Source: an optimization exercise on an open RTL-to-GDS flow (aim: small area and a short achievable clock period). Production flows keep margins and buffers that such runs may drop. At most, simulation tests tie the RTL to the original design; equivalence was not proved. The series may have gaps, and a smaller design here may also do less where the tests do not look. For runs 2 to 7 and 9, only the layout was checked, not whether the RTL still works. Power figures rest on the tool's default switching activity, not on a simulated workload.

==> flow/config.mk <==
export PLATFORM = sky130hd
export DESIGN_NAME = top
export DESIGN_NICKNAME = top
export VERILOG_FILES = /design/flow/design.v
export SDC_FILE = /design/flow/constraint.sdc
export NUM_CORES = 8
export LEC_CHECK = 0
export CAP_MARGIN = 40
export CORE_MARGIN = 2
export CORE_UTILIZATION = 30
export SLEW_MARGIN = 40
==> flow/constraint.sdc <==
create_clock -name core_clock -period 13.0 [get_ports {clk_in}]
set_input_delay 2.6000 -clock core_clock [delete_from_list [all_inputs] [get_ports {clk_in}]]
set_output_delay 2.6000 -clock core_clock [all_outputs]
set_load 0.01 [all_outputs]
==> flow/design.v <==
module PE (
    clk_in,
    activation_in,
    weight_in,
    psum_in,
    activation_out,
    psum_out
);
parameter WIDTH = 14;
input                  clk_in;
input      [9-1:0]     activation_in;
input      [9-1:0]     weight_in;
input      [WIDTH-1:0] psum_in;
output reg [WIDTH-1:0] psum_out;
output reg [9-1:0]     activation_out;
reg                    partial_product [0:9-1];
reg        [4-1:0]     population_count;
integer i;
always @(*) begin
    for (i = 0; i < 9; i = i + 1) begin
        partial_product[i] = activation_in[i] ~^ weight_in[i];
    end
end
always @(*) begin
    population_count = partial_product[0] +
                       partial_product[1] +
                       partial_product[2] +
                       partial_product[3] +
                       partial_product[4] +
                       partial_product[5] +
                       partial_product[6] +
                       partial_product[7] +
                       partial_product[8];    
end
always @(*) begin
    psum_out = $signed(2 * population_count - 4'd9) + psum_in;
end
always @(posedge clk_in) begin
    activation_out <= activation_in;
end
endmodule
module PE_column (
    clk_in,
    activation_in,
    weight_in,
    psum_in,
    psum_out
);
parameter WIDTH = 14;
parameter O_CH  = 64;
input                            clk_in;
input      [9-1:0]               activation_in;  
input      [9*O_CH-1:0]          weight_in;
input      [WIDTH*O_CH-1:0]      psum_in;
output     [WIDTH*O_CH-1:0]      psum_out;
wire       [9-1:0] activation[0:O_CH];
integer i, j;
assign activation[0] = activation_in;
generate
    genvar k;
    for (k = 0; k < O_CH; k = k + 1) begin : PE
        PE PE (
            .clk_in(clk_in),
            .activation_in(activation[k]),
            .weight_in(weight_in[9*(O_CH-k)-1-:9]),
            .psum_in(psum_in[WIDTH*(O_CH-k)-1-:WIDTH]),
            .activation_out(activation[k+1]),
            .psum_out(psum_out[WIDTH*(O_CH-k)-1-:WIDTH])
        );
    end
endgenerate
endmodule
module top (
    clk_in,
    rst_in,          
    data_in,         
    load_weight_in,  
    in_valid_in,     
    pop_in,          
    sum_out
);
parameter WIDTH = 14;
parameter OUT_ROW_LENGTH = 4;
parameter O_CH = 64;
input                            clk_in, rst_in;
input      [9-1:0]               data_in;  
input                            load_weight_in;  
input                            in_valid_in;
input                            pop_in;
output     [WIDTH-1:0]           sum_out;  
reg        [6-1:0]               weight_count_w;  
reg        [6-1:0]               weight_count_r;  
reg        [9-1:0]               weight_w[0:O_CH-1];
reg        [9-1:0]               weight_r[0:O_CH-1];
reg                              in_valid_r[0:O_CH-2];
reg        [WIDTH-1:0]           psum_w[0:O_CH-1][0:OUT_ROW_LENGTH-1];  
reg        [WIDTH-1:0]           psum_r[0:O_CH-1][0:OUT_ROW_LENGTH-1];
reg        [9-1:0]               PE_column_activation_input;  
reg        [9*O_CH-1:0]          PE_column_weight_input;  
reg        [WIDTH*O_CH-1:0]      PE_column_psum_input;  
wire       [WIDTH*O_CH-1:0]      PE_column_psum_output;  
reg        [8-1:0]               pop_count_w;  
reg        [8-1:0]               pop_count_r;  
integer                          i, j, m, n, p, q, r, s, t, u, v, w, x, y, z, a;
always @(*) begin
    if (load_weight_in == 1'b1) begin
        weight_count_w = weight_count_r + 1;
    end
    else begin
        weight_count_w = 6'd0;
    end
end
always @(posedge clk_in) begin
    weight_count_r <= weight_count_w;
end
always @(*) begin
    for (i = 0; i < O_CH; i = i + 1) begin
        weight_w[i] = weight_r[i];
    end
    if (load_weight_in == 1'b1) begin
        weight_w[weight_count_r] = data_in;
    end
end
always @(posedge clk_in) begin
    for (j = 0; j < O_CH; j = j + 1) begin
        weight_r[j] <= weight_w[j];
    end
end
always @(posedge clk_in) begin
    if (rst_in == 1'b0) begin
       for (a = 0; a <= O_CH-2; a = a + 1) begin
            in_valid_r[a] <= 1'b0;
        end 
    end
    else begin
        in_valid_r[0] <= in_valid_in;
        for (m = 1; m <= O_CH-2; m = m + 1) begin
            in_valid_r[m] <= in_valid_r[m-1];
        end
    end
end
always @(*) begin
    for (n = 0; n <= O_CH-1; n = n + 1) begin
        for (p = 0; p <= OUT_ROW_LENGTH-1; p = p + 1) begin
            psum_w[n][p] = psum_r[n][p];
        end
    end
    if (in_valid_in == 1'b1) begin
        psum_w[0][0] = PE_column_psum_output[WIDTH*O_CH-1-:WIDTH];
        for (q = 1; q <= OUT_ROW_LENGTH-1; q = q + 1) begin
            psum_w[0][q] = psum_r[0][q-1];
        end
    end
    for (r = 1; r <= O_CH-1; r = r + 1) begin
        if (in_valid_r[r-1] == 1'b1) begin
            psum_w[r][0] = PE_column_psum_output[WIDTH*(O_CH-r)-1-:WIDTH];
            for (s = 1; s <= OUT_ROW_LENGTH-1; s = s + 1) begin
                psum_w[r][s] = psum_r[r][s-1];
            end    
        end
    end
end
always @(posedge clk_in) begin
    if (rst_in == 1'b0) begin
        for (t = 0; t <= O_CH-1; t = t + 1) begin
            for (u = 0; u <= OUT_ROW_LENGTH-1; u = u + 1) begin
                psum_r[t][u] <= {WIDTH{1'b0}};
            end
        end
    end
    else begin
        for (v = 0; v <= O_CH-1; v = v + 1) begin
            for (w = 0; w <= OUT_ROW_LENGTH-1; w = w + 1) begin
                psum_r[v][w] <= psum_w[v][w];
            end
        end
    end
end
always @(*) begin
    if (in_valid_in == 1'b1) begin
        PE_column_activation_input = data_in;
    end
    else begin
        PE_column_activation_input = 9'd0;
    end
end
always @(*) begin
    for (x = 0; x < O_CH; x = x + 1) begin
        PE_column_weight_input[9*(O_CH-x)-1-:9] = weight_r[x];
    end
end
always @(*) begin
    for (y = 0; y <= O_CH-1; y = y + 1) begin
        PE_column_psum_input[WIDTH*(O_CH-y)-1-:WIDTH] = psum_r[y][OUT_ROW_LENGTH-1];
    end
end
PE_column PE_column (
    .clk_in(clk_in),
    .activation_in(PE_column_activation_input),
    .weight_in(PE_column_weight_input),
    .psum_in(PE_column_psum_input),
    .psum_out(PE_column_psum_output)
);
always @(*) begin
    if (pop_in == 1'b1) begin
        pop_count_w = pop_count_r + 1;
    end
    else begin
        pop_count_w = 8'd0;
    end
end
always @(posedge clk_in) begin
    pop_count_r <= pop_count_w;
end
assign sum_out = psum_r[pop_count_r[7:2]][2'd3-pop_count_r[1:0]];
endmodule
==> flow/run.sh <==
#!/bin/bash
# synth_recipe.tcl (not shown) runs the flow's synth.tcl, then flattens the netlist and writes it again
# the make line also repeats each setting of config.mk as NAME=value (left out here)
make -C /OpenROAD-flow-scripts/flow DESIGN_CONFIG=/design/flow/config.mk WORK_HOME=/design/flow/orfs CLKGATE_MAP_FILE= SYNTH_SCRIPT=/design/flow/synth_recipe.tcl finish
**Run 1: I/O nets highlighted**

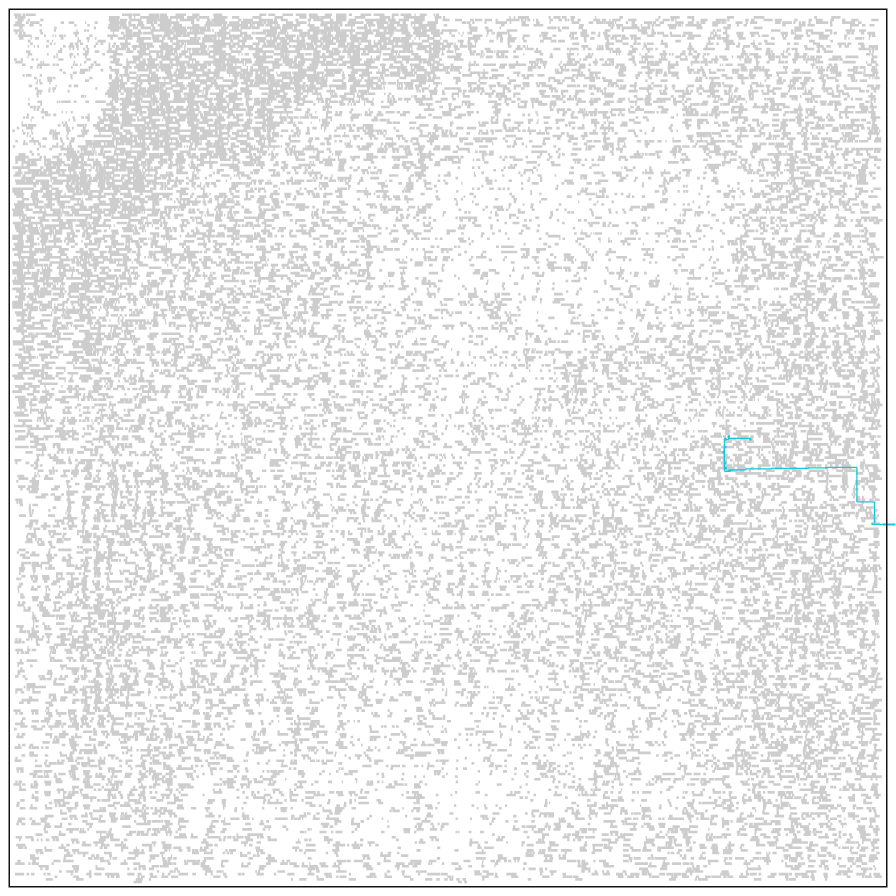
colour	port	direction	end cells	wire
cyan	`pop_in`	input	8	297 um

**Run 1: placement density heat map**

23 x 23 tiles, from black (low) to pale yellow (high), 0 to 100% covered.
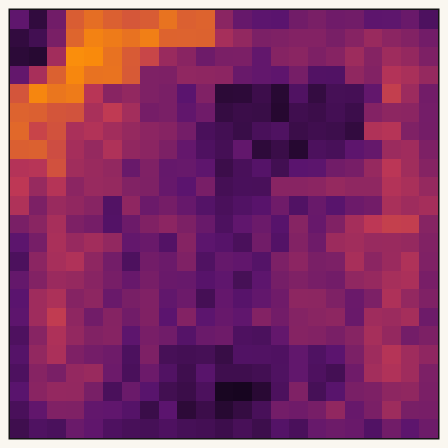
tiles over 75% full	0.20%
fullest tile	75%
emptiest ninth of the die	bottom middle
mean over tiles	34%

**Run 1: clock nets**

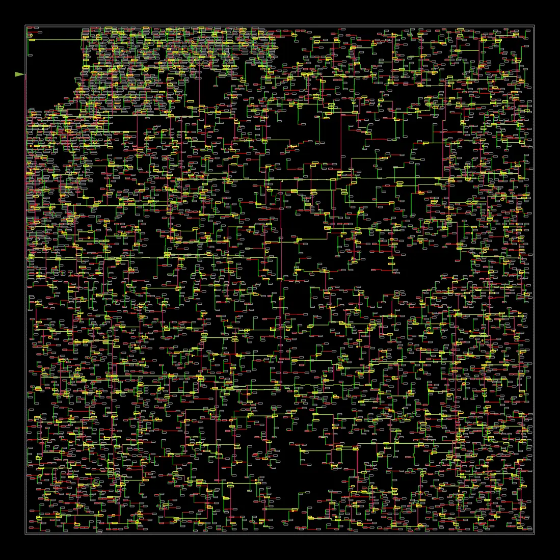
worst-case clock skew: 94.73 ps
latest clock arrival within the worst-skew pair: 1230 ps

**Run 1: M4 wires**

Scale bar: 200 um.
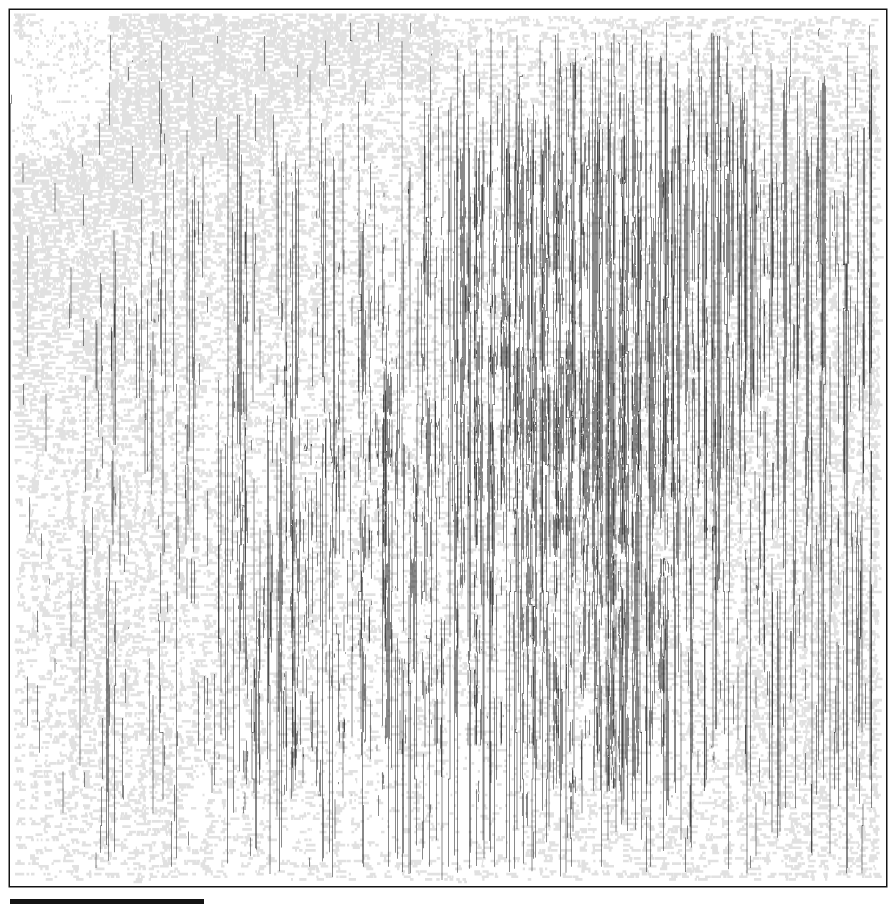
nets with wire on the layer	1306
main direction	vertical
longest straight run	629 um

==> Flow_metrics.wiki, run 1 <==
{| class="wikitable"
! Metric !! Value
|-
| Drt via density || 6.512
|-
| Leading post-synthesis cells by cell area || dfxtp_1 (35%), mux2i_1 (13%), nor2b_1 (8.8%), edfxtp_1 (7.1%), ha_1 (5.0%)
|-
| End of the worst hold path || PE_column.PE[9].PE.activation_out[5]
|-
| Outcome || finished clean
|-
| Core Box Area || 0.8072 sq mm
|-
| Warnings from Yosys || 9
|-
| Kind of critical path || reg2out
|-
| Critical path capture point || sum_out[4]
|-
| Pwr per Cell Area || 207.1 mW/mm^2
|-
| Most used flip-flop cell after synthesis || dfxtp_1
|-
| Total setup buffers inserted after CTS || 0
|-
| Cell count after synthesis || 23910
|-
| RSZ-0062 raised after global routing || no
|-
| Largest power group || combinational cells
|-
| Detailed-route wire length on metal 1 || 870.7 mm
|-
| Post-Synthesis Mean Instance Area || 10.16 sq um
|-
| Port-buffer cells || 27
|-
| Post-route worst setup slack || 2535 ps
|-
| DR top layer || met5
|-
| Slew at the pin closest to its max-slew limit || 1186 ps
|-
| Seq/Total Area, Yosys || 41.97%
|-
| Most frequent cell on the critical path || buf_4
|-
| Switching fraction of total power || 43.70%
|-
| Setup Viol. Count Final || 0
|-
| DRC Markers || 0
|-
| Worst path top cell family by delay || buffers and inverters
|-
| Number of antenna cells inserted || 552
|-
| Post-synth EDFFs || 576
|-
| Antenna violation net count after detailed routing || 0
|-
| Logic depth of the worst path, buffers included || 13
|-
| Wire length of the first global-routing pass || 2585 mm
|-
| Floorplan die width || 903.8 um
|-
| Final worst path period need || 10470 ps
|-
| Share of cell area taken by muxes after synthesis || 13.30%
|-
| Leading cell category by total area || multi-input gates
|-
| Final wirelength || 2175 mm
|-
| Number of rows in the core area || 330
|-
| Post-Synth XOR/XNOR Area || 4.954%
|-
| Area of the die || 0.8169 sq mm
|-
| Clock tree from TritonCTS || done
|-
| Top-level I/O count || 28
|-
| Max-cap violations || 0
|-
| Combinational Power || 25.7 mW
|-
| CP arrival || 7870 ps
|-
| Launching element of the worst setup path || pop_count_r[3]
|-
| Initial core utilization || 30.09%
|-
| Critical Path Slowest Stage Cell || a2111o_1
|-
| Initial drt markers || 45540
|-
| Count leader, synth || dfxtp_1
|-
| Dominant combinational cell family by area after synthesis || simple AND/OR/NAND/NOR gates
|-
| Synth unique cells || 94
|-
| Final net count || 25870
|-
| Met3 wire len || 363.3 mm
|-
| Post-synthesis adder-cell area fraction || 8.151%
|-
| Pin count of the biggest net entering global routing || 202
|-
| Comb power frac || 42.9%
|-
| Multi-input combinational area share || 47.06%
|-
| Register bit total from synthesis || 4804
|-
| Count of cells along the worst register-to-register path || 18
|-
| Leading registers by flop count || psum_r: 3584 flops, weight_r: 576 flops, PE_column.PE.PE.activation_out: 567 flops
|-
| Required time at the worst-slack endpoint || 10400 ps
|-
| Hold Violations, Final || 0
|-
| Clock network power consumption || 18.5 mW
|-
| Largest area contributor in the netlist || dfxtp_1
|-
| Net switching power || 26.14 mW
|-
| Number of sinks driven by the clock tree || 4804
|-
| Final total power || 59.82 mW
|-
| Delay of the slowest cell on the worst path || 890 ps
|-
| Area delta synth->final || 18.94%
|-
| Cts bufs inserted || 614
|-
| Sequential share of power || 26.2%
|-
| Detail-routed net length per standard cell || 59.82 um
|-
| Worst hold slack || 344.9 ps
|-
| Setup slack of the worst register-to-register path || 4830 ps
|-
| Multi-input gates || 16920
|-
| Fmax || 0.09556 GHz
|-
| Share of layout cells above drive strength 1 || 12.62%
|-
| Share of the synthesized area in the top cell type || 34.85%
|}
**Run 1: congestion heat map**

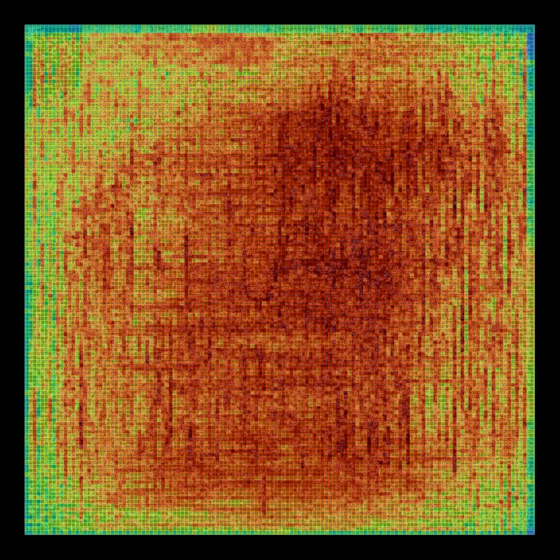

## Run 2: what changed since run 1
==> flow/design.v (replaced) <==
module PE (
    activation_in,
    weight_in,
    psum_in,
    psum_out
);
parameter WIDTH = 14;
input      [9-1:0]     activation_in;
input      [9-1:0]     weight_in;
input      [WIDTH-1:0] psum_in;
output     [WIDTH-1:0] psum_out;
wire       [9-1:0]     match = activation_in ~^ weight_in;
wire       [4-1:0]     population_count = match[0] + match[1] + match[2] +
                                          match[3] + match[4] + match[5] +
                                          match[6] + match[7] + match[8];
assign psum_out = psum_in + {population_count, 1'b0} - 9;
endmodule
module PE_column (
    clk_in,
    rst_in,
    active_in,
    activation_in,
    load_in,
    data_in,
    sel_in,
    zero_out,
    psum_out
);
parameter WIDTH = 14;
input                    clk_in;
input                    rst_in;
input                    active_in;
input      [9-1:0]       activation_in;
input                    load_in;
input      [9-1:0]       data_in;
input      [2-1:0]       sel_in;
output                   zero_out;
output     [WIDTH-1:0]   psum_out;
reg        [9-1:0]       weight_r;
reg        [4-1:0]       zero_r;
reg        [WIDTH-1:0]   psum_r [0:3];
wire       [WIDTH-1:0]   oldest = zero_r[3] ? {WIDTH{1'b0}} : psum_r[3];
wire       [WIDTH-1:0]   sum;
PE #(.WIDTH(WIDTH)) PE (
    .activation_in(activation_in),
    .weight_in(weight_r),
    .psum_in(oldest),
    .psum_out(sum)
);
always @(posedge clk_in) begin
    if (load_in) weight_r <= data_in;
end
always @(posedge clk_in) begin
    if (!rst_in) zero_r <= 4'b1111;
    else if (active_in) zero_r <= {zero_r[2:0], 1'b0};
end
always @(posedge clk_in) begin
    if (active_in) begin
        psum_r[0] <= sum;
        psum_r[1] <= psum_r[0];
        psum_r[2] <= psum_r[1];
        psum_r[3] <= psum_r[2];
    end
end
assign zero_out = zero_r[~sel_in];
assign psum_out = psum_r[~sel_in];
endmodule
module top (
    clk_in,
    rst_in,
    data_in,
    load_weight_in,
    in_valid_in,
    pop_in,
    sum_out
);
parameter WIDTH = 14;
parameter O_CH = 64;
input                            clk_in, rst_in;
input      [9-1:0]               data_in;
input                            load_weight_in;
input                            in_valid_in;
input                            pop_in;
output     [WIDTH-1:0]           sum_out;
reg        [6-1:0]               weight_count_r;
reg        [8-1:0]               pop_count_r;
reg        [9-1:0]               activation_r [1:O_CH-1];
reg                              in_valid_r   [1:O_CH-1];
wire       [WIDTH-1:0]           row_sum  [0:O_CH-1];
wire                             row_zero [0:O_CH-1];
always @(posedge clk_in) begin
    weight_count_r <= load_weight_in ? weight_count_r + 6'd1 : 6'd0;
    pop_count_r    <= pop_in ? pop_count_r + 8'd1 : 8'd0;
end
integer m;
always @(posedge clk_in) begin
    activation_r[1] <= data_in;
    in_valid_r[1]   <= rst_in & in_valid_in;
    for (m = 2; m < O_CH; m = m + 1) begin
        activation_r[m] <= activation_r[m-1];
        in_valid_r[m]   <= rst_in & in_valid_r[m-1];
    end
end
genvar k;
generate
    for (k = 0; k < O_CH; k = k + 1) begin : ROW
        PE_column #(.WIDTH(WIDTH)) PE_column (
            .clk_in(clk_in),
            .rst_in(rst_in),
            .active_in(k == 0 ? in_valid_in : in_valid_r[k == 0 ? 1 : k]),
            .activation_in(k == 0 ? data_in : activation_r[k == 0 ? 1 : k]),
            .load_in(load_weight_in && weight_count_r == k),
            .data_in(data_in),
            .sel_in(pop_count_r[1:0]),
            .zero_out(row_zero[k]),
            .psum_out(row_sum[k])
        );
    end
endgenerate
wire [5:0] row_sel = pop_count_r[7:2];
assign sum_out = row_zero[row_sel] ? {WIDTH{1'b0}} : row_sum[row_sel];
endmodule
**Run 2: congestion heat map**

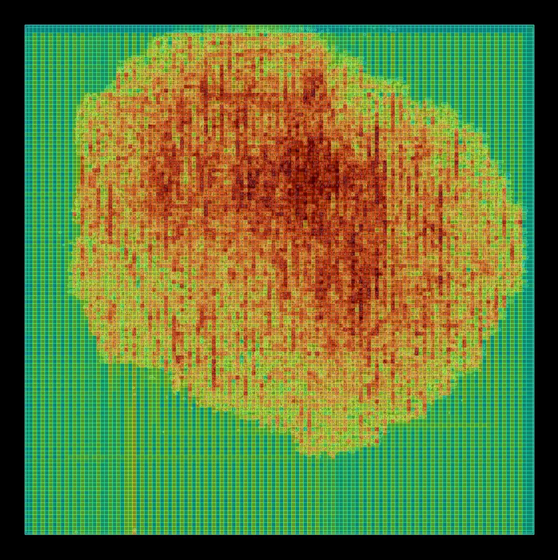
met3 Track Usage GR: 7.941%
detail-routed net length per standard cell: 32.05 um

**Run 2: M4 wires**

Scale bar: 200 um.
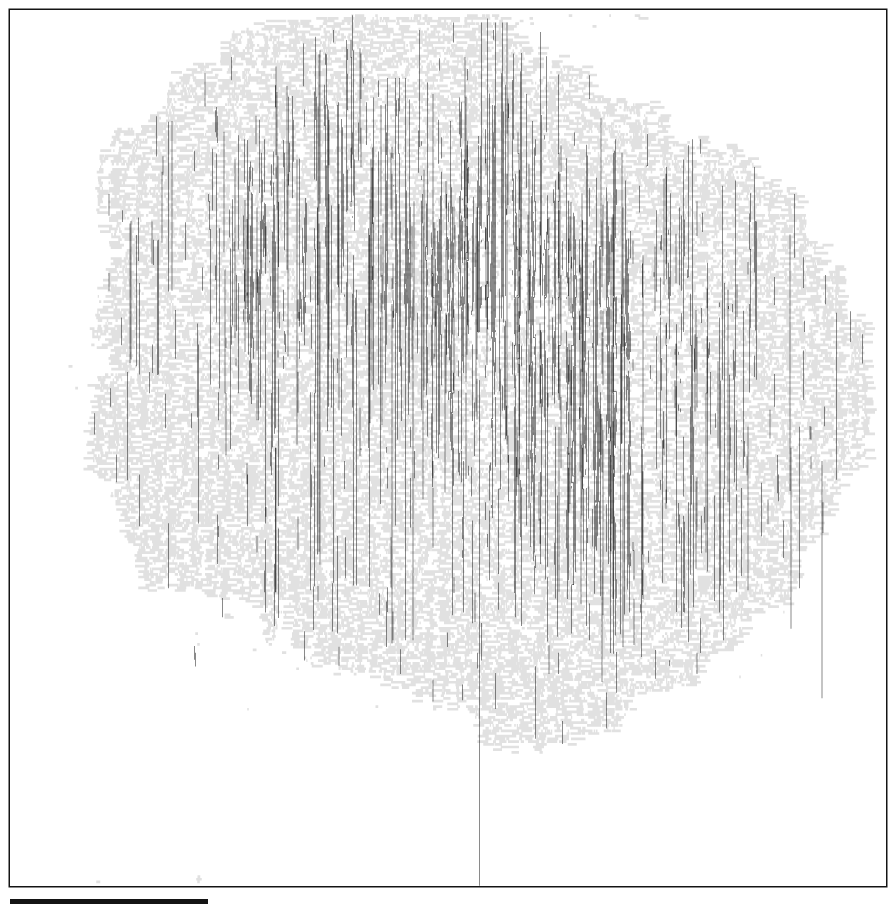
wire length on this layer	73.2 mm
main direction	vertical

**Run 2: placement density heat map**

22 x 22 tiles, from black (low) to pale yellow (high), 0 to 100% covered.
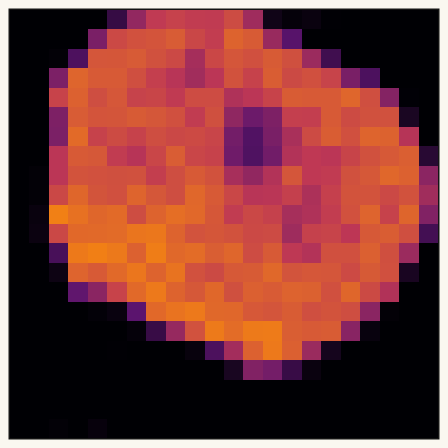
densest ninth of the die	middle
emptiest ninth of the die	bottom left
mean over tiles	33%

==> Flow_metrics.wiki, run 2 <==
{| class="wikitable"
! Metric !! Value
|-
| Drt via density || 5.528
|-
| Number of antenna cells inserted || 94
|-
| Post-synthesis adder-cell area fraction || 9.581%
|-
| Global-route usage over all layers || 22.82%
|-
| Antenna violation net count after detailed routing || 0
|-
| Critical path capture point || sum_out[13]
|-
| Fmax || 0.1003 GHz
|-
| Register bit total from synthesis || 5060
|-
| Initial drt markers || 27810
|-
| Kind of critical path || reg2out
|-
| Number of sequential cells in the layout || 5060
|-
| Area of the die || 0.7795 sq mm
|-
| Hold Violations, Final || 0
|-
| Slew at the pin closest to its max-slew limit || 1069 ps
|-
| Global Route met1 Usage || 29.47%
|-
| Core Box Area || 0.7691 sq mm
|-
| Clock network power consumption || 16.0 mW
|-
| Leading post-synthesis cells by cell area || edfxtp_1 (54%), dfxtp_1 (7.8%), ha_1 (6.3%), a222oi_1 (3.7%), xnor2_1 (3.6%)
|-
| Combinational Power || 9.84 mW
|-
| Setup Viol. Count Final || 0
|-
| Share of layout cells above drive strength 1 || 8.813%
|-
| Pwr per Cell Area || 165.7 mW/mm^2
|-
| Initial core utilization || 30.13%
|-
| Post-Synth XOR/XNOR Area || 5.356%
|-
| Count of cells along the worst register-to-register path || 20
|-
| Largest power group || registers
|-
| Dominant combinational cell family by area after synthesis || compound AO/OA/AOI/OAI gates
|-
| Final net count || 19600
|-
| Sequential-cell power consumption || 18.3 mW
|-
| Share of cell area taken by muxes after synthesis || 0.8207%
|-
| Launching element of the worst setup path || pop_count_r[0]
|-
| Mapped cell area || 0.2317 sq mm
|-
| Final wirelength || 922.9 mm
|-
| Port-buffer cells || 27
|-
| Cts bufs inserted || 555
|-
| End of the worst hold path || activation_r[46][7]
|-
| Switching fraction of total power || 30.48%
|-
| Detailed-route wire length on metal 1 || 344.6 mm
|-
| Required time at the worst-slack endpoint || 10400 ps
|-
| Leading cell category by total area || flip-flops and latches
|-
| Cell count after synthesis || 17670
|-
| Most used flip-flop cell after synthesis || edfxtp_1
|-
| Number of rows in the core area || 322
|-
| Multi-input gates || 10310
|-
| Number of sinks driven by the clock tree || 5060
|-
| Critical Path Slowest Stage Cell || nor4_1
|-
| Synth unique cells || 86
|-
| Max-cap violations || 0
|-
| Post-Synthesis Mean Instance Area || 13.11 sq um
|-
| Seq/Total Area, Yosys || 61.68%
|-
| Comb power frac || 22.3%
|-
| Worst path top cell family by delay || compound AO/OA/AOI/OAI gates
|-
| Outcome || finished clean
|-
| Floorplan die width || 882.9 um
|-
| Share of the synthesized area in the top cell type || 53.91%
|-
| Clock tree from TritonCTS || done
|-
| Pin count of the biggest net entering global routing || 136
|-
| Post-route worst setup slack || 3029 ps
|-
| Post-synth EDFFs || 4160
|-
| Sequential share of power || 41.5%
|-
| Wire length of the first global-routing pass || 1240 mm
|-
| Met3 wire len || 126.5 mm
|-
| CP arrival || 7370 ps
|-
| Worst-case clock skew || 71.20 ps
|-
| Net switching power || 13.44 mW
|-
| Total setup buffers inserted after CTS || 0
|-
| Top library cells by usage in the layout, fill and taps aside || edfxtp_1 (4160), inv_1 (1625), ha_1 (1156)
|-
| Warnings from Yosys || 7
|-
| DR top layer || met5
|-
| Largest area contributor in the netlist || edfxtp_1
|-
| DRC Markers || 0
|-
| Setup slack of the worst register-to-register path || 6100 ps
|-
| Delay of the slowest cell on the worst path || 790 ps
|-
| Top-level I/O count || 28
|-
| Count leader, synth || edfxtp_1
|-
| RSZ-0062 raised after global routing || no
|-
| Logic depth of the worst path, buffers included || 11
|-
| Final total power || 44.09 mW
|-
| Worst hold slack || 349.5 ps
|-
| Multi-input combinational area share || 30.55%
|}
==> run 3: a larger rewrite; changed files in full <==
removed: flow/run.sh
==> flow/design.v <==
module PE_count (
    activation_in,
    weight_in,
    e_out
);
input      [9-1:0]     activation_in;
input      [9-1:0]     weight_in;
output     [4-1:0]     e_out;
wire       [9-1:0]     m = activation_in ~^ weight_in;
wire       [4-1:0]     population_count;
PE_popcount PE_popcount (.m(m), .count(population_count));
assign e_out = population_count - 4'd5;
endmodule
module PE_popcount (
    m,
    count
);
input      [9-1:0]     m;
output     [4-1:0]     count;
function [1:0] fa;   
    input x, y, z;
    fa = {(x & y) | (x & z) | (y & z), x ^ y ^ z};
endfunction
wire       [1:0]       f1 = fa(m[0], m[1], m[2]);
wire       [1:0]       f2 = fa(m[3], m[4], m[5]);
wire       [1:0]       f3 = fa(m[6], m[7], m[8]);
wire       [1:0]       f4 = fa(f1[0], f2[0], f3[0]);     
wire       [1:0]       f5 = fa(f1[1], f2[1], f3[1]);     
wire                   h_s = f4[1] ^ f5[0];              
wire                   h_c = f4[1] & f5[0];              
assign count = {f5[1] & h_c, f5[1] ^ h_c, h_s, f4[0]};
endmodule
module PE (
    e_in,
    psum_in,
    psum_out
);
parameter WIDTH = 14;
input      [4-1:0]     e_in;
input      [WIDTH-1:0] psum_in;
output     [WIDTH-1:0] psum_out;
wire       [WIDTH-2:0] u = psum_in[WIDTH-1:1];
wire                   b = psum_in[0];
wire       [4:0]       c;
wire       [3:0]       lo;
assign c[0] = b;
genvar i;
generate
    for (i = 0; i < 4; i = i + 1) begin : LO
        assign lo[i]  = u[i] ^ e_in[i] ^ c[i];
        assign c[i+1] = (u[i] & e_in[i]) | (u[i] & c[i]) | (e_in[i] & c[i]);
    end
endgenerate
wire                   up = c[4] & ~e_in[3];
wire                   dn = ~c[4] & e_in[3];
wire       [WIDTH-6:0] hi = u[WIDTH-2:4];
wire       [WIDTH-5:0] all1, all0;
wire       [WIDTH-6:0] hi_out;
assign all1[0] = 1'b1;
assign all0[0] = 1'b1;
generate
    for (i = 0; i < WIDTH-5; i = i + 1) begin : HI
        assign all1[i+1]  = all1[i] & hi[i];
        assign all0[i+1]  = all0[i] & ~hi[i];
        assign hi_out[i]  = hi[i] ^ ((up & all1[i]) | (dn & all0[i]));
    end
endgenerate
assign psum_out = {hi_out, lo, ~b};
endmodule
module PE_fast (
    activation_in,
    weight_in,
    psum_in,
    psum_out
);
parameter WIDTH = 14;
input      [9-1:0]     activation_in;
input      [9-1:0]     weight_in;
input      [WIDTH-1:0] psum_in;
output reg [WIDTH-1:0] psum_out;
wire       [4-1:0]     population_count;
reg        [10-1:0]    one_hot;
PE_popcount PE_popcount (.m(activation_in ~^ weight_in), .count(population_count));
integer p;
always @(*) begin
    for (p = 0; p < 10; p = p + 1)
        one_hot[p] = (population_count == p);
    psum_out = {WIDTH{1'b0}};
    for (p = 0; p < 10; p = p + 1)
        psum_out = psum_out | ({WIDTH{one_hot[p]}} & (psum_in + 2 * p - 9));
end
endmodule
module PE_column (
    clk_in,
    rst_in,
    active_in,
    activation_in,
    load_in,
    data_in,
    count_out,
    e_out,
    psum_out,
    sum_out
);
parameter WIDTH = 14;
parameter FIRST = 0;
input                    clk_in;
input                    rst_in;
input                    active_in;       
input      [9-1:0]       activation_in;   
input                    load_in;         
input      [9-1:0]       data_in;
output     [3-1:0]       count_out;
output     [4-1:0]       e_out;           
output     [4*WIDTH-1:0] psum_out;        
output     [WIDTH-1:0]   sum_out;         
reg        [9-1:0]       weight_r;
wire       [9-1:0]       weight_next = ({9{load_in}} & data_in) | ({9{~load_in}} & weight_r);
reg        [3-1:0]       count_r;
reg        [WIDTH-1:0]   psum_r [0:3];
wire       [WIDTH-1:0]   oldest = {WIDTH{count_r[2]}} & psum_r[3];
wire       [WIDTH-1:0]   sum;
always @(posedge clk_in) begin
    weight_r <= weight_next;
end
generate
    if (FIRST) begin : F
        assign e_out = 4'd0;
        PE_fast #(.WIDTH(WIDTH)) PE (
            .activation_in(activation_in),
            .weight_in(weight_r),
            .psum_in(oldest),
            .psum_out(sum)
        );
    end
    else begin : N
        wire [4-1:0] e;
        reg  [4-1:0] e_r;
        PE_count PE_count (
            .activation_in(activation_in),
            .weight_in(weight_next),
            .e_out(e)
        );
        always @(posedge clk_in) begin
            e_r <= e;
        end
        assign e_out = e_r;
        PE #(.WIDTH(WIDTH)) PE (
            .e_in(e_r),
            .psum_in(oldest),
            .psum_out(sum)
        );
    end
endgenerate
always @(posedge clk_in) begin
    if (!rst_in) count_r <= 3'd0;
    else if (active_in && !count_r[2]) count_r <= count_r + 3'd1;
end
always @(posedge clk_in) begin
    if (active_in) begin
        psum_r[0] <= sum;
        psum_r[1] <= psum_r[0];
        psum_r[2] <= psum_r[1];
        psum_r[3] <= psum_r[2];
    end
end
assign count_out = count_r;
assign psum_out = {psum_r[3], psum_r[2], psum_r[1], psum_r[0]};
assign sum_out  = sum;
endmodule
module top (
    clk_in,
    rst_in,
    data_in,
    load_weight_in,
    in_valid_in,
    pop_in,
    sum_out
);
parameter WIDTH = 14;
parameter O_CH = 64;
input                            clk_in, rst_in;
input      [9-1:0]               data_in;
input                            load_weight_in;
input                            in_valid_in;
input                            pop_in;
output     [WIDTH-1:0]           sum_out;
reg        [6-1:0]               weight_count_r;
reg        [8-1:0]               pop_count_r;      
reg        [6-1:0]               next_row_r;       
reg                              next_row0_r;      
reg        [4-1:0]               pixel_r;          
reg        [WIDTH-1:0]           out_r;
reg        [9-1:0]               activation_r [1:O_CH-2];
reg                              in_valid_r   [1:O_CH-1];
wire       [4*WIDTH-1:0]         row_psum  [0:O_CH-1];
wire       [3-1:0]               row_count [0:O_CH-1];
wire       [4-1:0]               row_e     [0:O_CH-1];
wire       [WIDTH-1:0]           row_sum   [0:O_CH-1];
wire                             row_active [0:O_CH-1];
always @(posedge clk_in) begin
    weight_count_r <= load_weight_in ? weight_count_r + 6'd1 : 6'd0;
end
integer m;
always @(posedge clk_in) begin
    activation_r[1] <= data_in;
    for (m = 2; m <= O_CH-2; m = m + 1) begin
        activation_r[m] <= activation_r[m-1];
    end
    in_valid_r[1] <= rst_in & in_valid_in;
    for (m = 2; m <= O_CH-1; m = m + 1) begin
        in_valid_r[m] <= rst_in & in_valid_r[m-1];
    end
end
genvar k;
generate
    for (k = 0; k < O_CH; k = k + 1) begin : ROW
        assign row_active[k] = (k == 0) ? in_valid_in : in_valid_r[(k == 0) ? 1 : k];
        PE_column #(.WIDTH(WIDTH), .FIRST(k == 0)) PE_column (
            .clk_in(clk_in),
            .rst_in(rst_in),
            .active_in(row_active[k]),
            .activation_in((k <= 1) ? data_in : activation_r[(k <= 1) ? 1 : k-1]),
            .load_in(load_weight_in && weight_count_r == k),
            .data_in(data_in),
            .count_out(row_count[k]),
            .e_out(row_e[k]),
            .psum_out(row_psum[k]),
            .sum_out(row_sum[k])
        );
    end
endgenerate
always @(posedge clk_in) begin
    pop_count_r <= pop_in ? pop_count_r + 8'd1 : 8'd0;
    next_row_r  <= pop_in ? next_row_plus[7:2] : 6'd0;
    next_row0_r <= pop_in ? (next_row_plus[7:2] == 6'd0) : 1'b1;
    pixel_r     <= pop_in ? {pixel_r[2:0], pixel_r[3]} : 4'b0001;
end
wire       [8-1:0]               next_row_plus = pop_count_r + 8'd2;
function [WIDTH-1:0] next_sum;
    input [4*WIDTH-1:0] psum;
    input [3-1:0]       count;
    input [WIDTH-1:0]   sum;
    input               active;
    input [4-1:0]       slot_oh;
    reg   [4*WIDTH-1:0] cleared;
    reg   [WIDTH-1:0]   idle, moved;
    integer j;
    begin
        for (j = 0; j < 4; j = j + 1)
            cleared[j*WIDTH +: WIDTH] = {WIDTH{count > j}} & psum[j*WIDTH +: WIDTH];
        idle  = {WIDTH{1'b0}};
        moved = {WIDTH{slot_oh[0]}} & sum;
        for (j = 0; j < 4; j = j + 1)
            idle = idle | ({WIDTH{slot_oh[j]}} & cleared[j*WIDTH +: WIDTH]);
        for (j = 1; j < 4; j = j + 1)
            moved = moved | ({WIDTH{slot_oh[j]}} & cleared[(j-1)*WIDTH +: WIDTH]);
        next_sum = active ? moved : idle;
    end
endfunction
reg        [4*WIDTH-1:0]         sel_psum;
reg        [3-1:0]               sel_count;
reg        [4-1:0]               sel_e;
reg                              sel_active;
integer r;
always @(*) begin
    sel_psum   = {4*WIDTH{1'b0}};
    sel_count  = 3'd0;
    sel_e      = 4'd0;
    sel_active = 1'b0;
    for (r = 1; r < O_CH; r = r + 1) begin
        if (next_row_r == r) begin
            sel_psum   = sel_psum   | row_psum[r];
            sel_count  = sel_count  | row_count[r];
            sel_e      = sel_e      | row_e[r];
            sel_active = sel_active | row_active[r];
        end
    end
end
wire       [WIDTH-1:0]           sel_sum;
PE #(.WIDTH(WIDTH)) PE (
    .e_in(sel_e),
    .psum_in({WIDTH{sel_count[2]}} & sel_psum[4*WIDTH-1:3*WIDTH]),
    .psum_out(sel_sum)
);
wire       [4-1:0]               next_slot = {pixel_r[3], pixel_r[0], pixel_r[1], pixel_r[2]};
always @(posedge clk_in) begin
    if (!rst_in)
        out_r <= {WIDTH{1'b0}};
    else if (!pop_in)
        out_r <= next_sum(row_psum[0], row_count[0], row_sum[0], in_valid_in, 4'b1000);
    else if (next_row0_r)
        out_r <= next_sum(row_psum[0], row_count[0], row_sum[0], in_valid_in, next_slot);
    else
        out_r <= next_sum(sel_psum, sel_count, sel_sum, sel_active, next_slot);
end
assign sum_out = out_r;
endmodule
==> flow/flow/run.sh <==
#!/bin/bash
# Layout: the standard ORFS flow (standard.sh), with repair_timing aiming
# for extra setup slack so that the achieved period shrinks, and a leaner
# clock tree. The SDC (clock period, I/O delays, loads) is the standard flow's, unchanged.
set -euo pipefail
bash standard.sh \
    SETUP_SLACK_MARGIN=8.5 \
    finish > orfs_make.log 2>&1
==> flow/standard.sh <==
#!/bin/bash
# synth_recipe.tcl (not shown) runs the flow's synth.tcl, then flattens the netlist and writes it again
# the make line also repeats each setting of config.mk as NAME=value (left out here)
make -C /OpenROAD-flow-scripts/flow DESIGN_CONFIG=/design/flow/config.mk WORK_HOME=/design/flow/orfs CLKGATE_MAP_FILE= SYNTH_SCRIPT=/design/flow/synth_recipe.tcl "${@:-finish}"
==> flow/config.mk <==
export PLATFORM = sky130hd
export DESIGN_NAME = top
export DESIGN_NICKNAME = top
export VERILOG_FILES = /design/flow/design.v
export SDC_FILE = /design/flow/constraint.sdc
export NUM_CORES = 8
export LEC_CHECK = 0
export CAP_MARGIN = 20
export CORE_MARGIN = 2
export CORE_UTILIZATION = 55
export SLEW_MARGIN = 20
==> Flow_metrics.wiki, run 3 <==
{| class="wikitable"
! Metric !! Value
|-
| Share of cell area taken by muxes after synthesis || 3.279%
|-
| Wire length of the first global-routing pass || 2531 mm
|-
| Initial core utilization || 55.27%
|-
| First logged error message || [ERROR GRT-0116] Global routing finished with congestion. Check the congestion regions in the DRC Viewer.
|-
| Die boundary height || 648.8 um
|-
| Gr ovfl total || 6021
|-
| Post-synthesis adder-cell area fraction || 7.215%
|-
| Pre-CTS setup slack || 4916 ps
|-
| Most used flip-flop cell after synthesis || edfxtp_1
|-
| Warnings from Yosys || 11
|-
| Global-route usage over all layers || 88.30%
|-
| Post-synth EDFFs || 3593
|-
| Cts bufs inserted || 553
|-
| Post-Synth XOR/XNOR Area || 4.279%
|-
| Total setup buffers inserted after CTS || 651
|-
| Global routing met2 resource utilization || 97.72%
|-
| Clock Tree Root || clkbuf_16
|-
| Port-buffer cells || 27
|-
| Met3 Track Usage GR || 80.29%
|-
| Register bit total from synthesis || 5264
|-
| Compound-cell area share of the yosys netlist || 10.21%
|-
| Top cell types by occurrence after synthesis || edfxtp_1 (3593), dfxtp_1 (1671), a22oi_1 (1439), nand2_1 (1191), nand3_1 (989)
|-
| Pin count of the biggest net entering global routing || 87
|-
| Share of the synthesized area in the top cell type || 47.19%
|-
| Hold Buf Count CTS || 0
|-
| Cell count after synthesis || 17620
|-
| Largest area contributor in the netlist || edfxtp_1
|-
| Top-level I/O count || 28
|-
| Placed cell count || 22680
|-
| Total placed instance area || 0.2442 sq mm
|-
| Post-synthesis share of cell area spent on and, or, nand and nor gates || 10.23%
|-
| Dominant combinational cell family by area after synthesis || simple AND/OR/NAND/NOR gates
|-
| FFs w/ async S/R, synth || 0%
|-
| H-tree lvl count || 6
|-
| Number of gates given a new drive strength after cts || 2056
|-
| Maximum buffer depth of the clock tree || 4
|-
| Synth unique cells || 90
|-
| Leading post-synthesis cells by cell area || edfxtp_1 (47%), dfxtp_1 (15%), fa_1 (5.0%), a22oi_1 (4.7%), mux2_2 (2.9%)
|-
| Outcome || stopped before the end
|-
| Mapped cell area || 0.2286 sq mm
|-
| Global Route met1 Usage || 88.87%
|-
| Most used routing layer || met2
|-
| Stop stage || global routing (5_1_grt)
|-
| Floorplan die width || 648.8 um
|-
| Number of sinks driven by the clock tree || 5264
|-
| Count leader, synth || edfxtp_1
|-
| DPL Wire Length || 1125 mm
|-
| Gpl congestion || 1.295
|-
| Number of global-route vias before repair || 230200
|-
| Number of rows in the core area || 236
|-
| Seq/Total Area, Yosys || 61.82%
|-
| Post-Synthesis Mean Instance Area || 12.98 sq um
|}
## Run 4: what changed since run 3
--- a/flow/design.v
+++ b/flow/design.v
@@ -6,16 +6,34 @@
 input      [9-1:0]     activation_in;
 input      [9-1:0]     weight_in;
-output     [4-1:0]     e_out;
-wire       [9-1:0]     m = activation_in ~^ weight_in;
-wire       [4-1:0]     population_count;
-PE_popcount PE_popcount (.m(m), .count(population_count));
-assign e_out = population_count - 4'd5;
+output reg [4-1:0]     e_out;
+wire       [4-1:0]     partial;
+PE_popcount PE_popcount (.m(activation_in ~^ weight_in), .partial(partial));
+always @(*) begin
+    case (partial)
+        4'b0000: e_out = 4'd11;   
+        4'b0001: e_out = 4'd12;
+        4'b0010: e_out = 4'd13;
+        4'b0011: e_out = 4'd14;
+        4'b0100: e_out = 4'd13;
+        4'b0101: e_out = 4'd14;
+        4'b0110: e_out = 4'd15;
+        4'b0111: e_out = 4'd0;
+        4'b1000: e_out = 4'd15;
+        4'b1001: e_out = 4'd0;
+        4'b1010: e_out = 4'd1;
+        4'b1011: e_out = 4'd2;
+        4'b1100: e_out = 4'd1;
+        4'b1101: e_out = 4'd2;
+        4'b1110: e_out = 4'd3;
+        default: e_out = 4'd4;
+    endcase
+end
 endmodule
 module PE_popcount (
     m,
-    count
+    partial
 );
 input      [9-1:0]     m;
-output     [4-1:0]     count;
+output     [4-1:0]     partial;
 function [1:0] fa;   
     input x, y, z;
@@ -27,7 +45,5 @@
 wire       [1:0]       f4 = fa(f1[0], f2[0], f3[0]);     
 wire       [1:0]       f5 = fa(f1[1], f2[1], f3[1]);     
-wire                   h_s = f4[1] ^ f5[0];              
-wire                   h_c = f4[1] & f5[0];              
-assign count = {f5[1] & h_c, f5[1] ^ h_c, h_s, f4[0]};
+assign partial = {f5[1], f5[0], f4[1], f4[0]};
 endmodule
 module PE (
@@ -79,11 +95,27 @@
 input      [WIDTH-1:0] psum_in;
 output reg [WIDTH-1:0] psum_out;
-wire       [4-1:0]     population_count;
+wire       [4-1:0]     partial;
 reg        [10-1:0]    one_hot;
-PE_popcount PE_popcount (.m(activation_in ~^ weight_in), .count(population_count));
+PE_popcount PE_popcount (.m(activation_in ~^ weight_in), .partial(partial));
 integer p;
 always @(*) begin
-    for (p = 0; p < 10; p = p + 1)
-        one_hot[p] = (population_count == p);
+    case (partial)   
+        4'b0000: one_hot = 10'b0000000001;
+        4'b0001: one_hot = 10'b0000000010;
+        4'b0010: one_hot = 10'b0000000100;
+        4'b0011: one_hot = 10'b0000001000;
+        4'b0100: one_hot = 10'b0000000100;
+        4'b0101: one_hot = 10'b0000001000;
+        4'b0110: one_hot = 10'b0000010000;
+        4'b0111: one_hot = 10'b0000100000;
+        4'b1000: one_hot = 10'b0000010000;
+        4'b1001: one_hot = 10'b0000100000;
+        4'b1010: one_hot = 10'b0001000000;
+        4'b1011: one_hot = 10'b0010000000;
+        4'b1100: one_hot = 10'b0001000000;
+        4'b1101: one_hot = 10'b0010000000;
+        4'b1110: one_hot = 10'b0100000000;
+        default: one_hot = 10'b1000000000;
+    endcase
     psum_out = {WIDTH{1'b0}};
     for (p = 0; p < 10; p = p + 1)
@@ -186,8 +218,6 @@
 input                            pop_in;
 output     [WIDTH-1:0]           sum_out;
-reg        [6-1:0]               weight_count_r;
-reg        [8-1:0]               pop_count_r;      
-reg        [6-1:0]               next_row_r;       
-reg                              next_row0_r;      
+reg        [O_CH-1:0]            weight_row_r;     
+reg        [O_CH-1:0]            next_row_r;       
 reg        [4-1:0]               pixel_r;          
 reg        [WIDTH-1:0]           out_r;
@@ -200,5 +230,6 @@
 wire                             row_active [0:O_CH-1];
 always @(posedge clk_in) begin
-    weight_count_r <= load_weight_in ? weight_count_r + 6'd1 : 6'd0;
+    weight_row_r <= load_weight_in ? {weight_row_r[O_CH-2:0], weight_row_r[O_CH-1]}
+                                   : {{O_CH-1{1'b0}}, 1'b1};
 end
 integer m;
@@ -222,5 +253,5 @@
             .active_in(row_active[k]),
             .activation_in((k <= 1) ? data_in : activation_r[(k <= 1) ? 1 : k-1]),
-            .load_in(load_weight_in && weight_count_r == k),
+            .load_in(load_weight_in && weight_row_r[k]),
             .data_in(data_in),
             .count_out(row_count[k]),
@@ -232,10 +263,8 @@
 endgenerate
 always @(posedge clk_in) begin
-    pop_count_r <= pop_in ? pop_count_r + 8'd1 : 8'd0;
-    next_row_r  <= pop_in ? next_row_plus[7:2] : 6'd0;
-    next_row0_r <= pop_in ? (next_row_plus[7:2] == 6'd0) : 1'b1;
+    next_row_r  <= !pop_in ? {{O_CH-1{1'b0}}, 1'b1} :
+                   pixel_r[2] ? {next_row_r[O_CH-2:0], next_row_r[O_CH-1]} : next_row_r;
     pixel_r     <= pop_in ? {pixel_r[2:0], pixel_r[3]} : 4'b0001;
 end
-wire       [8-1:0]               next_row_plus = pop_count_r + 8'd2;
 function [WIDTH-1:0] next_sum;
     input [4*WIDTH-1:0] psum;
@@ -270,5 +299,5 @@
     sel_active = 1'b0;
     for (r = 1; r < O_CH; r = r + 1) begin
-        if (next_row_r == r) begin
+        if (next_row_r[r]) begin
             sel_psum   = sel_psum   | row_psum[r];
             sel_count  = sel_count  | row_count[r];
@@ -278,10 +307,6 @@
     end
 end
-wire       [WIDTH-1:0]           sel_sum;
-PE #(.WIDTH(WIDTH)) PE (
-    .e_in(sel_e),
-    .psum_in({WIDTH{sel_count[2]}} & sel_psum[4*WIDTH-1:3*WIDTH]),
-    .psum_out(sel_sum)
-);
+wire       [WIDTH-1:0]           sel_sum = ({WIDTH{sel_count[2]}} & sel_psum[4*WIDTH-1:3*WIDTH]) +
+                                           {{WIDTH-5{sel_e[3]}}, sel_e, 1'b1};
 wire       [4-1:0]               next_slot = {pixel_r[3], pixel_r[0], pixel_r[1], pixel_r[2]};
 always @(posedge clk_in) begin
@@ -290,5 +315,5 @@
     else if (!pop_in)
         out_r <= next_sum(row_psum[0], row_count[0], row_sum[0], in_valid_in, 4'b1000);
-    else if (next_row0_r)
+    else if (next_row_r[0])
         out_r <= next_sum(row_psum[0], row_count[0], row_sum[0], in_valid_in, next_slot);
     else
--- a/flow/config.mk
+++ b/flow/config.mk
@@ -8,4 +8,4 @@
 export CAP_MARGIN = 20
 export CORE_MARGIN = 2
-export CORE_UTILIZATION = 55
+export CORE_UTILIZATION = 48
 export SLEW_MARGIN = 20
==> Flow_metrics.wiki, run 4 <==
{| class="wikitable"
! Metric !! Value
|-
| Outcome || stopped before the end
|-
| Stop stage || global routing (5_1_grt)
|-
| First logged error message || [ERROR GRT-0116] Global routing finished with congestion. Check the congestion regions in the DRC Viewer.
|-
| Die boundary height || 698.7 um
|-
| Number of rows in the core area || 255
|-
| Pin count of the biggest net entering global routing || 135
|-
| Total placed instance area || 0.2457 sq mm
|-
| Count leader, synth || edfxtp_1
|-
| Dominant combinational cell family by area after synthesis || compound AO/OA/AOI/OAI gates
|-
| Number of global-route vias before repair || 205500
|-
| Floorplan die width || 698.7 um
|-
| Placed cell count || 23460
|-
| Post-Synthesis Mean Instance Area || 13.40 sq um
|-
| Post-Synth XOR/XNOR Area || 3.167%
|-
| Seq/Total Area, Yosys || 61.95%
|-
| Post-synth EDFFs || 3593
|-
| FFs w/ async S/R, synth || 0%
|-
| Hold Buf Count CTS || 0
|-
| Number of sinks driven by the clock tree || 5371
|-
| Global routing met2 resource utilization || 86.89%
|-
| Maximum buffer depth of the clock tree || 4
|-
| Port-buffer cells || 27
|-
| Leading post-synthesis cells by cell area || edfxtp_1 (47%), dfxtp_1 (15%), fa_1 (5.0%), mux2_2 (2.8%), a22o_1 (2.7%)
|-
| Cell count after synthesis || 17280
|-
| Wire length of the first global-routing pass || 2393 mm
|-
| Share of cell area taken by muxes after synthesis || 3.944%
|-
| H-tree lvl count || 6
|-
| Synth unique cells || 90
|-
| Share of the synthesized area in the top cell type || 46.58%
|-
| Register bit total from synthesis || 5371
|-
| Largest area contributor in the netlist || edfxtp_1
|-
| Post-synthesis share of cell area spent on and, or, nand and nor gates || 7.579%
|-
| Met3 Track Usage GR || 64.15%
|-
| Pre-CTS setup slack || 5237 ps
|-
| Gpl congestion || 1.195
|-
| Compound-cell area share of the yosys netlist || 12.76%
|-
| Total setup buffers inserted after CTS || 395
|-
| Most used flip-flop cell after synthesis || edfxtp_1
|-
| Global-route usage over all layers || 74.62%
|-
| Cts bufs inserted || 579
|-
| Post-synthesis adder-cell area fraction || 7.436%
|-
| DPL Wire Length || 1174 mm
|-
| Warnings from Yosys || 12
|-
| Most used routing layer || met2
|-
| Gr ovfl total || 481
|-
| Top cell types by occurrence after synthesis || edfxtp_1 (3593), dfxtp_1 (1778), nand2_1 (1119), inv_1 (912), clkbuf_1 (775)
|-
| Mapped cell area || 0.2316 sq mm
|-
| Top-level I/O count || 28
|-
| Global Route met1 Usage || 76.08%
|-
| Initial core utilization || 48.11%
|-
| Number of gates given a new drive strength after cts || 1893
|-
| Clock Tree Root || clkbuf_16
|}
## Run 5: files that changed since run 4, shown whole
==> flow/design.v <==
module PE_count (
    activation_in,
    weight_in,
    partial_out
);
input      [9-1:0]     activation_in;
input      [9-1:0]     weight_in;
output     [4-1:0]     partial_out;
PE_popcount PE_popcount (.m(activation_in ~^ weight_in), .partial(partial_out));
endmodule
module PE_popcount (
    m,
    partial
);
input      [9-1:0]     m;
output     [4-1:0]     partial;
function [1:0] fa;   
    input x, y, z;
    fa = {(x & y) | (x & z) | (y & z), x ^ y ^ z};
endfunction
wire       [1:0]       f1 = fa(m[0], m[1], m[2]);
wire       [1:0]       f2 = fa(m[3], m[4], m[5]);
wire       [1:0]       f3 = fa(m[6], m[7], m[8]);
wire       [1:0]       f4 = fa(f1[0], f2[0], f3[0]);     
wire       [1:0]       f5 = fa(f1[1], f2[1], f3[1]);     
assign partial = {f5[1], f5[0], f4[1], f4[0]};
endmodule
module PE (
    partial_in,
    psum_in,
    psum_out,
    e_out
);
parameter WIDTH = 14;
input      [4-1:0]     partial_in;
input      [WIDTH-1:0] psum_in;
output     [WIDTH-1:0] psum_out;
output reg [4-1:0]     e_out;
always @(*) begin
    case (partial_in)
        4'b0000: e_out = 4'd11;   
        4'b0001: e_out = 4'd12;
        4'b0010: e_out = 4'd13;
        4'b0011: e_out = 4'd14;
        4'b0100: e_out = 4'd13;
        4'b0101: e_out = 4'd14;
        4'b0110: e_out = 4'd15;
        4'b0111: e_out = 4'd0;
        4'b1000: e_out = 4'd15;
        4'b1001: e_out = 4'd0;
        4'b1010: e_out = 4'd1;
        4'b1011: e_out = 4'd2;
        4'b1100: e_out = 4'd1;
        4'b1101: e_out = 4'd2;
        4'b1110: e_out = 4'd3;
        default: e_out = 4'd4;
    endcase
end
wire       [WIDTH-2:0] u = psum_in[WIDTH-1:1];
wire                   b = psum_in[0];
wire       [4:0]       c;
wire       [3:0]       lo;
assign c[0] = b;
genvar i;
generate
    for (i = 0; i < 4; i = i + 1) begin : LO
        assign lo[i]  = u[i] ^ e_out[i] ^ c[i];
        assign c[i+1] = (u[i] & e_out[i]) | (u[i] & c[i]) | (e_out[i] & c[i]);
    end
endgenerate
wire                   up = c[4] & ~e_out[3];
wire                   dn = ~c[4] & e_out[3];
wire       [WIDTH-6:0] hi = u[WIDTH-2:4];
wire       [WIDTH-5:0] all1, all0;
wire       [WIDTH-6:0] hi_out;
assign all1[0] = 1'b1;
assign all0[0] = 1'b1;
generate
    for (i = 0; i < WIDTH-5; i = i + 1) begin : HI
        assign all1[i+1]  = all1[i] & hi[i];
        assign all0[i+1]  = all0[i] & ~hi[i];
        assign hi_out[i]  = hi[i] ^ ((up & all1[i]) | (dn & all0[i]));
    end
endgenerate
assign psum_out = {hi_out, lo, ~b};
endmodule
module PE_quick (
    e_in,
    psum_in,
    psum_out
);
parameter WIDTH = 14;
input      [4-1:0]     e_in;
input      [WIDTH-1:0] psum_in;
output     [WIDTH-1:0] psum_out;
assign psum_out = psum_in + {{WIDTH-5{e_in[3]}}, e_in, 1'b1};
endmodule
module PE_fast (
    activation_in,
    weight_in,
    psum_in,
    psum_out
);
parameter WIDTH = 14;
input      [9-1:0]     activation_in;
input      [9-1:0]     weight_in;
input      [WIDTH-1:0] psum_in;
output     [WIDTH-1:0] psum_out;
wire       [6-1:0]     groups;
wire       [10*WIDTH-1:0] candidates;
PE_groups PE_groups (.m(activation_in ~^ weight_in), .groups(groups));
PE_candidates #(.WIDTH(WIDTH)) PE_candidates (.psum_in(psum_in), .candidates(candidates));
PE_pick #(.WIDTH(WIDTH)) PE_pick (.groups(groups), .candidates(candidates), .psum_out(psum_out));
endmodule
module PE_groups (
    m,
    groups
);
input      [9-1:0]     m;
output     [6-1:0]     groups;
function [1:0] fa;   
    input x, y, z;
    fa = {(x & y) | (x & z) | (y & z), x ^ y ^ z};
endfunction
assign groups = {fa(m[6], m[7], m[8]), fa(m[3], m[4], m[5]), fa(m[0], m[1], m[2])};
endmodule
module PE_candidates (
    psum_in,
    candidates
);
parameter WIDTH = 14;
input      [WIDTH-1:0] psum_in;
output reg [10*WIDTH-1:0] candidates;
integer p;
always @(*) begin
    for (p = 0; p < 10; p = p + 1)
        candidates[p*WIDTH +: WIDTH] = psum_in + 2 * p - 9;
end
endmodule
module PE_pick (
    groups,
    candidates,
    psum_out
);
parameter WIDTH = 14;
input      [6-1:0]     groups;
input      [10*WIDTH-1:0] candidates;
output     [WIDTH-1:0] psum_out;
wire       [1:0]       ga = groups[1:0];
wire       [1:0]       gb = groups[3:2];
wire       [1:0]       gc = groups[5:4];
wire       [7*WIDTH-1:0] x;    
wire       [4*WIDTH-1:0] y;    
genvar s;
generate
    for (s = 0; s < 7; s = s + 1) begin : X
        assign x[s*WIDTH +: WIDTH] = candidates[(s + gc)*WIDTH +: WIDTH];
    end
    for (s = 0; s < 4; s = s + 1) begin : Y
        assign y[s*WIDTH +: WIDTH] = x[(s + gb)*WIDTH +: WIDTH];
    end
endgenerate
assign psum_out = y[ga*WIDTH +: WIDTH];
endmodule
module PE_column (
    clk_in,
    rst_in,
    active_in,
    activation_in,
    load_in,
    data_in,
    count_out,
    e_out,
    psum_out,
    sum_out
);
parameter WIDTH = 14;
parameter FIRST = 0;
input                    clk_in;
input                    rst_in;
input                    active_in;       
input      [9-1:0]       activation_in;   
input                    load_in;         
input      [9-1:0]       data_in;
output     [3-1:0]       count_out;
output     [4-1:0]       e_out;           
output     [4*WIDTH-1:0] psum_out;        
output     [WIDTH-1:0]   sum_out;         
reg        [9-1:0]       weight_r;
wire       [9-1:0]       weight_next = ({9{load_in}} & data_in) | ({9{~load_in}} & weight_r);
reg        [3-1:0]       count_r;
reg        [WIDTH-1:0]   psum_r [0:3];
wire       [WIDTH-1:0]   oldest = {WIDTH{count_r[2]}} & psum_r[3];
wire       [WIDTH-1:0]   sum;
always @(posedge clk_in) begin
    weight_r <= weight_next;
end
generate
    if (FIRST) begin : F
        assign e_out = 4'd0;
        PE_fast #(.WIDTH(WIDTH)) PE (
            .activation_in(activation_in),
            .weight_in(weight_r),
            .psum_in(oldest),
            .psum_out(sum)
        );
    end
    else begin : N
        wire [4-1:0] e;
        reg  [4-1:0] e_r;
        PE_count PE_count (
            .activation_in(activation_in),
            .weight_in(weight_next),
            .partial_out(e)
        );
        always @(posedge clk_in) begin
            e_r <= e;
        end
        PE #(.WIDTH(WIDTH)) PE (
            .partial_in(e_r),
            .psum_in(oldest),
            .psum_out(sum),
            .e_out(e_out)
        );
    end
endgenerate
always @(posedge clk_in) begin
    if (!rst_in) count_r <= 3'd0;
    else if (active_in && !count_r[2]) count_r <= count_r + 3'd1;
end
always @(posedge clk_in) begin
    if (active_in) begin
        psum_r[0] <= sum;
        psum_r[1] <= psum_r[0];
        psum_r[2] <= psum_r[1];
        psum_r[3] <= psum_r[2];
    end
end
assign count_out = count_r;
assign psum_out = {psum_r[3], psum_r[2], psum_r[1], psum_r[0]};
assign sum_out  = sum;
endmodule
module top (
    clk_in,
    rst_in,
    data_in,
    load_weight_in,
    in_valid_in,
    pop_in,
    sum_out
);
parameter WIDTH = 14;
parameter O_CH = 64;
input                            clk_in, rst_in;
input      [9-1:0]               data_in;
input                            load_weight_in;
input                            in_valid_in;
input                            pop_in;
output     [WIDTH-1:0]           sum_out;
reg        [O_CH-1:0]            weight_row_r;     
reg        [O_CH-1:0]            next_row_r;       
reg        [4-1:0]               pixel_r;          
reg        [WIDTH-1:0]           out_r;
reg        [9-1:0]               activation_r [1:O_CH-2];
reg                              in_valid_r   [1:O_CH-1];
wire       [4*WIDTH-1:0]         row_psum  [0:O_CH-1];
wire       [3-1:0]               row_count [0:O_CH-1];
wire       [4-1:0]               row_e     [0:O_CH-1];
wire       [WIDTH-1:0]           row_sum   [0:O_CH-1];
wire                             row_active [0:O_CH-1];
always @(posedge clk_in) begin
    weight_row_r <= load_weight_in ? {weight_row_r[O_CH-2:0], weight_row_r[O_CH-1]}
                                   : {{O_CH-1{1'b0}}, 1'b1};
end
integer m;
always @(posedge clk_in) begin
    activation_r[1] <= data_in;
    for (m = 2; m <= O_CH-2; m = m + 1) begin
        activation_r[m] <= activation_r[m-1];
    end
    in_valid_r[1] <= rst_in & in_valid_in;
    for (m = 2; m <= O_CH-1; m = m + 1) begin
        in_valid_r[m] <= rst_in & in_valid_r[m-1];
    end
end
genvar k;
generate
    for (k = 0; k < O_CH; k = k + 1) begin : ROW
        assign row_active[k] = (k == 0) ? in_valid_in : in_valid_r[(k == 0) ? 1 : k];
        PE_column #(.WIDTH(WIDTH), .FIRST(k == 0)) PE_column (
            .clk_in(clk_in),
            .rst_in(rst_in),
            .active_in(row_active[k]),
            .activation_in((k <= 1) ? data_in : activation_r[(k <= 1) ? 1 : k-1]),
            .load_in(load_weight_in && weight_row_r[k]),
            .data_in(data_in),
            .count_out(row_count[k]),
            .e_out(row_e[k]),
            .psum_out(row_psum[k]),
            .sum_out(row_sum[k])
        );
    end
endgenerate
always @(posedge clk_in) begin
    next_row_r  <= !pop_in ? {{O_CH-1{1'b0}}, 1'b1} :
                   pixel_r[2] ? {next_row_r[O_CH-2:0], next_row_r[O_CH-1]} : next_row_r;
    pixel_r     <= pop_in ? {pixel_r[2:0], pixel_r[3]} : 4'b0001;
end
wire       [4*WIDTH-1:0]         sel_psum;
wire       [3-1:0]               sel_count;
wire       [4-1:0]               sel_e;
wire                             sel_active;
wire       [(O_CH-1)*4*WIDTH-1:0] all_psum;
wire       [(O_CH-1)*3-1:0]      all_count;
wire       [(O_CH-1)*4-1:0]      all_e;
wire       [O_CH-2:0]            all_active;
generate
    for (k = 1; k < O_CH; k = k + 1) begin : GATHER
        assign all_psum[(k-1)*4*WIDTH +: 4*WIDTH] = row_psum[k];
        assign all_count[(k-1)*3 +: 3]            = row_count[k];
        assign all_e[(k-1)*4 +: 4]                = row_e[k];
        assign all_active[k-1]                    = row_active[k];
    end
endgenerate
read_mux #(.WIDTH(WIDTH), .ROWS(O_CH-1)) read_mux (
    .select(next_row_r[O_CH-1:1]),
    .psum_in(all_psum), .count_in(all_count), .e_in(all_e), .active_in(all_active),
    .psum_out(sel_psum), .count_out(sel_count), .e_out(sel_e), .active_out(sel_active)
);
wire       [WIDTH-1:0]           sel_sum;
PE_quick #(.WIDTH(WIDTH)) PE_quick (
    .e_in(sel_e),
    .psum_in({WIDTH{sel_count[2]}} & sel_psum[4*WIDTH-1:3*WIDTH]),
    .psum_out(sel_sum)
);
wire       [4-1:0]               next_slot = {pixel_r[3], pixel_r[0], pixel_r[1], pixel_r[2]};
wire       [WIDTH-1:0]           early;
wire                             take_row0_sum, take_sel_sum;
read_terms #(.WIDTH(WIDTH)) read_terms (
    .rst_in(rst_in), .pop_in(pop_in), .row0_in(next_row_r[0]), .slot_in(next_slot),
    .row0_psum(row_psum[0]), .row0_count(row_count[0]), .row0_active(in_valid_in),
    .sel_psum(sel_psum), .sel_count(sel_count), .sel_active(sel_active),
    .early(early), .take_row0_sum(take_row0_sum), .take_sel_sum(take_sel_sum)
);
always @(posedge clk_in) begin
    out_r <= early | ({WIDTH{take_row0_sum}} & row_sum[0]) | ({WIDTH{take_sel_sum}} & sel_sum);
end
assign sum_out = out_r;
endmodule
module read_mux (
    select,
    psum_in,
    count_in,
    e_in,
    active_in,
    psum_out,
    count_out,
    e_out,
    active_out
);
parameter WIDTH = 14;
parameter ROWS = 63;
localparam D = 4*WIDTH + 3 + 4 + 1;   
input      [ROWS-1:0]            select;
input      [ROWS*4*WIDTH-1:0]    psum_in;
input      [ROWS*3-1:0]          count_in;
input      [ROWS*4-1:0]          e_in;
input      [ROWS-1:0]            active_in;
output     [4*WIDTH-1:0]         psum_out;
output     [3-1:0]               count_out;
output     [4-1:0]               e_out;
output                           active_out;
wire       [64*D-1:0]            rows;
wire       [64-1:0]              sel = {{64-ROWS{1'b0}}, select};
genvar r;
generate
    for (r = 0; r < 64; r = r + 1) begin : ROW
        if (r < ROWS)
            assign rows[r*D +: D] = {active_in[r], e_in[r*4 +: 4], count_in[r*3 +: 3],
                                     psum_in[r*4*WIDTH +: 4*WIDTH]};
        else
            assign rows[r*D +: D] = {D{1'b0}};
    end
endgenerate
wire       [32*D-1:0]            l1;    
wire       [8*D-1:0]             l2;    
wire       [4*D-1:0]             l3;    
wire       [D-1:0]               l4;
generate
    for (r = 0; r < 32; r = r + 1) begin : L1
        read_aoi #(.D(D)) node (.s0(sel[2*r]), .d0(rows[2*r*D +: D]),
                                .s1(sel[2*r+1]), .d1(rows[(2*r+1)*D +: D]),
                                .y(l1[r*D +: D]));
    end
    for (r = 0; r < 8; r = r + 1) begin : L2
        read_nand4 #(.D(D)) node (.a(l1[4*r*D +: D]), .b(l1[(4*r+1)*D +: D]),
                                  .c(l1[(4*r+2)*D +: D]), .d(l1[(4*r+3)*D +: D]),
                                  .y(l2[r*D +: D]));
    end
    for (r = 0; r < 4; r = r + 1) begin : L3
        read_nor2 #(.D(D)) node (.a(l2[2*r*D +: D]), .b(l2[(2*r+1)*D +: D]),
                                 .y(l3[r*D +: D]));
    end
endgenerate
read_nand4 #(.D(D)) L4 (.a(l3[0 +: D]), .b(l3[D +: D]), .c(l3[2*D +: D]), .d(l3[3*D +: D]),
                        .y(l4));
assign {active_out, e_out, count_out, psum_out} = l4;
endmodule
module read_aoi (s0, d0, s1, d1, y);
parameter D = 1;
input            s0, s1;
input  [D-1:0]   d0, d1;
output [D-1:0]   y;
assign y = ~(({D{s0}} & d0) | ({D{s1}} & d1));
endmodule
module read_nand4 (a, b, c, d, y);
parameter D = 1;
input  [D-1:0]   a, b, c, d;
output [D-1:0]   y;
assign y = ~(a & b & c & d);
endmodule
module read_nor2 (a, b, y);
parameter D = 1;
input  [D-1:0]   a, b;
output [D-1:0]   y;
assign y = ~(a | b);
endmodule
module read_terms (
    rst_in,
    pop_in,
    row0_in,
    slot_in,
    row0_psum,
    row0_count,
    row0_active,
    sel_psum,
    sel_count,
    sel_active,
    early,
    take_row0_sum,
    take_sel_sum
);
parameter WIDTH = 14;
input                            rst_in, pop_in, row0_in;
input      [4-1:0]               slot_in;
input      [4*WIDTH-1:0]         row0_psum, sel_psum;
input      [3-1:0]               row0_count, sel_count;
input                            row0_active, sel_active;
output     [WIDTH-1:0]           early;
output                           take_row0_sum, take_sel_sum;
function [WIDTH-1:0] kept;    
    input [4*WIDTH-1:0] psum;
    input [3-1:0]       count;
    input               active;
    input [4-1:0]       slot;
    reg   [WIDTH-1:0]   v;
    integer j;
    begin
        v = {WIDTH{1'b0}};
        for (j = 0; j < 4; j = j + 1) begin
            if (!active && count > j)
                v = v | ({WIDTH{slot[j]}} & psum[j*WIDTH +: WIDTH]);
            if (active && j > 0 && count > j - 1)
                v = v | ({WIDTH{slot[j]}} & psum[(j-1)*WIDTH +: WIDTH]);
        end
        kept = v;
    end
endfunction
wire       [4-1:0]               slot = pop_in ? slot_in : 4'b1000;
wire                             use_row0 = !pop_in || row0_in;
assign early = {WIDTH{rst_in}} &
               (use_row0 ? kept(row0_psum, row0_count, row0_active, slot)
                         : kept(sel_psum, sel_count, sel_active, slot));
assign take_row0_sum = rst_in & use_row0 & row0_active & slot[0];
assign take_sel_sum  = rst_in & !use_row0 & sel_active & slot[0];
endmodule
==> flow/flow/run.sh <==
#!/bin/bash
# Layout: the standard ORFS flow (standard.sh) with these changes to how
# the layout is made; the SDC (clock period, I/O delays, loads) is the standard flow's.
#  - repair_timing aims for extra setup slack, so the achieved period shrinks,
#    and may swap cells across footprints;
#  - the clock tree uses larger sink clusters and no dummy loads;
#  - the port buffers are buf_4 cells.
# ORFS's own logs are in orfs/logs; make's output is in orfs_make.log.
set -euo pipefail
bash standard.sh \
    SETUP_SLACK_MARGIN=8.5 \
    MATCH_CELL_FOOTPRINT=0 \
    BUFFER_PORTS_ARGS="-buffer_cell sky130_fd_sc_hd__buf_4" \
    CTS_ARGS="-sink_clustering_enable -repair_clock_nets -dont_use_dummy_load -sink_clustering_size 20 -sink_clustering_max_diameter 100" \
    finish > orfs_make.log 2>&1
==> flow/config.mk <==
export PLATFORM = sky130hd
export DESIGN_NAME = top
export DESIGN_NICKNAME = top
export VERILOG_FILES = /design/flow/design.v
export SDC_FILE = /design/flow/constraint.sdc
export NUM_CORES = 8
export LEC_CHECK = 0
export CAP_MARGIN = 20
export CORE_MARGIN = 2
export CORE_UTILIZATION = 40
export SLEW_MARGIN = 20
export SYNTH_HIERARCHICAL = 1
**Run 5: M4 wires**

Scale bar: 200 um.
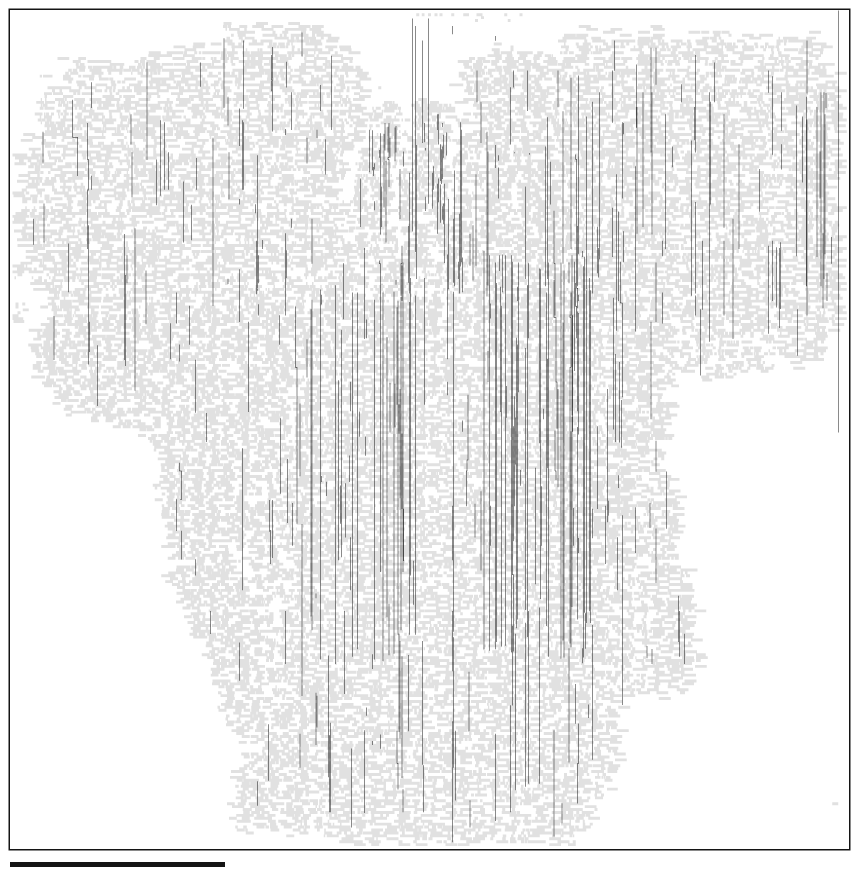
nets with wire on the layer	273
main direction	vertical

**Run 5: congestion heat map**

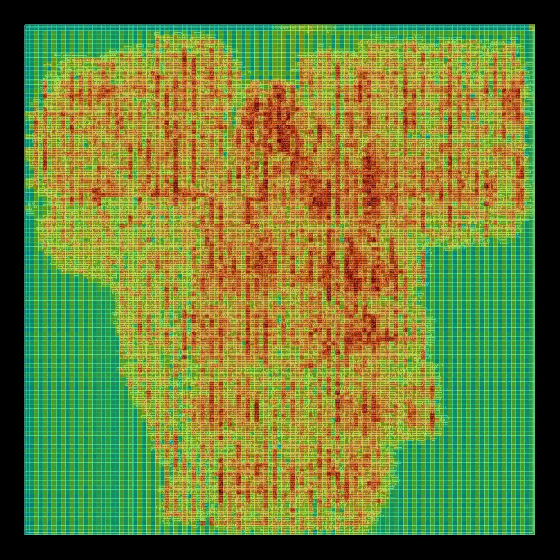
met3 Track Usage GR: 3.284%
final core occ: 42.97%
global-route usage over all layers: 21.87%
global routing met2 resource utilization: 32.90%
most used routing layer: met2

==> Flow_metrics.wiki, run 5 <==
{| class="wikitable"
! Metric !! Value
|-
| Clock transition at the registers of the reported paths || 80 ps
|-
| Total setup buffers inserted after CTS || 12
|-
| Worst hold slack || 288.8 ps
|-
| DRC Markers || 0
|-
| Total leakage power || 87.70 nW
|-
| Final net count || 17710
|-
| Clock Tree Root || clkbuf_16
|-
| Number of detailed-route iterations in the first pass || 6
|-
| Die boundary height || 781.0 um
|-
| Core Box Area || 0.6019 sq mm
|-
| IR drop worst, VDD || 105.8 uV
|-
| Non-Clock Buffer Count || 363
|-
| Overall via count from detail_route || 138800
|-
| Area taken by multi-input logic gates || 0.08990 sq mm
|-
| Hold Violations, Final || 0
|-
| Top library cells by usage in the layout, fill and taps aside || edfxtp_1 (3593), a22oi_1 (1660), dfxtp_1 (1632)
|-
| Sequential-cell power consumption || 19.1 mW
|-
| DR top layer || met5
|-
| Multi-input combinational area share || 34.76%
|-
| Floorplan die width || 781.0 um
|-
| Met3 wire len || 50.31 mm
|-
| Final total power || 33.48 mW
|-
| Type of the worst min-delay path || reg2reg
|-
| Filler cells || 54420
|-
| Pre-CTS setup slack || 5627 ps
|-
| Most frequent cell on the critical path || nand4_1
|-
| Clock power share || 29.2%
|-
| Gpl congestion || 0.9045
|-
| Warnings from Yosys || 22
|-
| Sequential portion of the cell area || 55.56%
|-
| Sequential Area || 0.1437 sq mm
|-
| Number of global-route vias before repair || 134700
|-
| Pin count of the biggest net entering global routing || 99
|-
| Worst hold path stage count || 0
|-
| Cell count after synthesis || 16780
|-
| Post-route worst setup slack || 8172 ps
|-
| Share of layout cells above drive strength 1 || 17.57%
|-
| Largest Register || ROW.PE_column.psum_r
|-
| FF-to-FF Start || next_row_r[2]
|-
| Slew margin rel. || 13.21%
|-
| Setup TNS Final || 0 ps
|-
| Setup crit start kind || flip-flop
|-
| Count of cells along the worst register-to-register path || 13
|-
| Hold path startpoint || activation_r[45][5]
|-
| Combinational Power || 4.58 mW
|-
| Internal power summed over all cells || 24.89 mW
|-
| Hold Buf Count CTS || 0
|-
| DPL Wire Length || 494.3 mm
|-
| Fmax || 0.2071 GHz
|-
| Largest power group || registers
|-
| Crit Path Max Fanout || 61
|-
| Sequential share of power || 57.2%
|-
| Capture instance of the worst register-to-register path || out_r[13]
|-
| Wire length of the first global-routing pass || 982.6 mm
|-
| H-tree lvl count || 5
|-
| Kind of critical path || reg2reg
|-
| Critical Path Slowest Stage Cell || nor2_1
|-
| Leading registers by flop count || ROW.PE_column.psum_r: 3584 flops, ROW.PE_column.weight_r: 567 flops, activation_r: 558 flops
|-
| Number of clock buffer instances in the layout || 311
|-
| Maximum buffer depth of the clock tree || 4
|-
| Global Route met1 Usage || 31.29%
|-
| Total placed instance area || 0.2494 sq mm
|-
| Mapped cell area || 0.2415 sq mm
|-
| Switching fraction of total power || 25.65%
|-
| Leading cell category by total area || flip-flops and latches
|-
| Initial antenna violation count || 29
|-
| Initial drt markers || 15490
|-
| Slew Viols, Final || 0
|-
| Worst-case clock skew || 157.7 ps
|-
| Drt via density || 5.603
|-
| RSZ-0062 raised after global routing || yes
|-
| Length of routed met2 wiring || 304.1 mm
|-
| Area fraction of clock buffers and clock inverters || 3.009%
|-
| Placed cell count || 24390
|-
| End of the worst hold path || activation_r[46][5]
|-
| Cell Chain, Critical Path || buf_4, a22oi_1, nand4_1, nor2_1, nand4_1, and2_1, ha_1, a21oi_1, nand2_1, o31a_1, o41ai_4, xnor2_2, a221o_1
|-
| Multi-input gates || 9626
|-
| Final wirelength || 693.6 mm
|-
| Flip-flop count of the largest register, all copies and words added || 3584
|-
| Comb power frac || 13.7%
|-
| Delay of the slowest cell on the worst path || 950 ps
|-
| Detailed-route wire length on metal 1 || 302.0 mm
|-
| Leading cell type in the layout, fill and taps excluded || edfxtp_1
|-
| Number of buffer and inverter instances along the worst setup path || 1
|-
| Number of tap instances || 8036
|-
| Post-route cell area || 0.2587 sq mm
|-
| Non-Filler Instances || 24770
|-
| Ratio of final minimum period to clock period || 37.14%
|-
| Logic depth of the worst path, buffers included || 13
|-
| Net switching power || 8.589 mW
|-
| Clock tree from TritonCTS || done
|-
| Number of rows in the core area || 285
|-
| Worst path top cell family by delay || simple AND/OR/NAND/NOR gates
|-
| Slew at the pin closest to its max-slew limit || 1297 ps
|-
| Number of antenna cells inserted || 10
|-
| Area delta synth->final || 7.121%
|-
| Pwr per Cell Area || 129.4 mW/mm^2
|-
| Initial core utilization || 40.12%
|-
| Antenna violation net count after detailed routing || 0
|-
| Launching element of the worst setup path || next_row_r[2]
|-
| Post-Synthesis Mean Instance Area || 14.39 sq um
|-
| Outcome || finished clean
|-
| Detail-routed net length per standard cell || 28.00 um
|-
| Port-buffer cells || 27
|-
| Area of the die || 0.6099 sq mm
|-
| Setup Viol. Count Final || 0
|-
| Required time at the worst-slack endpoint || 13880 ps
|-
| Top-level I/O count || 28
|-
| Max-cap violations || 0
|-
| CP arrival || 5710 ps
|-
| Number of gates given a new drive strength after cts || 140
|-
| Gr ovfl total || 0
|-
| Critical path capture point || out_r[13]
|-
| Inverters, non-clock || 1056
|-
| Non-clock buffers, area share || 1.247%
|-
| Final worst path period need || 4828 ps
|-
| Setup slack of the worst register-to-register path || 8170 ps
|-
| Worst Setup End Kind || flip-flop
|}
**Run 5: clock nets**

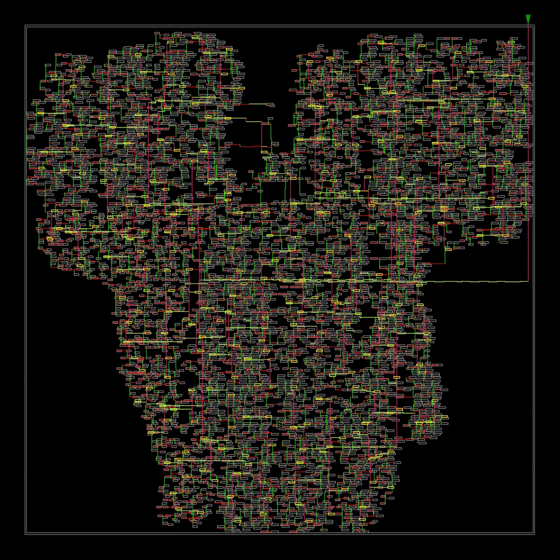
number of sequential cells in the layout: 5371
latest clock arrival within the worst-skew pair: 1000 ps
cts bufs inserted: 311
number of sinks driven by the clock tree: 5371
clock network power consumption: 9.77 mW

**Run 5: the metal 1 layer**

Scale bar: 200 um.
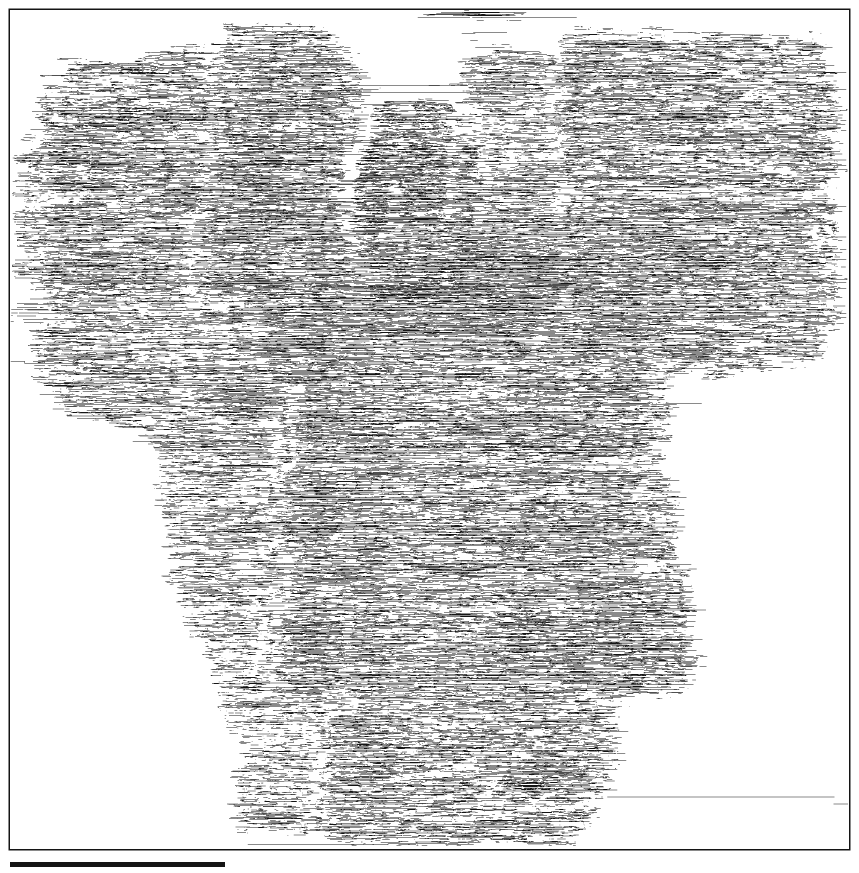

## Run 6: what changed since run 5
--- a/flow/config.mk
+++ b/flow/config.mk
@@ -8,5 +8,5 @@
 export CAP_MARGIN = 20
 export CORE_MARGIN = 2
-export CORE_UTILIZATION = 40
+export CORE_UTILIZATION = 50
 export SLEW_MARGIN = 20
 export SYNTH_HIERARCHICAL = 1
**Run 6: the metal 1 layer**

Scale bar: 200 um.
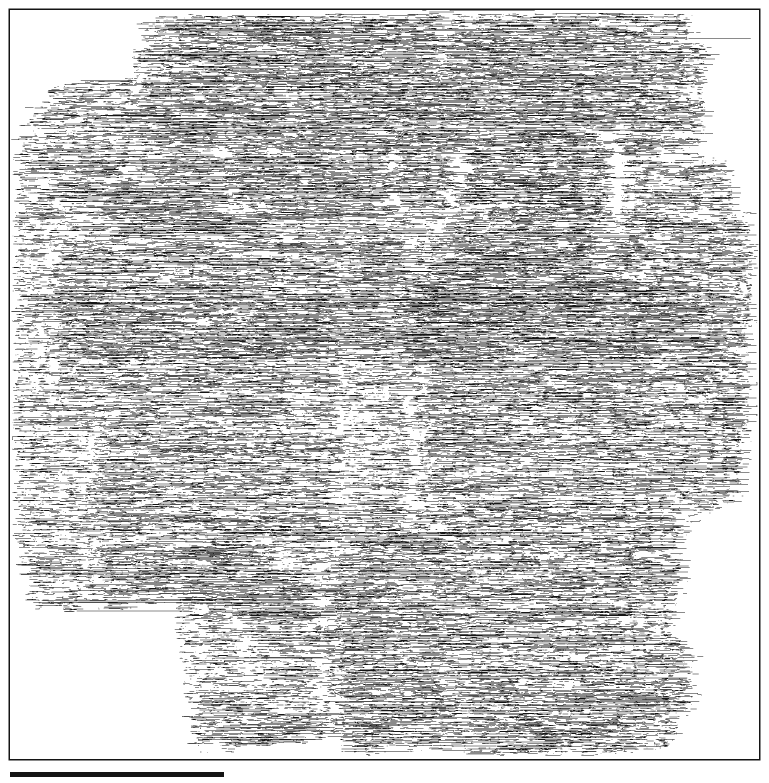
nets with wire on the layer	16744
main direction	horizontal
longest straight run	303 um
share of all routed wire	44%

**Run 6: congestion heat map**

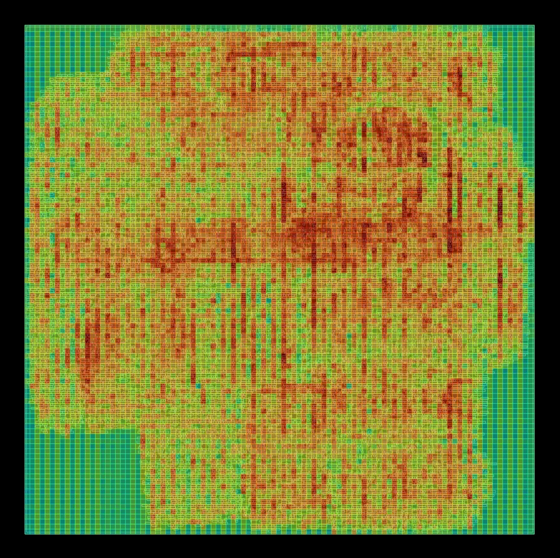
Global Route met1 Usage: 40.36%
final core occ: 53.15%
detail-routed net length per standard cell: 29.94 um
global routing met2 resource utilization: 40.51%
global-route usage over all layers: 27.61%

==> Flow_metrics.wiki, run 6 <==
{| class="wikitable"
! Metric !! Value
|-
| Overall via count from detail_route || 138000
|-
| Leading cell type in the layout, fill and taps excluded || edfxtp_1
|-
| Number of antenna cells inserted || 8
|-
| Post-Synthesis Mean Instance Area || 14.39 sq um
|-
| Slew Viols, Final || 0
|-
| Multi-input gates || 9609
|-
| Non-clock buffers, area share || 1.101%
|-
| Inverters, non-clock || 1055
|-
| Filler cells || 40100
|-
| Logic depth of the worst path, buffers included || 11
|-
| Number of rows in the core area || 255
|-
| Setup crit start kind || input pin
|-
| Worst path top cell family by delay || adder cells
|-
| Net switching power || 8.604 mW
|-
| Top library cells by usage in the layout, fill and taps aside || edfxtp_1 (3593), a22oi_1 (1660), dfxtp_1 (1631)
|-
| Leading registers by flop count || ROW.PE_column.psum_r: 3584 flops, ROW.PE_column.weight_r: 567 flops, activation_r: 558 flops
|-
| Wire length of the first global-routing pass || 980.3 mm
|-
| Area delta synth->final || 6.045%
|-
| Worst-case clock skew || 114.9 ps
|-
| Detailed-route wire length on metal 1 || 304.5 mm
|-
| Floorplan die width || 698.9 um
|-
| Non-Filler Instances || 23100
|-
| Final worst path period need || 4878 ps
|-
| Warnings from Yosys || 22
|-
| Area taken by multi-input logic gates || 0.08979 sq mm
|-
| Clock tree from TritonCTS || done
|-
| Hold Buf Count CTS || 0
|-
| Sequential Area || 0.1437 sq mm
|-
| Multi-input combinational area share || 35.06%
|-
| Slew margin rel. || 11.14%
|-
| Cell Chain, Critical Path || buf_16, xnor2_4, fa_4, buf_16, buf_8, clkbuf_16, buf_12, mux4_2, o32a_1, o2111a_2, a221o_1
|-
| Critical path capture point || out_r[4]
|-
| Post-route cell area || 0.2561 sq mm
|-
| Area of the die || 0.4885 sq mm
|-
| Maximum buffer depth of the clock tree || 4
|-
| Placed cell count || 22740
|-
| Die boundary height || 698.9 um
|-
| Outcome || finished clean
|-
| Total setup buffers inserted after CTS || 19
|-
| Initial antenna violation count || 36
|-
| DPL Wire Length || 499.0 mm
|-
| Number of global-route vias before repair || 134100
|-
| Total placed instance area || 0.2471 sq mm
|-
| Count of cells along the worst register-to-register path || 11
|-
| Number of clock buffer instances in the layout || 309
|-
| Core Box Area || 0.4818 sq mm
|-
| Setup TNS Final || 0 ps
|-
| Non-Clock Buffer Count || 320
|-
| Setup Viol. Count Final || 0
|-
| Leading cell category by total area || flip-flops and latches
|-
| IR drop worst, VDD || 110.4 uV
|-
| Type of the worst min-delay path || reg2reg
|-
| Final wirelength || 691.4 mm
|-
| Final net count || 17650
|-
| Worst Setup End Kind || flip-flop
|-
| Total leakage power || 87.36 nW
|-
| Share of layout cells above drive strength 1 || 17.25%
|-
| Ratio of final minimum period to clock period || 37.52%
|-
| Met3 Track Usage GR || 6.064%
|-
| Fmax || 0.2050 GHz
|-
| Pre-CTS setup slack || 5692 ps
|-
| Delay of the slowest cell on the worst path || 1000 ps
|-
| Port-buffer cells || 27
|-
| Sequential share of power || 57.1%
|-
| Pin count of the biggest net entering global routing || 194
|-
| Internal power summed over all cells || 24.89 mW
|-
| Sequential portion of the cell area || 56.12%
|-
| Length of routed met2 wiring || 296.9 mm
|-
| CP arrival || 5740 ps
|}
**Run 6: clock nets**

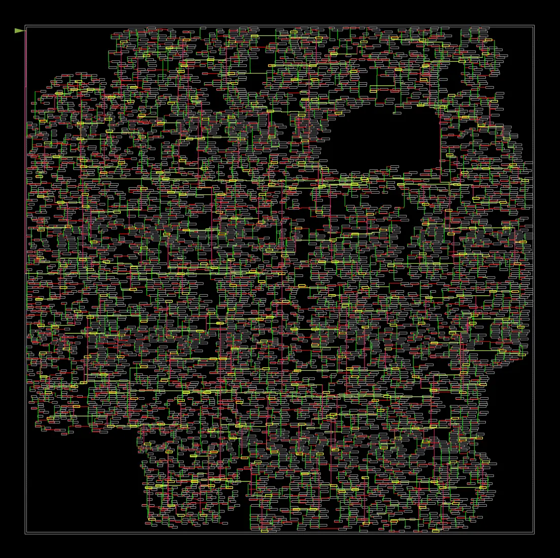
clock network power consumption: 9.72 mW
cts bufs inserted: 309

**Run 6: placement density heat map**

35 x 35 tiles, from black (low) to pale yellow (high), 0 to 100% covered.
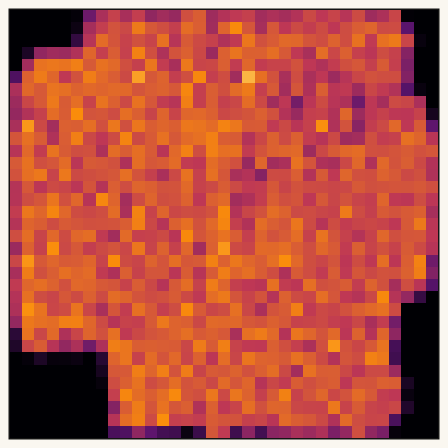

## Run 7: what changed since run 6
--- a/flow/design.v
+++ b/flow/design.v
@@ -87,4 +87,5 @@
 module PE_quick (
     e_in,
+    valid_in,
     psum_in,
     psum_out
@@ -92,7 +93,64 @@
 parameter WIDTH = 14;
 input      [4-1:0]     e_in;
+input                  valid_in;       
 input      [WIDTH-1:0] psum_in;
 output     [WIDTH-1:0] psum_out;
-assign psum_out = psum_in + {{WIDTH-5{e_in[3]}}, e_in, 1'b1};
+wire       [4:0]       lo;
+wire                   up, dn;
+wire       [WIDTH-6:0] hi_up, hi_dn;
+PE_quick_lo PE_quick_lo (.e_in(e_in), .psum_in(psum_in[4:0]), .lo(lo), .up(up), .dn(dn));
+PE_quick_hi #(.WIDTH(WIDTH)) PE_quick_hi (.hi(psum_in[WIDTH-1:5]), .hi_up(hi_up), .hi_dn(hi_dn));
+PE_quick_pick #(.WIDTH(WIDTH)) PE_quick_pick (
+    .e_in(e_in), .valid_in(valid_in), .lo(lo), .up(up), .dn(dn),
+    .hi(psum_in[WIDTH-1:5]), .hi_up(hi_up), .hi_dn(hi_dn), .psum_out(psum_out)
+);
+endmodule
+module PE_quick_lo (
+    e_in,
+    psum_in,
+    lo,
+    up,
+    dn
+);
+input      [4-1:0]     e_in;
+input      [4:0]       psum_in;
+output     [4:0]       lo;
+output                 up, dn;
+wire       [6:0]       t = {2'b00, psum_in} + {{2{e_in[3]}}, e_in, 1'b1};    
+assign lo = t[4:0];
+assign up = ~t[6] & t[5];
+assign dn = t[6];
+endmodule
+module PE_quick_hi (
+    hi,
+    hi_up,
+    hi_dn
+);
+parameter WIDTH = 14;
+input      [WIDTH-6:0] hi;
+output     [WIDTH-6:0] hi_up, hi_dn;
+assign hi_up = hi + 1'b1;
+assign hi_dn = hi - 1'b1;
+endmodule
+module PE_quick_pick (
+    e_in,
+    valid_in,
+    lo,
+    up,
+    dn,
+    hi,
+    hi_up,
+    hi_dn,
+    psum_out
+);
+parameter WIDTH = 14;
+input      [4-1:0]     e_in;
+input                  valid_in;
+input      [4:0]       lo;
+input                  up, dn;
+input      [WIDTH-6:0] hi, hi_up, hi_dn;
+output     [WIDTH-1:0] psum_out;
+wire       [WIDTH-1:0] full = {up ? hi_up : (dn ? hi_dn : hi), lo};
+assign psum_out = valid_in ? full : {{WIDTH-5{e_in[3]}}, e_in, 1'b1};
 endmodule
 module PE_fast (
@@ -331,5 +389,6 @@
 PE_quick #(.WIDTH(WIDTH)) PE_quick (
     .e_in(sel_e),
-    .psum_in({WIDTH{sel_count[2]}} & sel_psum[4*WIDTH-1:3*WIDTH]),
+    .valid_in(sel_count[2]),
+    .psum_in(sel_psum[4*WIDTH-1:3*WIDTH]),
     .psum_out(sel_sum)
 );
--- a/flow/config.mk
+++ b/flow/config.mk
@@ -8,5 +8,5 @@
 export CAP_MARGIN = 20
 export CORE_MARGIN = 2
-export CORE_UTILIZATION = 50
+export CORE_UTILIZATION = 40
 export SLEW_MARGIN = 20
 export SYNTH_HIERARCHICAL = 1
**Run 7: placement density heat map**

39 x 39 tiles, from black (low) to pale yellow (high), 0 to 100% covered.
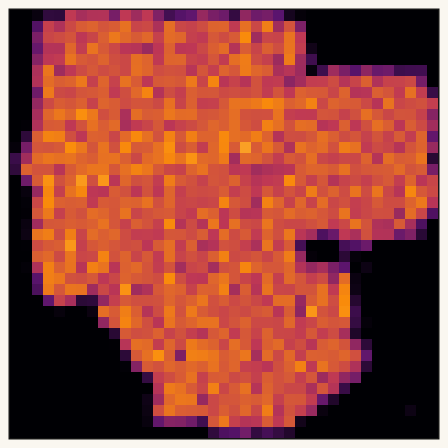
nearly empty tiles	25%
mean over tiles	41%
tiles over 75% full	0.90%

**Run 7: congestion heat map**

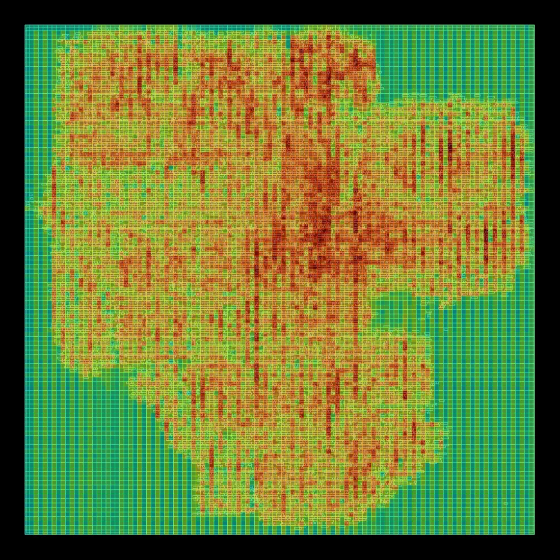
Global Route met1 Usage: 31.50%
final core occ: 43.05%

==> Flow_metrics.wiki, run 7 <==
{| class="wikitable"
! Metric !! Value
|-
| Share of layout cells above drive strength 1 || 17.87%
|-
| Combinational Power || 4.78 mW
|-
| Worst-case clock skew || 108.7 ps
|-
| Number of detailed-route iterations in the first pass || 6
|-
| Met3 Track Usage GR || 3.869%
|-
| Setup slack of the worst register-to-register path || 8180 ps
|-
| Initial core utilization || 40.13%
|-
| Flip-flop count of the largest register, all copies and words added || 3584
|-
| Internal power summed over all cells || 24.98 mW
|-
| Pwr per Cell Area || 130.0 mW/mm^2
|-
| Setup TNS Final || 0 ps
|-
| Launching element of the worst setup path || next_row_r[56]
|-
| Number of tap instances || 8036
|-
| Sequential share of power || 56.8%
|-
| Clock Tree Root || clkbuf_16
|-
| Non-Clock Buffer Count || 403
|-
| Met3 wire len || 54.27 mm
|-
| Logic depth of the worst path, buffers included || 10
|-
| Most used routing layer || met2
|-
| Area taken by multi-input logic gates || 0.09009 sq mm
|-
| Length of routed met2 wiring || 310.9 mm
|-
| CP arrival || 5670 ps
|-
| Global routing met2 resource utilization || 33.88%
|-
| Filler cells || 54020
|-
| Leading cell category by total area || flip-flops and latches
|-
| Non-clock buffers, area share || 1.409%
|-
| Placed cell count || 24430
|-
| Worst path top cell family by delay || compound AO/OA/AOI/OAI gates
|-
| Worst Setup End Kind || flip-flop
|-
| Delay of the slowest cell on the worst path || 680 ps
|-
| Comb power frac || 14.2%
|-
| Hold path startpoint || activation_r[9][5]
|-
| Fmax || 0.2075 GHz
|-
| Cts bufs inserted || 311
|-
| Critical Path Slowest Stage Cell || nor2_4
|-
| Overall via count from detail_route || 139300
|-
| Ratio of final minimum period to clock period || 37.08%
|-
| Number of gates given a new drive strength after cts || 215
|-
| Number of antenna cells inserted || 14
|-
| Total leakage power || 87.96 nW
|-
| Post-route worst setup slack || 8180 ps
|-
| Number of sinks driven by the clock tree || 5371
|-
| Cell Chain, Critical Path || buf_4, a22oi_1, nand4_1, nor2_4, nand4_1, o311a_4, a221oi_1, buf_4, o22ai_1, a221o_1
|-
| Leading cell type in the layout, fill and taps excluded || edfxtp_1
|-
| Pin count of the biggest net entering global routing || 81
|-
| Sequential portion of the cell area || 55.42%
|-
| Initial drt markers || 16680
|-
| Switching fraction of total power || 25.88%
|-
| Clock tree from TritonCTS || done
|-
| Crit Path Max Fanout || 45
|-
| Post-Synthesis Mean Instance Area || 14.39 sq um
|-
| Setup crit start kind || flip-flop
|-
| Outcome || finished clean
|-
| Maximum buffer depth of the clock tree || 4
|-
| Top library cells by usage in the layout, fill and taps aside || edfxtp_1 (3593), a22oi_1 (1658), dfxtp_1 (1630)
|-
| Net switching power || 8.722 mW
|-
| Clock network power consumption || 9.78 mW
|-
| Leading registers by flop count || ROW.PE_column.psum_r: 3584 flops, ROW.PE_column.weight_r: 567 flops, activation_r: 558 flops
|-
| Global-route usage over all layers || 22.02%
|-
| Multi-input combinational area share || 34.74%
|-
| Detail-routed net length per standard cell || 28.10 um
|-
| FF-to-FF Start || next_row_r[56]
|-
| Core Box Area || 0.6023 sq mm
|-
| RSZ-0062 raised after global routing || yes
|-
| Port-buffer cells || 27
|-
| Drt via density || 5.616
|-
| Floorplan die width || 781.3 um
|-
| Final wirelength || 697.1 mm
|-
| Worst hold path stage count || 0
|-
| Max-cap violations || 0
|-
| Non-Filler Instances || 24810
|-
| Number of clock buffer instances in the layout || 311
|-
| Final net count || 17740
|-
| End of the worst hold path || activation_r[10][5]
|-
| Number of rows in the core area || 285
|-
| Number of sequential cells in the layout || 5371
|-
| Sequential Area || 0.1437 sq mm
|-
| DPL Wire Length || 502.9 mm
|}
**Run 7: I/O nets highlighted**

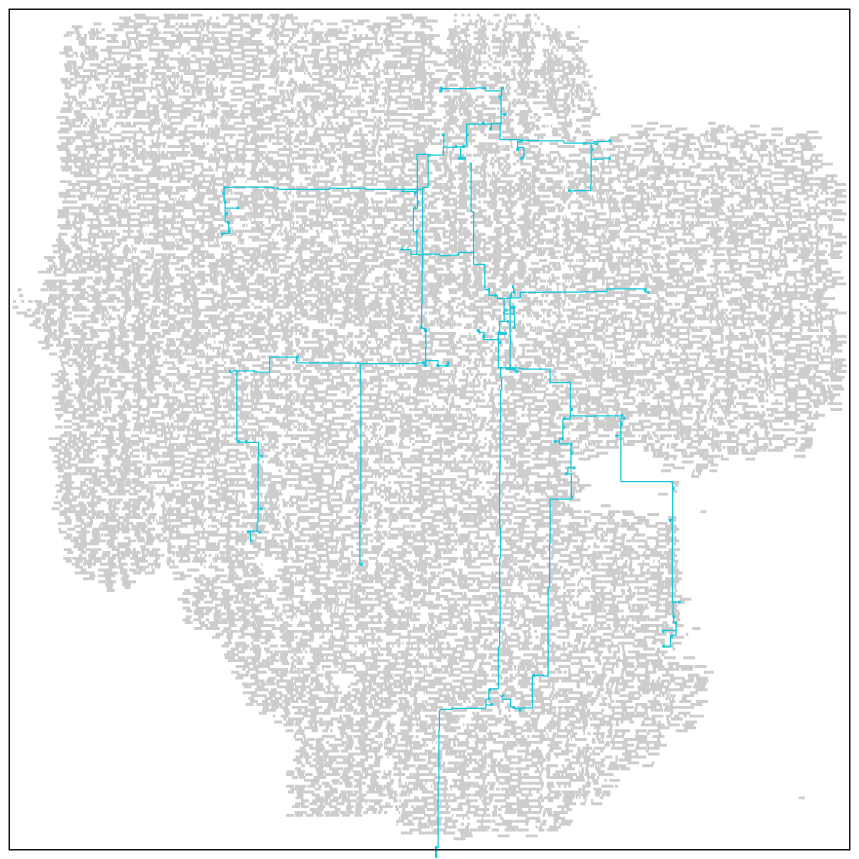
colour	port	direction	end cells	wire
cyan	`pop_in`	input	104	3680 um

**Run 7: the metal 1 layer**

Scale bar: 200 um.
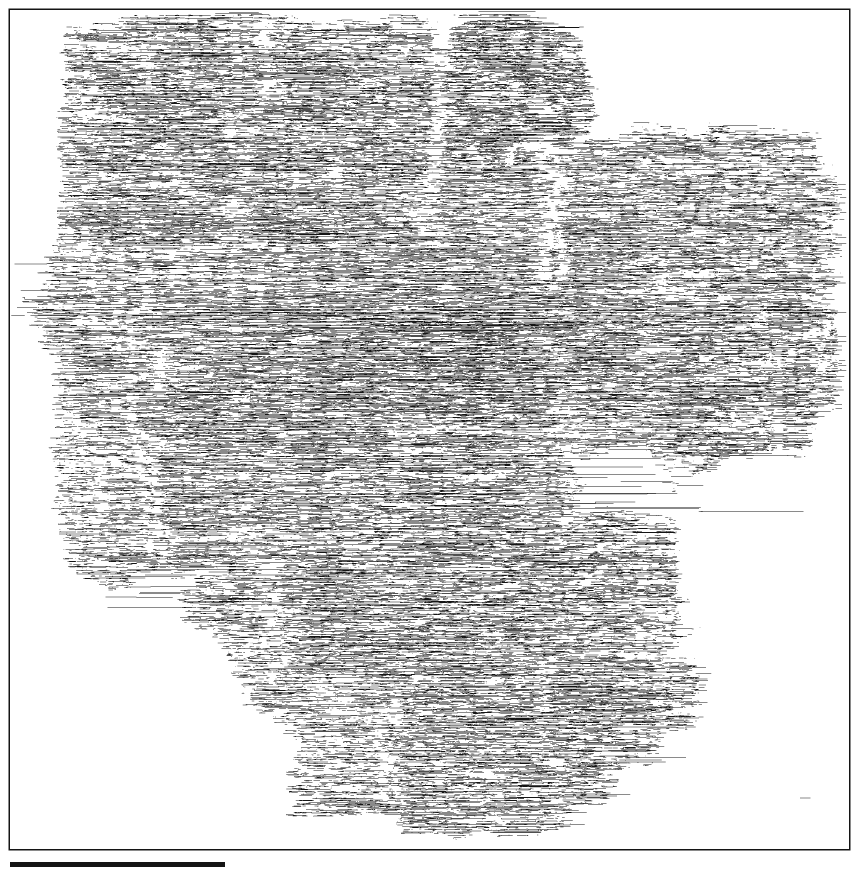

## Run 8: what changed since run 7
--- a/flow/design.v
+++ b/flow/design.v
@@ -87,5 +87,4 @@
 module PE_quick (
     e_in,
-    valid_in,
     psum_in,
     psum_out
@@ -93,64 +92,7 @@
 parameter WIDTH = 14;
 input      [4-1:0]     e_in;
-input                  valid_in;       
 input      [WIDTH-1:0] psum_in;
 output     [WIDTH-1:0] psum_out;
-wire       [4:0]       lo;
-wire                   up, dn;
-wire       [WIDTH-6:0] hi_up, hi_dn;
-PE_quick_lo PE_quick_lo (.e_in(e_in), .psum_in(psum_in[4:0]), .lo(lo), .up(up), .dn(dn));
-PE_quick_hi #(.WIDTH(WIDTH)) PE_quick_hi (.hi(psum_in[WIDTH-1:5]), .hi_up(hi_up), .hi_dn(hi_dn));
-PE_quick_pick #(.WIDTH(WIDTH)) PE_quick_pick (
-    .e_in(e_in), .valid_in(valid_in), .lo(lo), .up(up), .dn(dn),
-    .hi(psum_in[WIDTH-1:5]), .hi_up(hi_up), .hi_dn(hi_dn), .psum_out(psum_out)
-);
-endmodule
-module PE_quick_lo (
-    e_in,
-    psum_in,
-    lo,
-    up,
-    dn
-);
-input      [4-1:0]     e_in;
-input      [4:0]       psum_in;
-output     [4:0]       lo;
-output                 up, dn;
-wire       [6:0]       t = {2'b00, psum_in} + {{2{e_in[3]}}, e_in, 1'b1};    
-assign lo = t[4:0];
-assign up = ~t[6] & t[5];
-assign dn = t[6];
-endmodule
-module PE_quick_hi (
-    hi,
-    hi_up,
-    hi_dn
-);
-parameter WIDTH = 14;
-input      [WIDTH-6:0] hi;
-output     [WIDTH-6:0] hi_up, hi_dn;
-assign hi_up = hi + 1'b1;
-assign hi_dn = hi - 1'b1;
-endmodule
-module PE_quick_pick (
-    e_in,
-    valid_in,
-    lo,
-    up,
-    dn,
-    hi,
-    hi_up,
-    hi_dn,
-    psum_out
-);
-parameter WIDTH = 14;
-input      [4-1:0]     e_in;
-input                  valid_in;
-input      [4:0]       lo;
-input                  up, dn;
-input      [WIDTH-6:0] hi, hi_up, hi_dn;
-output     [WIDTH-1:0] psum_out;
-wire       [WIDTH-1:0] full = {up ? hi_up : (dn ? hi_dn : hi), lo};
-assign psum_out = valid_in ? full : {{WIDTH-5{e_in[3]}}, e_in, 1'b1};
+assign psum_out = psum_in + {{WIDTH-5{e_in[3]}}, e_in, 1'b1};
 endmodule
 module PE_fast (
@@ -389,6 +331,5 @@
 PE_quick #(.WIDTH(WIDTH)) PE_quick (
     .e_in(sel_e),
-    .valid_in(sel_count[2]),
-    .psum_in(sel_psum[4*WIDTH-1:3*WIDTH]),
+    .psum_in({WIDTH{sel_count[2]}} & sel_psum[4*WIDTH-1:3*WIDTH]),
     .psum_out(sel_sum)
 );
@@ -420,5 +361,4 @@
 parameter WIDTH = 14;
 parameter ROWS = 63;
-localparam D = 4*WIDTH + 3 + 4 + 1;   
 input      [ROWS-1:0]            select;
 input      [ROWS*4*WIDTH-1:0]    psum_in;
@@ -426,62 +366,21 @@
 input      [ROWS*4-1:0]          e_in;
 input      [ROWS-1:0]            active_in;
-output     [4*WIDTH-1:0]         psum_out;
-output     [3-1:0]               count_out;
-output     [4-1:0]               e_out;
-output                           active_out;
-wire       [64*D-1:0]            rows;
-wire       [64-1:0]              sel = {{64-ROWS{1'b0}}, select};
-genvar r;
-generate
-    for (r = 0; r < 64; r = r + 1) begin : ROW
-        if (r < ROWS)
-            assign rows[r*D +: D] = {active_in[r], e_in[r*4 +: 4], count_in[r*3 +: 3],
-                                     psum_in[r*4*WIDTH +: 4*WIDTH]};
-        else
-            assign rows[r*D +: D] = {D{1'b0}};
-    end
-endgenerate
-wire       [32*D-1:0]            l1;    
-wire       [8*D-1:0]             l2;    
-wire       [4*D-1:0]             l3;    
-wire       [D-1:0]               l4;
-generate
-    for (r = 0; r < 32; r = r + 1) begin : L1
-        read_aoi #(.D(D)) node (.s0(sel[2*r]), .d0(rows[2*r*D +: D]),
-                                .s1(sel[2*r+1]), .d1(rows[(2*r+1)*D +: D]),
-                                .y(l1[r*D +: D]));
-    end
-    for (r = 0; r < 8; r = r + 1) begin : L2
-        read_nand4 #(.D(D)) node (.a(l1[4*r*D +: D]), .b(l1[(4*r+1)*D +: D]),
-                                  .c(l1[(4*r+2)*D +: D]), .d(l1[(4*r+3)*D +: D]),
-                                  .y(l2[r*D +: D]));
-    end
-    for (r = 0; r < 4; r = r + 1) begin : L3
-        read_nor2 #(.D(D)) node (.a(l2[2*r*D +: D]), .b(l2[(2*r+1)*D +: D]),
-                                 .y(l3[r*D +: D]));
+output reg [4*WIDTH-1:0]         psum_out;
+output reg [3-1:0]               count_out;
+output reg [4-1:0]               e_out;
+output reg                       active_out;
+integer r;
+always @(*) begin
+    psum_out   = {4*WIDTH{1'b0}};
+    count_out  = 3'd0;
+    e_out      = 4'd0;
+    active_out = 1'b0;
+    for (r = 0; r < ROWS; r = r + 1) begin
+        psum_out   = psum_out   | ({4*WIDTH{select[r]}} & psum_in[r*4*WIDTH +: 4*WIDTH]);
+        count_out  = count_out  | ({3{select[r]}} & count_in[r*3 +: 3]);
+        e_out      = e_out      | ({4{select[r]}} & e_in[r*4 +: 4]);
+        active_out = active_out | (select[r] & active_in[r]);
     end
-endgenerate
-read_nand4 #(.D(D)) L4 (.a(l3[0 +: D]), .b(l3[D +: D]), .c(l3[2*D +: D]), .d(l3[3*D +: D]),
-                        .y(l4));
-assign {active_out, e_out, count_out, psum_out} = l4;
-endmodule
-module read_aoi (s0, d0, s1, d1, y);
-parameter D = 1;
-input            s0, s1;
-input  [D-1:0]   d0, d1;
-output [D-1:0]   y;
-assign y = ~(({D{s0}} & d0) | ({D{s1}} & d1));
-endmodule
-module read_nand4 (a, b, c, d, y);
-parameter D = 1;
-input  [D-1:0]   a, b, c, d;
-output [D-1:0]   y;
-assign y = ~(a & b & c & d);
-endmodule
-module read_nor2 (a, b, y);
-parameter D = 1;
-input  [D-1:0]   a, b;
-output [D-1:0]   y;
-assign y = ~(a | b);
+end
 endmodule
 module read_terms (
**Run 8: the metal 1 layer**

Scale bar: 200 um.
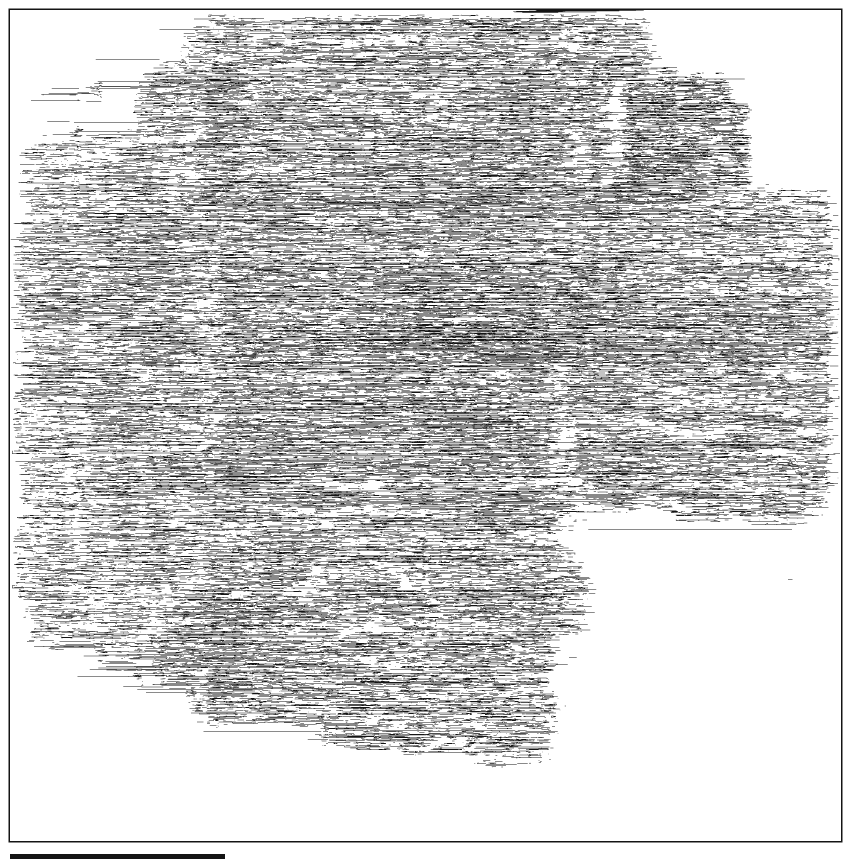
share of all routed wire	43%
nets with wire on the layer	16244
wire length on this layer	309 mm
longest straight run	426 um
main direction	horizontal

**Run 8: clock nets**

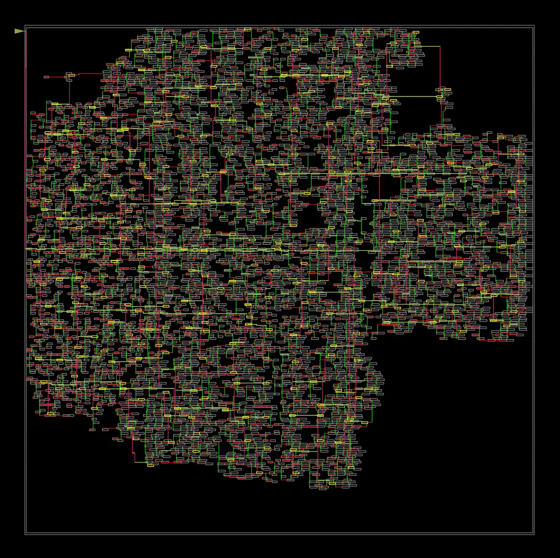
cts bufs inserted: 312
number of clock buffer instances in the layout: 312
latest clock arrival within the worst-skew pair: 1040 ps
clock network power consumption: 9.82 mW
worst-case clock skew: 126.8 ps

**Run 8: I/O nets highlighted**

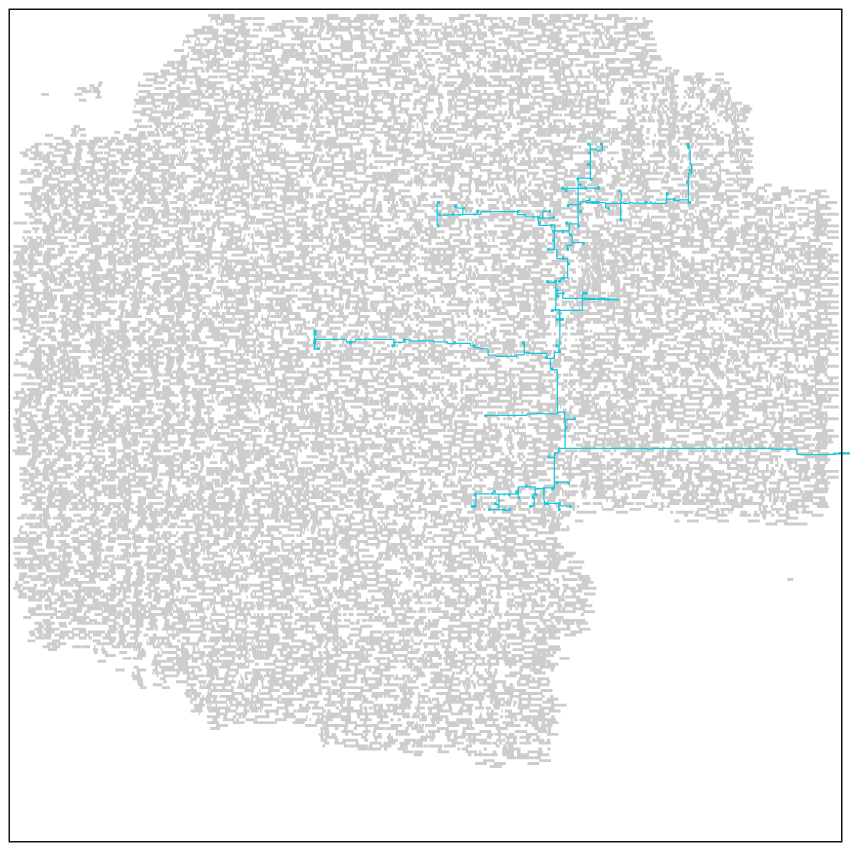
colour	port	direction	end cells	wire
cyan	`pop_in`	input	104	2020 um

==> Flow_metrics.wiki, run 8 <==
{| class="wikitable"
! Metric !! Value
|-
| Ratio of final minimum period to clock period || 40.92%
|-
| Detailed-route wire length on metal 1 || 308.7 mm
|-
| Total placed instance area || 0.2466 sq mm
|-
| Sequential Area || 0.1438 sq mm
|-
| Top-level I/O count || 28
|-
| Multi-input gates || 8969
|-
| Final core occ || 43.87%
|-
| Area delta synth->final || 9.248%
|-
| Floorplan die width || 773.5 um
|-
| Total leakage power || 89.33 nW
|-
| Gr ovfl total || 0
|-
| Launching element of the worst setup path || next_row_r[62]
|-
| Number of antenna cells inserted || 213
|-
| Global routing met2 resource utilization || 35.00%
|-
| Met3 Track Usage GR || 5.145%
|-
| Switching fraction of total power || 27.26%
|-
| Number of sequential cells in the layout || 5371
|-
| Final wirelength || 721.5 mm
|-
| Number of rows in the core area || 282
|-
| Port-buffer cells || 27
|-
| Overall via count from detail_route || 138200
|-
| Crit Path Max Fanout || 47
|-
| Inverters, non-clock || 1055
|-
| Post-Synthesis Mean Instance Area || 14.63 sq um
|-
| Setup slack of the worst register-to-register path || 7680 ps
|-
| Cell Chain, Critical Path || buf_6, a22o_1, a221oi_2, nand4_1, or4_4, and2_1, ha_1, a21o_1, a211oi_4, nor2_2, a31oi_4, xnor2_2, a221o_1
|-
| Comb power frac || 16.0%
|-
| Maximum buffer depth of the clock tree || 4
|-
| Required time at the worst-slack endpoint || 13840 ps
|-
| Drt via density || 5.723
|-
| Non-Filler Instances || 24150
|-
| Mapped cell area || 0.2369 sq mm
|-
| Leading cell category by total area || flip-flops and latches
|-
| Slew at the pin closest to its max-slew limit || 1286 ps
|-
| Top library cells by usage in the layout, fill and taps aside || edfxtp_1 (3593), dfxtp_1 (1583), and2_1 (1031)
|-
| H-tree lvl count || 5
|-
| DR top layer || met5
|-
| Multi-input combinational area share || 34.25%
|-
| Setup crit start kind || flip-flop
|-
| Die boundary height || 773.5 um
|-
| Area of the die || 0.5984 sq mm
|-
| Internal power summed over all cells || 25.24 mW
|-
| Count of cells along the worst register-to-register path || 13
|-
| RSZ-0062 raised after global routing || yes
|-
| Core Box Area || 0.5899 sq mm
|-
| Leading registers by flop count || ROW.PE_column.psum_r: 3584 flops, ROW.PE_column.weight_r: 567 flops, activation_r: 558 flops
|-
| Post-route cell area || 0.2588 sq mm
|-
| Critical Path Slowest Stage Cell || or4_4
|-
| Leading cell type in the layout, fill and taps excluded || edfxtp_1
|-
| Number of sinks driven by the clock tree || 5371
|-
| Most used routing layer || met2
|-
| Non-clock buffers, area share || 1.627%
|-
| Area fraction of clock buffers and clock inverters || 3.017%
|-
| Setup Viol. Count Final || 0
|-
| Warnings from Yosys || 23
|-
| Flip-flop count of the largest register, all copies and words added || 3584
|-
| Share of layout cells above drive strength 1 || 17.42%
|-
| Hold Buf Count CTS || 0
|-
| Worst hold path stage count || 0
|-
| Hold path startpoint || activation_r[50][4]
|-
| Final total power || 34.70 mW
|-
| Number of detailed-route iterations in the first pass || 7
|-
| Sequential-cell power consumption || 19.3 mW
|-
| Gpl congestion || 1.019
|-
| Final net count || 17110
|-
| Initial core utilization || 40.15%
|-
| Worst path top cell family by delay || simple AND/OR/NAND/NOR gates
|-
| Slew Viols, Final || 0
|-
| Worst Setup End Kind || flip-flop
|-
| Non-Clock Buffer Count || 421
|-
| Number of global-route vias before repair || 133000
|-
| Cell count after synthesis || 16190
|-
| DRC Markers || 0
|-
| Sequential portion of the cell area || 55.59%
|-
| Delay of the slowest cell on the worst path || 950 ps
|-
| Placed cell count || 23510
|-
| Number of gates given a new drive strength after cts || 415
|-
| Clock power share || 28.3%
|-
| Initial drt markers || 17420
|-
| Type of the worst min-delay path || reg2reg
|-
| End of the worst hold path || activation_r[51][4]
|-
| Final worst path period need || 5320 ps
|-
| Detail-routed net length per standard cell || 29.88 um
|-
| Capture instance of the worst register-to-register path || out_r[12]
|-
| Global Route met1 Usage || 32.62%
|-
| Clock transition at the registers of the reported paths || 90 ps
|-
| Met3 wire len || 63.79 mm
|-
| Slew margin rel. || 14.29%
|-
| Initial antenna violation count || 101
|-
| Fmax || 0.1880 GHz
|-
| Global-route usage over all layers || 23.09%
|-
| Worst hold slack || 328.9 ps
|-
| Largest power group || registers
|-
| FF-to-FF Start || next_row_r[62]
|-
| Critical path capture point || out_r[12]
|-
| Max-cap violations || 0
|-
| Number of tap instances || 7810
|-
| Net switching power || 9.459 mW
|-
| Sequential share of power || 55.7%
|-
| Post-route worst setup slack || 7680 ps
|-
| Number of buffer and inverter instances along the worst setup path || 1
|-
| Total setup buffers inserted after CTS || 47
|-
| Area taken by multi-input logic gates || 0.08862 sq mm
|-
| Setup TNS Final || 0 ps
|-
| Logic depth of the worst path, buffers included || 13
|-
| Clock tree from TritonCTS || done
|-
| Combinational Power || 5.56 mW
|-
| Outcome || finished clean
|-
| Hold Violations, Final || 0
|-
| Antenna violation net count after detailed routing || 0
|-
| IR drop worst, VDD || 111.3 uV
|-
| Pre-CTS setup slack || 5197 ps
|-
| Wire length of the first global-routing pass || 1002 mm
|-
| Pin count of the biggest net entering global routing || 104
|-
| Length of routed met2 wiring || 321.4 mm
|-
| Clock Tree Root || clkbuf_16
|-
| CP arrival || 6160 ps
|-
| Pwr per Cell Area || 134.1 mW/mm^2
|-
| DPL Wire Length || 526.4 mm
|-
| Filler cells || 52510
|-
| Largest Register || ROW.PE_column.psum_r
|-
| Kind of critical path || reg2reg
|}
**Run 8: M4 wires**

Scale bar: 200 um.
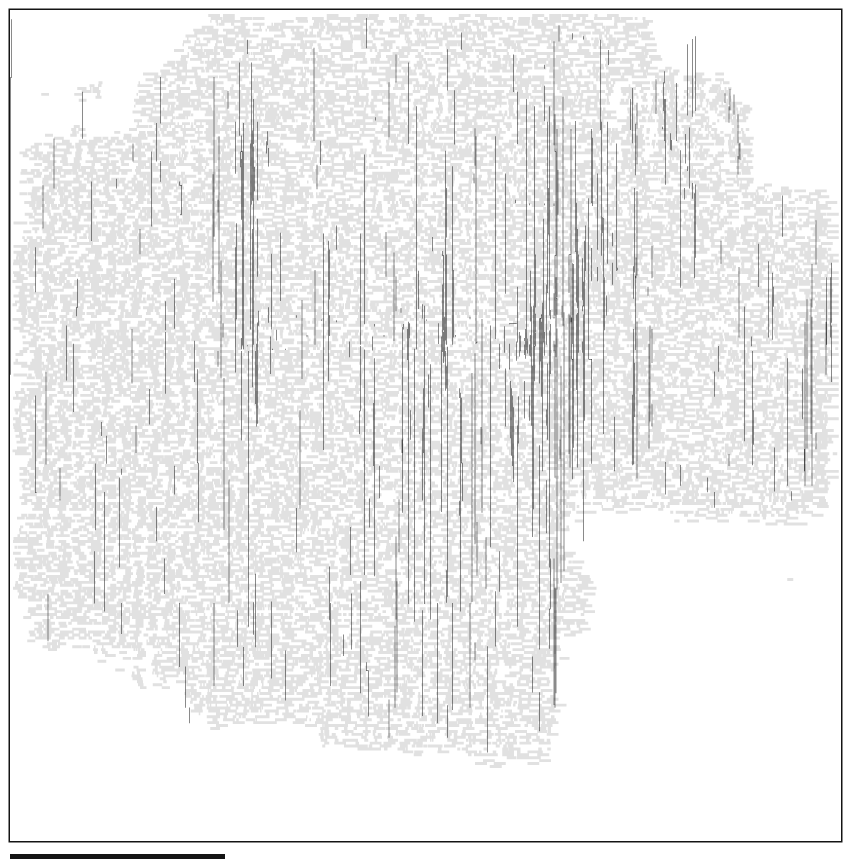

## Run 9: large edit since run 8, in outline
flow/design.v: 434 -> 586 lines; modules unchanged: 6
  PE_quick: edited, 11 -> 21 lines
  PE_quick_lo: new, 16 lines
  PE_quick_hi: new, 11 lines
  PE_quick_pick: new, 21 lines
  PE_fast: edited, 17 -> 34 lines
  PE_count3: new, 18 lines
  PE_pick4: new, 12 lines
  top: edited, 107 -> 131 lines
  read_mux: edited, 36 -> 50 lines
  read_ctl: new, 27 lines
  read_aoi: new, 7 lines
  read_nand4: new, 6 lines
  read_nor2: new, 6 lines
  removed: PE_groups, PE_pick
==> module PE_fast as of run 9 <==
module PE_fast (
    activation_in,
    weight_in,
    psum_in,
    psum_out
);
parameter WIDTH = 14;
input      [9-1:0]     activation_in;
input      [9-1:0]     weight_in;
input      [WIDTH-1:0] psum_in;
output     [WIDTH-1:0] psum_out;
wire       [10*WIDTH-1:0] candidates;
PE_candidates #(.WIDTH(WIDTH)) PE_candidates (.psum_in(psum_in), .candidates(candidates));
wire       [7*WIDTH-1:0] x;    
wire       [4*WIDTH-1:0] y;    
genvar s;
generate
    for (s = 0; s < 7; s = s + 1) begin : X
        wire [4-1:0] c;
        PE_count3 #(.COPY(s)) count_c (.a(activation_in[8:6]), .w(weight_in[8:6]), .one_hot(c));
        PE_pick4 #(.WIDTH(WIDTH)) pick (.one_hot(c), .in(candidates[s*WIDTH +: 4*WIDTH]),
                                        .out(x[s*WIDTH +: WIDTH]));
    end
    for (s = 0; s < 4; s = s + 1) begin : Y
        wire [4-1:0] b;
        PE_count3 #(.COPY(s)) count_b (.a(activation_in[5:3]), .w(weight_in[5:3]), .one_hot(b));
        PE_pick4 #(.WIDTH(WIDTH)) pick (.one_hot(b), .in(x[s*WIDTH +: 4*WIDTH]),
                                        .out(y[s*WIDTH +: WIDTH]));
    end
endgenerate
wire       [4-1:0]     a;
PE_count3 #(.COPY(0)) count_a (.a(activation_in[2:0]), .w(weight_in[2:0]), .one_hot(a));
PE_pick4 #(.WIDTH(WIDTH)) pick (.one_hot(a), .in(y), .out(psum_out));
endmodule
==> module read_nand4 as of run 9 <==
module read_nand4 (a, b, c, d, y);
parameter D = 1;
input  [D-1:0]   a, b, c, d;
output [D-1:0]   y;
assign y = ~(a & b & c & d);
endmodule
==> module read_aoi as of run 9 <==
module read_aoi (s0, d0, s1, d1, y);
parameter D = 1;
input            s0, s1;
input  [D-1:0]   d0, d1;
output [D-1:0]   y;
assign y = ~(({D{s0}} & d0) | ({D{s1}} & d1));
endmodule
==> module PE_quick_pick as of run 9 <==
module PE_quick_pick (
    e_in,
    valid_in,
    lo,
    up,
    dn,
    hi,
    hi_up,
    hi_dn,
    psum_out
);
parameter WIDTH = 14;
input      [4-1:0]     e_in;
input                  valid_in;
input      [4:0]       lo;
input                  up, dn;
input      [WIDTH-6:0] hi, hi_up, hi_dn;
output     [WIDTH-1:0] psum_out;
wire       [WIDTH-1:0] full = {up ? hi_up : (dn ? hi_dn : hi), lo};
assign psum_out = valid_in ? full : {{WIDTH-5{e_in[3]}}, e_in, 1'b1};
endmodule
==> module read_ctl as of run 9 <==
module read_ctl (
    select,
    count_in,
    active_in,
    above_in,
    count_out,
    active_out,
    above_out
);
parameter ROWS = 63;
input      [ROWS-1:0]            select;
input      [ROWS*3-1:0]          count_in;
input      [ROWS-1:0]            active_in, above_in;
output reg [3-1:0]               count_out;
output reg                       active_out, above_out;
integer r;
always @(*) begin
    count_out  = 3'd0;
    active_out = 1'b0;
    above_out  = 1'b0;
    for (r = 0; r < ROWS; r = r + 1) begin
        count_out  = count_out  | ({3{select[r]}} & count_in[r*3 +: 3]);
        active_out = active_out | (select[r] & active_in[r]);
        above_out  = above_out  | (select[r] & above_in[r]);
    end
end
endmodule
==> module read_nor2 as of run 9 <==
module read_nor2 (a, b, y);
parameter D = 1;
input  [D-1:0]   a, b;
output [D-1:0]   y;
assign y = ~(a | b);
endmodule
**Run 9: M4 wires**

Scale bar: 200 um.
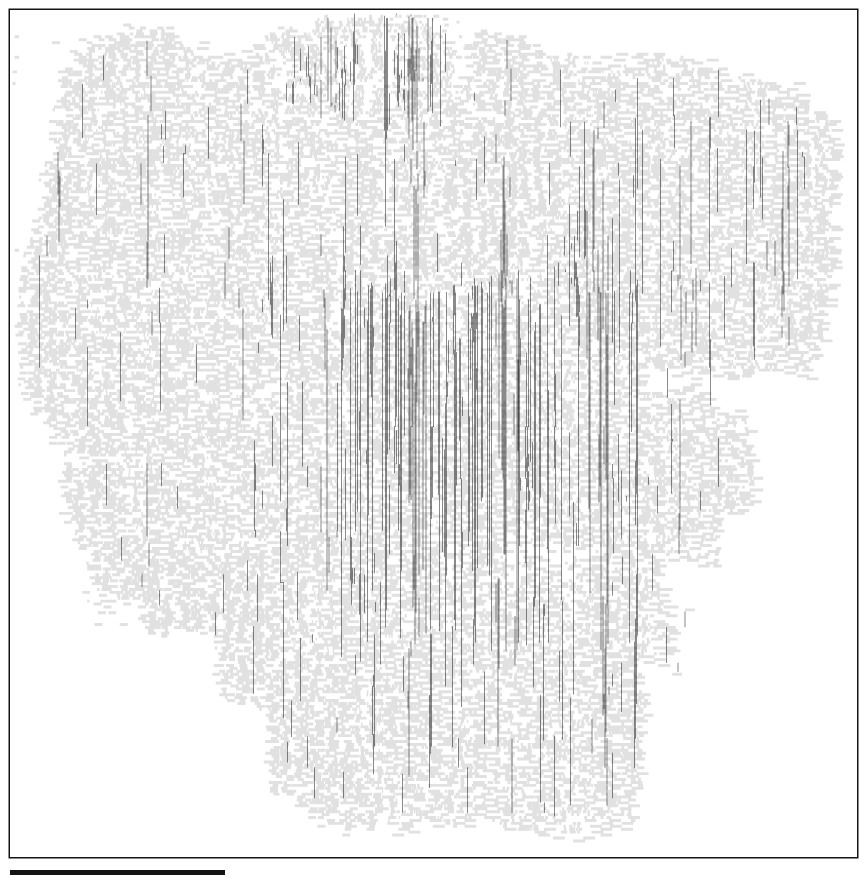
nets with wire on the layer	313
share of all routed wire	5.3%
wire length on this layer	39.9 mm

**Run 9: clock nets**

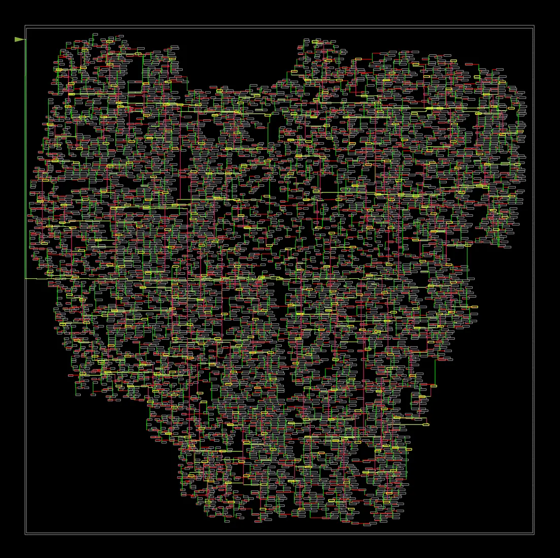
worst-case clock skew: 118.5 ps
latest clock arrival within the worst-skew pair: 1050 ps
cts bufs inserted: 316
clock network power consumption: 9.95 mW

==> Flow_metrics.wiki, run 9 <==
{| class="wikitable"
! Metric !! Value
|-
| Antenna violation net count after detailed routing || 0
|-
| Length of routed met2 wiring || 324.9 mm
|-
| Die boundary height || 787.9 um
|-
| Sequential-cell power consumption || 19.4 mW
|-
| Setup Viol. Count Final || 0
|-
| Leading cell type in the layout, fill and taps excluded || edfxtp_1
|-
| Post-route cell area || 0.2624 sq mm
|-
| Wire length of the first global-routing pass || 1061 mm
|-
| Number of global-route vias before repair || 140400
|-
| DRC Markers || 0
|-
| Area taken by multi-input logic gates || 0.09227 sq mm
|-
| Setup TNS Final || 0 ps
|-
| Fmax || 0.2179 GHz
|-
| Hold path startpoint || activation_r[50][2]
|-
| Non-clock buffers, area share || 1.100%
|-
| Global Route met1 Usage || 33.14%
|-
| Outcome || finished clean
|-
| Mapped cell area || 0.2458 sq mm
|-
| Cell count after synthesis || 17360
|-
| Clock power share || 29.3%
|-
| Post-route worst setup slack || 8411 ps
|-
| Top-level I/O count || 28
|-
| Clock Tree Root || clkbuf_16
|-
| Cell Chain, Critical Path || buf_6, nor2b_4, a211oi_4, a221oi_1, o22ai_1, a221o_1
|-
| Area delta synth->final || 6.765%
|-
| Number of tap instances || 8092
|-
| Global-route usage over all layers || 23.51%
|-
| Worst hold path stage count || 0
|-
| Flip-flop count of the largest register, all copies and words added || 3584
|-
| Final core occ || 42.91%
|-
| Multi-input gates || 10100
|-
| Floorplan die width || 787.9 um
|-
| Hold Buf Count CTS || 0
|-
| Number of rows in the core area || 287
|-
| Internal power summed over all cells || 25.06 mW
|-
| Setup slack of the worst register-to-register path || 8450 ps
|-
| Drt via density || 5.731
|-
| Clock tree from TritonCTS || done
|-
| Post-Synthesis Mean Instance Area || 14.16 sq um
|-
| Warnings from Yosys || 29
|-
| Core Box Area || 0.6115 sq mm
|-
| Non-Clock Buffer Count || 345
|-
| Maximum buffer depth of the clock tree || 4
|-
| Slew at the pin closest to its max-slew limit || 1306 ps
|-
| Slew Viols, Final || 0
|-
| Pwr per Cell Area || 129.3 mW/mm^2
|-
| DR top layer || met5
|-
| Pin count of the biggest net entering global routing || 195
|-
| Setup crit start kind || input pin
|-
| Inverters, non-clock || 1056
|-
| Met3 wire len || 69.13 mm
|-
| Placed cell count || 24990
|-
| Share of layout cells above drive strength 1 || 16.57%
|-
| Type of the worst min-delay path || reg2reg
|}
**Run 9: the metal 1 layer**

Scale bar: 200 um.
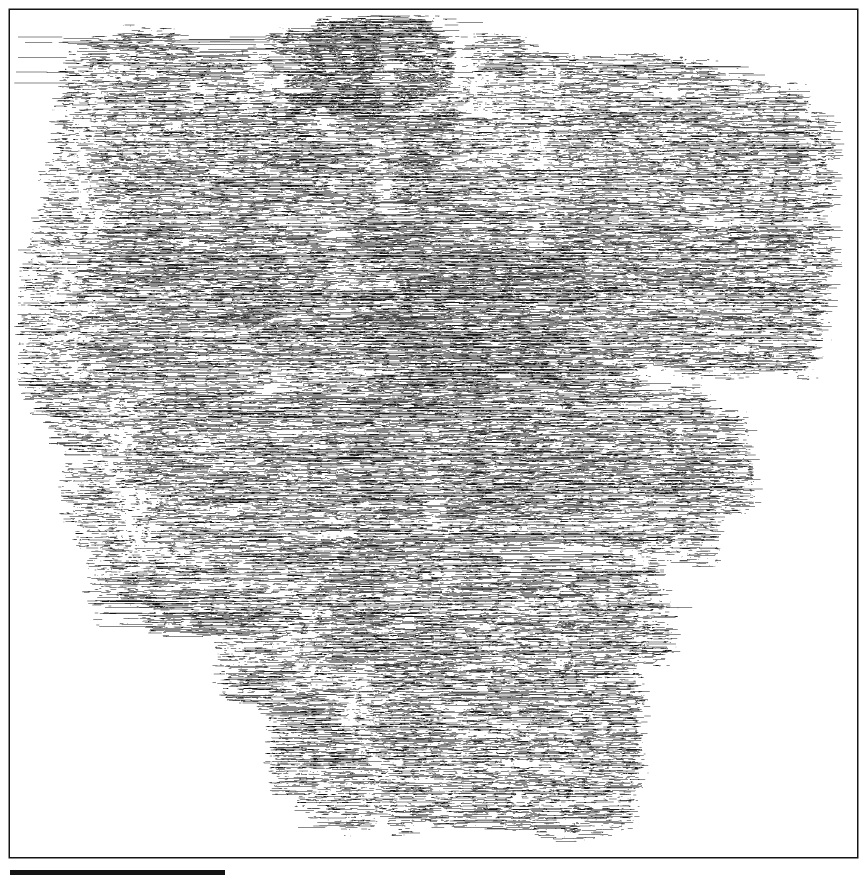
longest straight run	154 um
wire length on this layer	323 mm
main direction	horizontal

-- re-timing with driven ports --
In the flow no input, the clock included, has a driving cell. The finished layouts below were timed again as built, in two steps. Step 1: set_driving_cell puts a clkbuf_16 on clk_in and a buf_2 on each other input, an assumption about the parent block. Step 2 also shifts input and output timing later by t, the mid clock arrival at the registers, as if the neighbouring blocks saw the same clock. Three values: no drivers, after step 1, after step 2; two values: the first two.
run	shift t [ns]	slack for setup (ns)
run 1	1.337	2.535 / 2.387 / 3.356
run 2	1.233	3.029 / 2.895 / 4.121
run 5	1.069	8.172 / 8.172 / 7.187
run 6	1.065	8.122 / 8.180 / 7.115
run 7	1.110	8.180 / 8.180 / 7.196
run 8	1.093	7.680 / 7.680 / 7.050
run 9	1.104	8.411 / 8.393 / 7.289
After both steps every run listed still meets setup and hold.
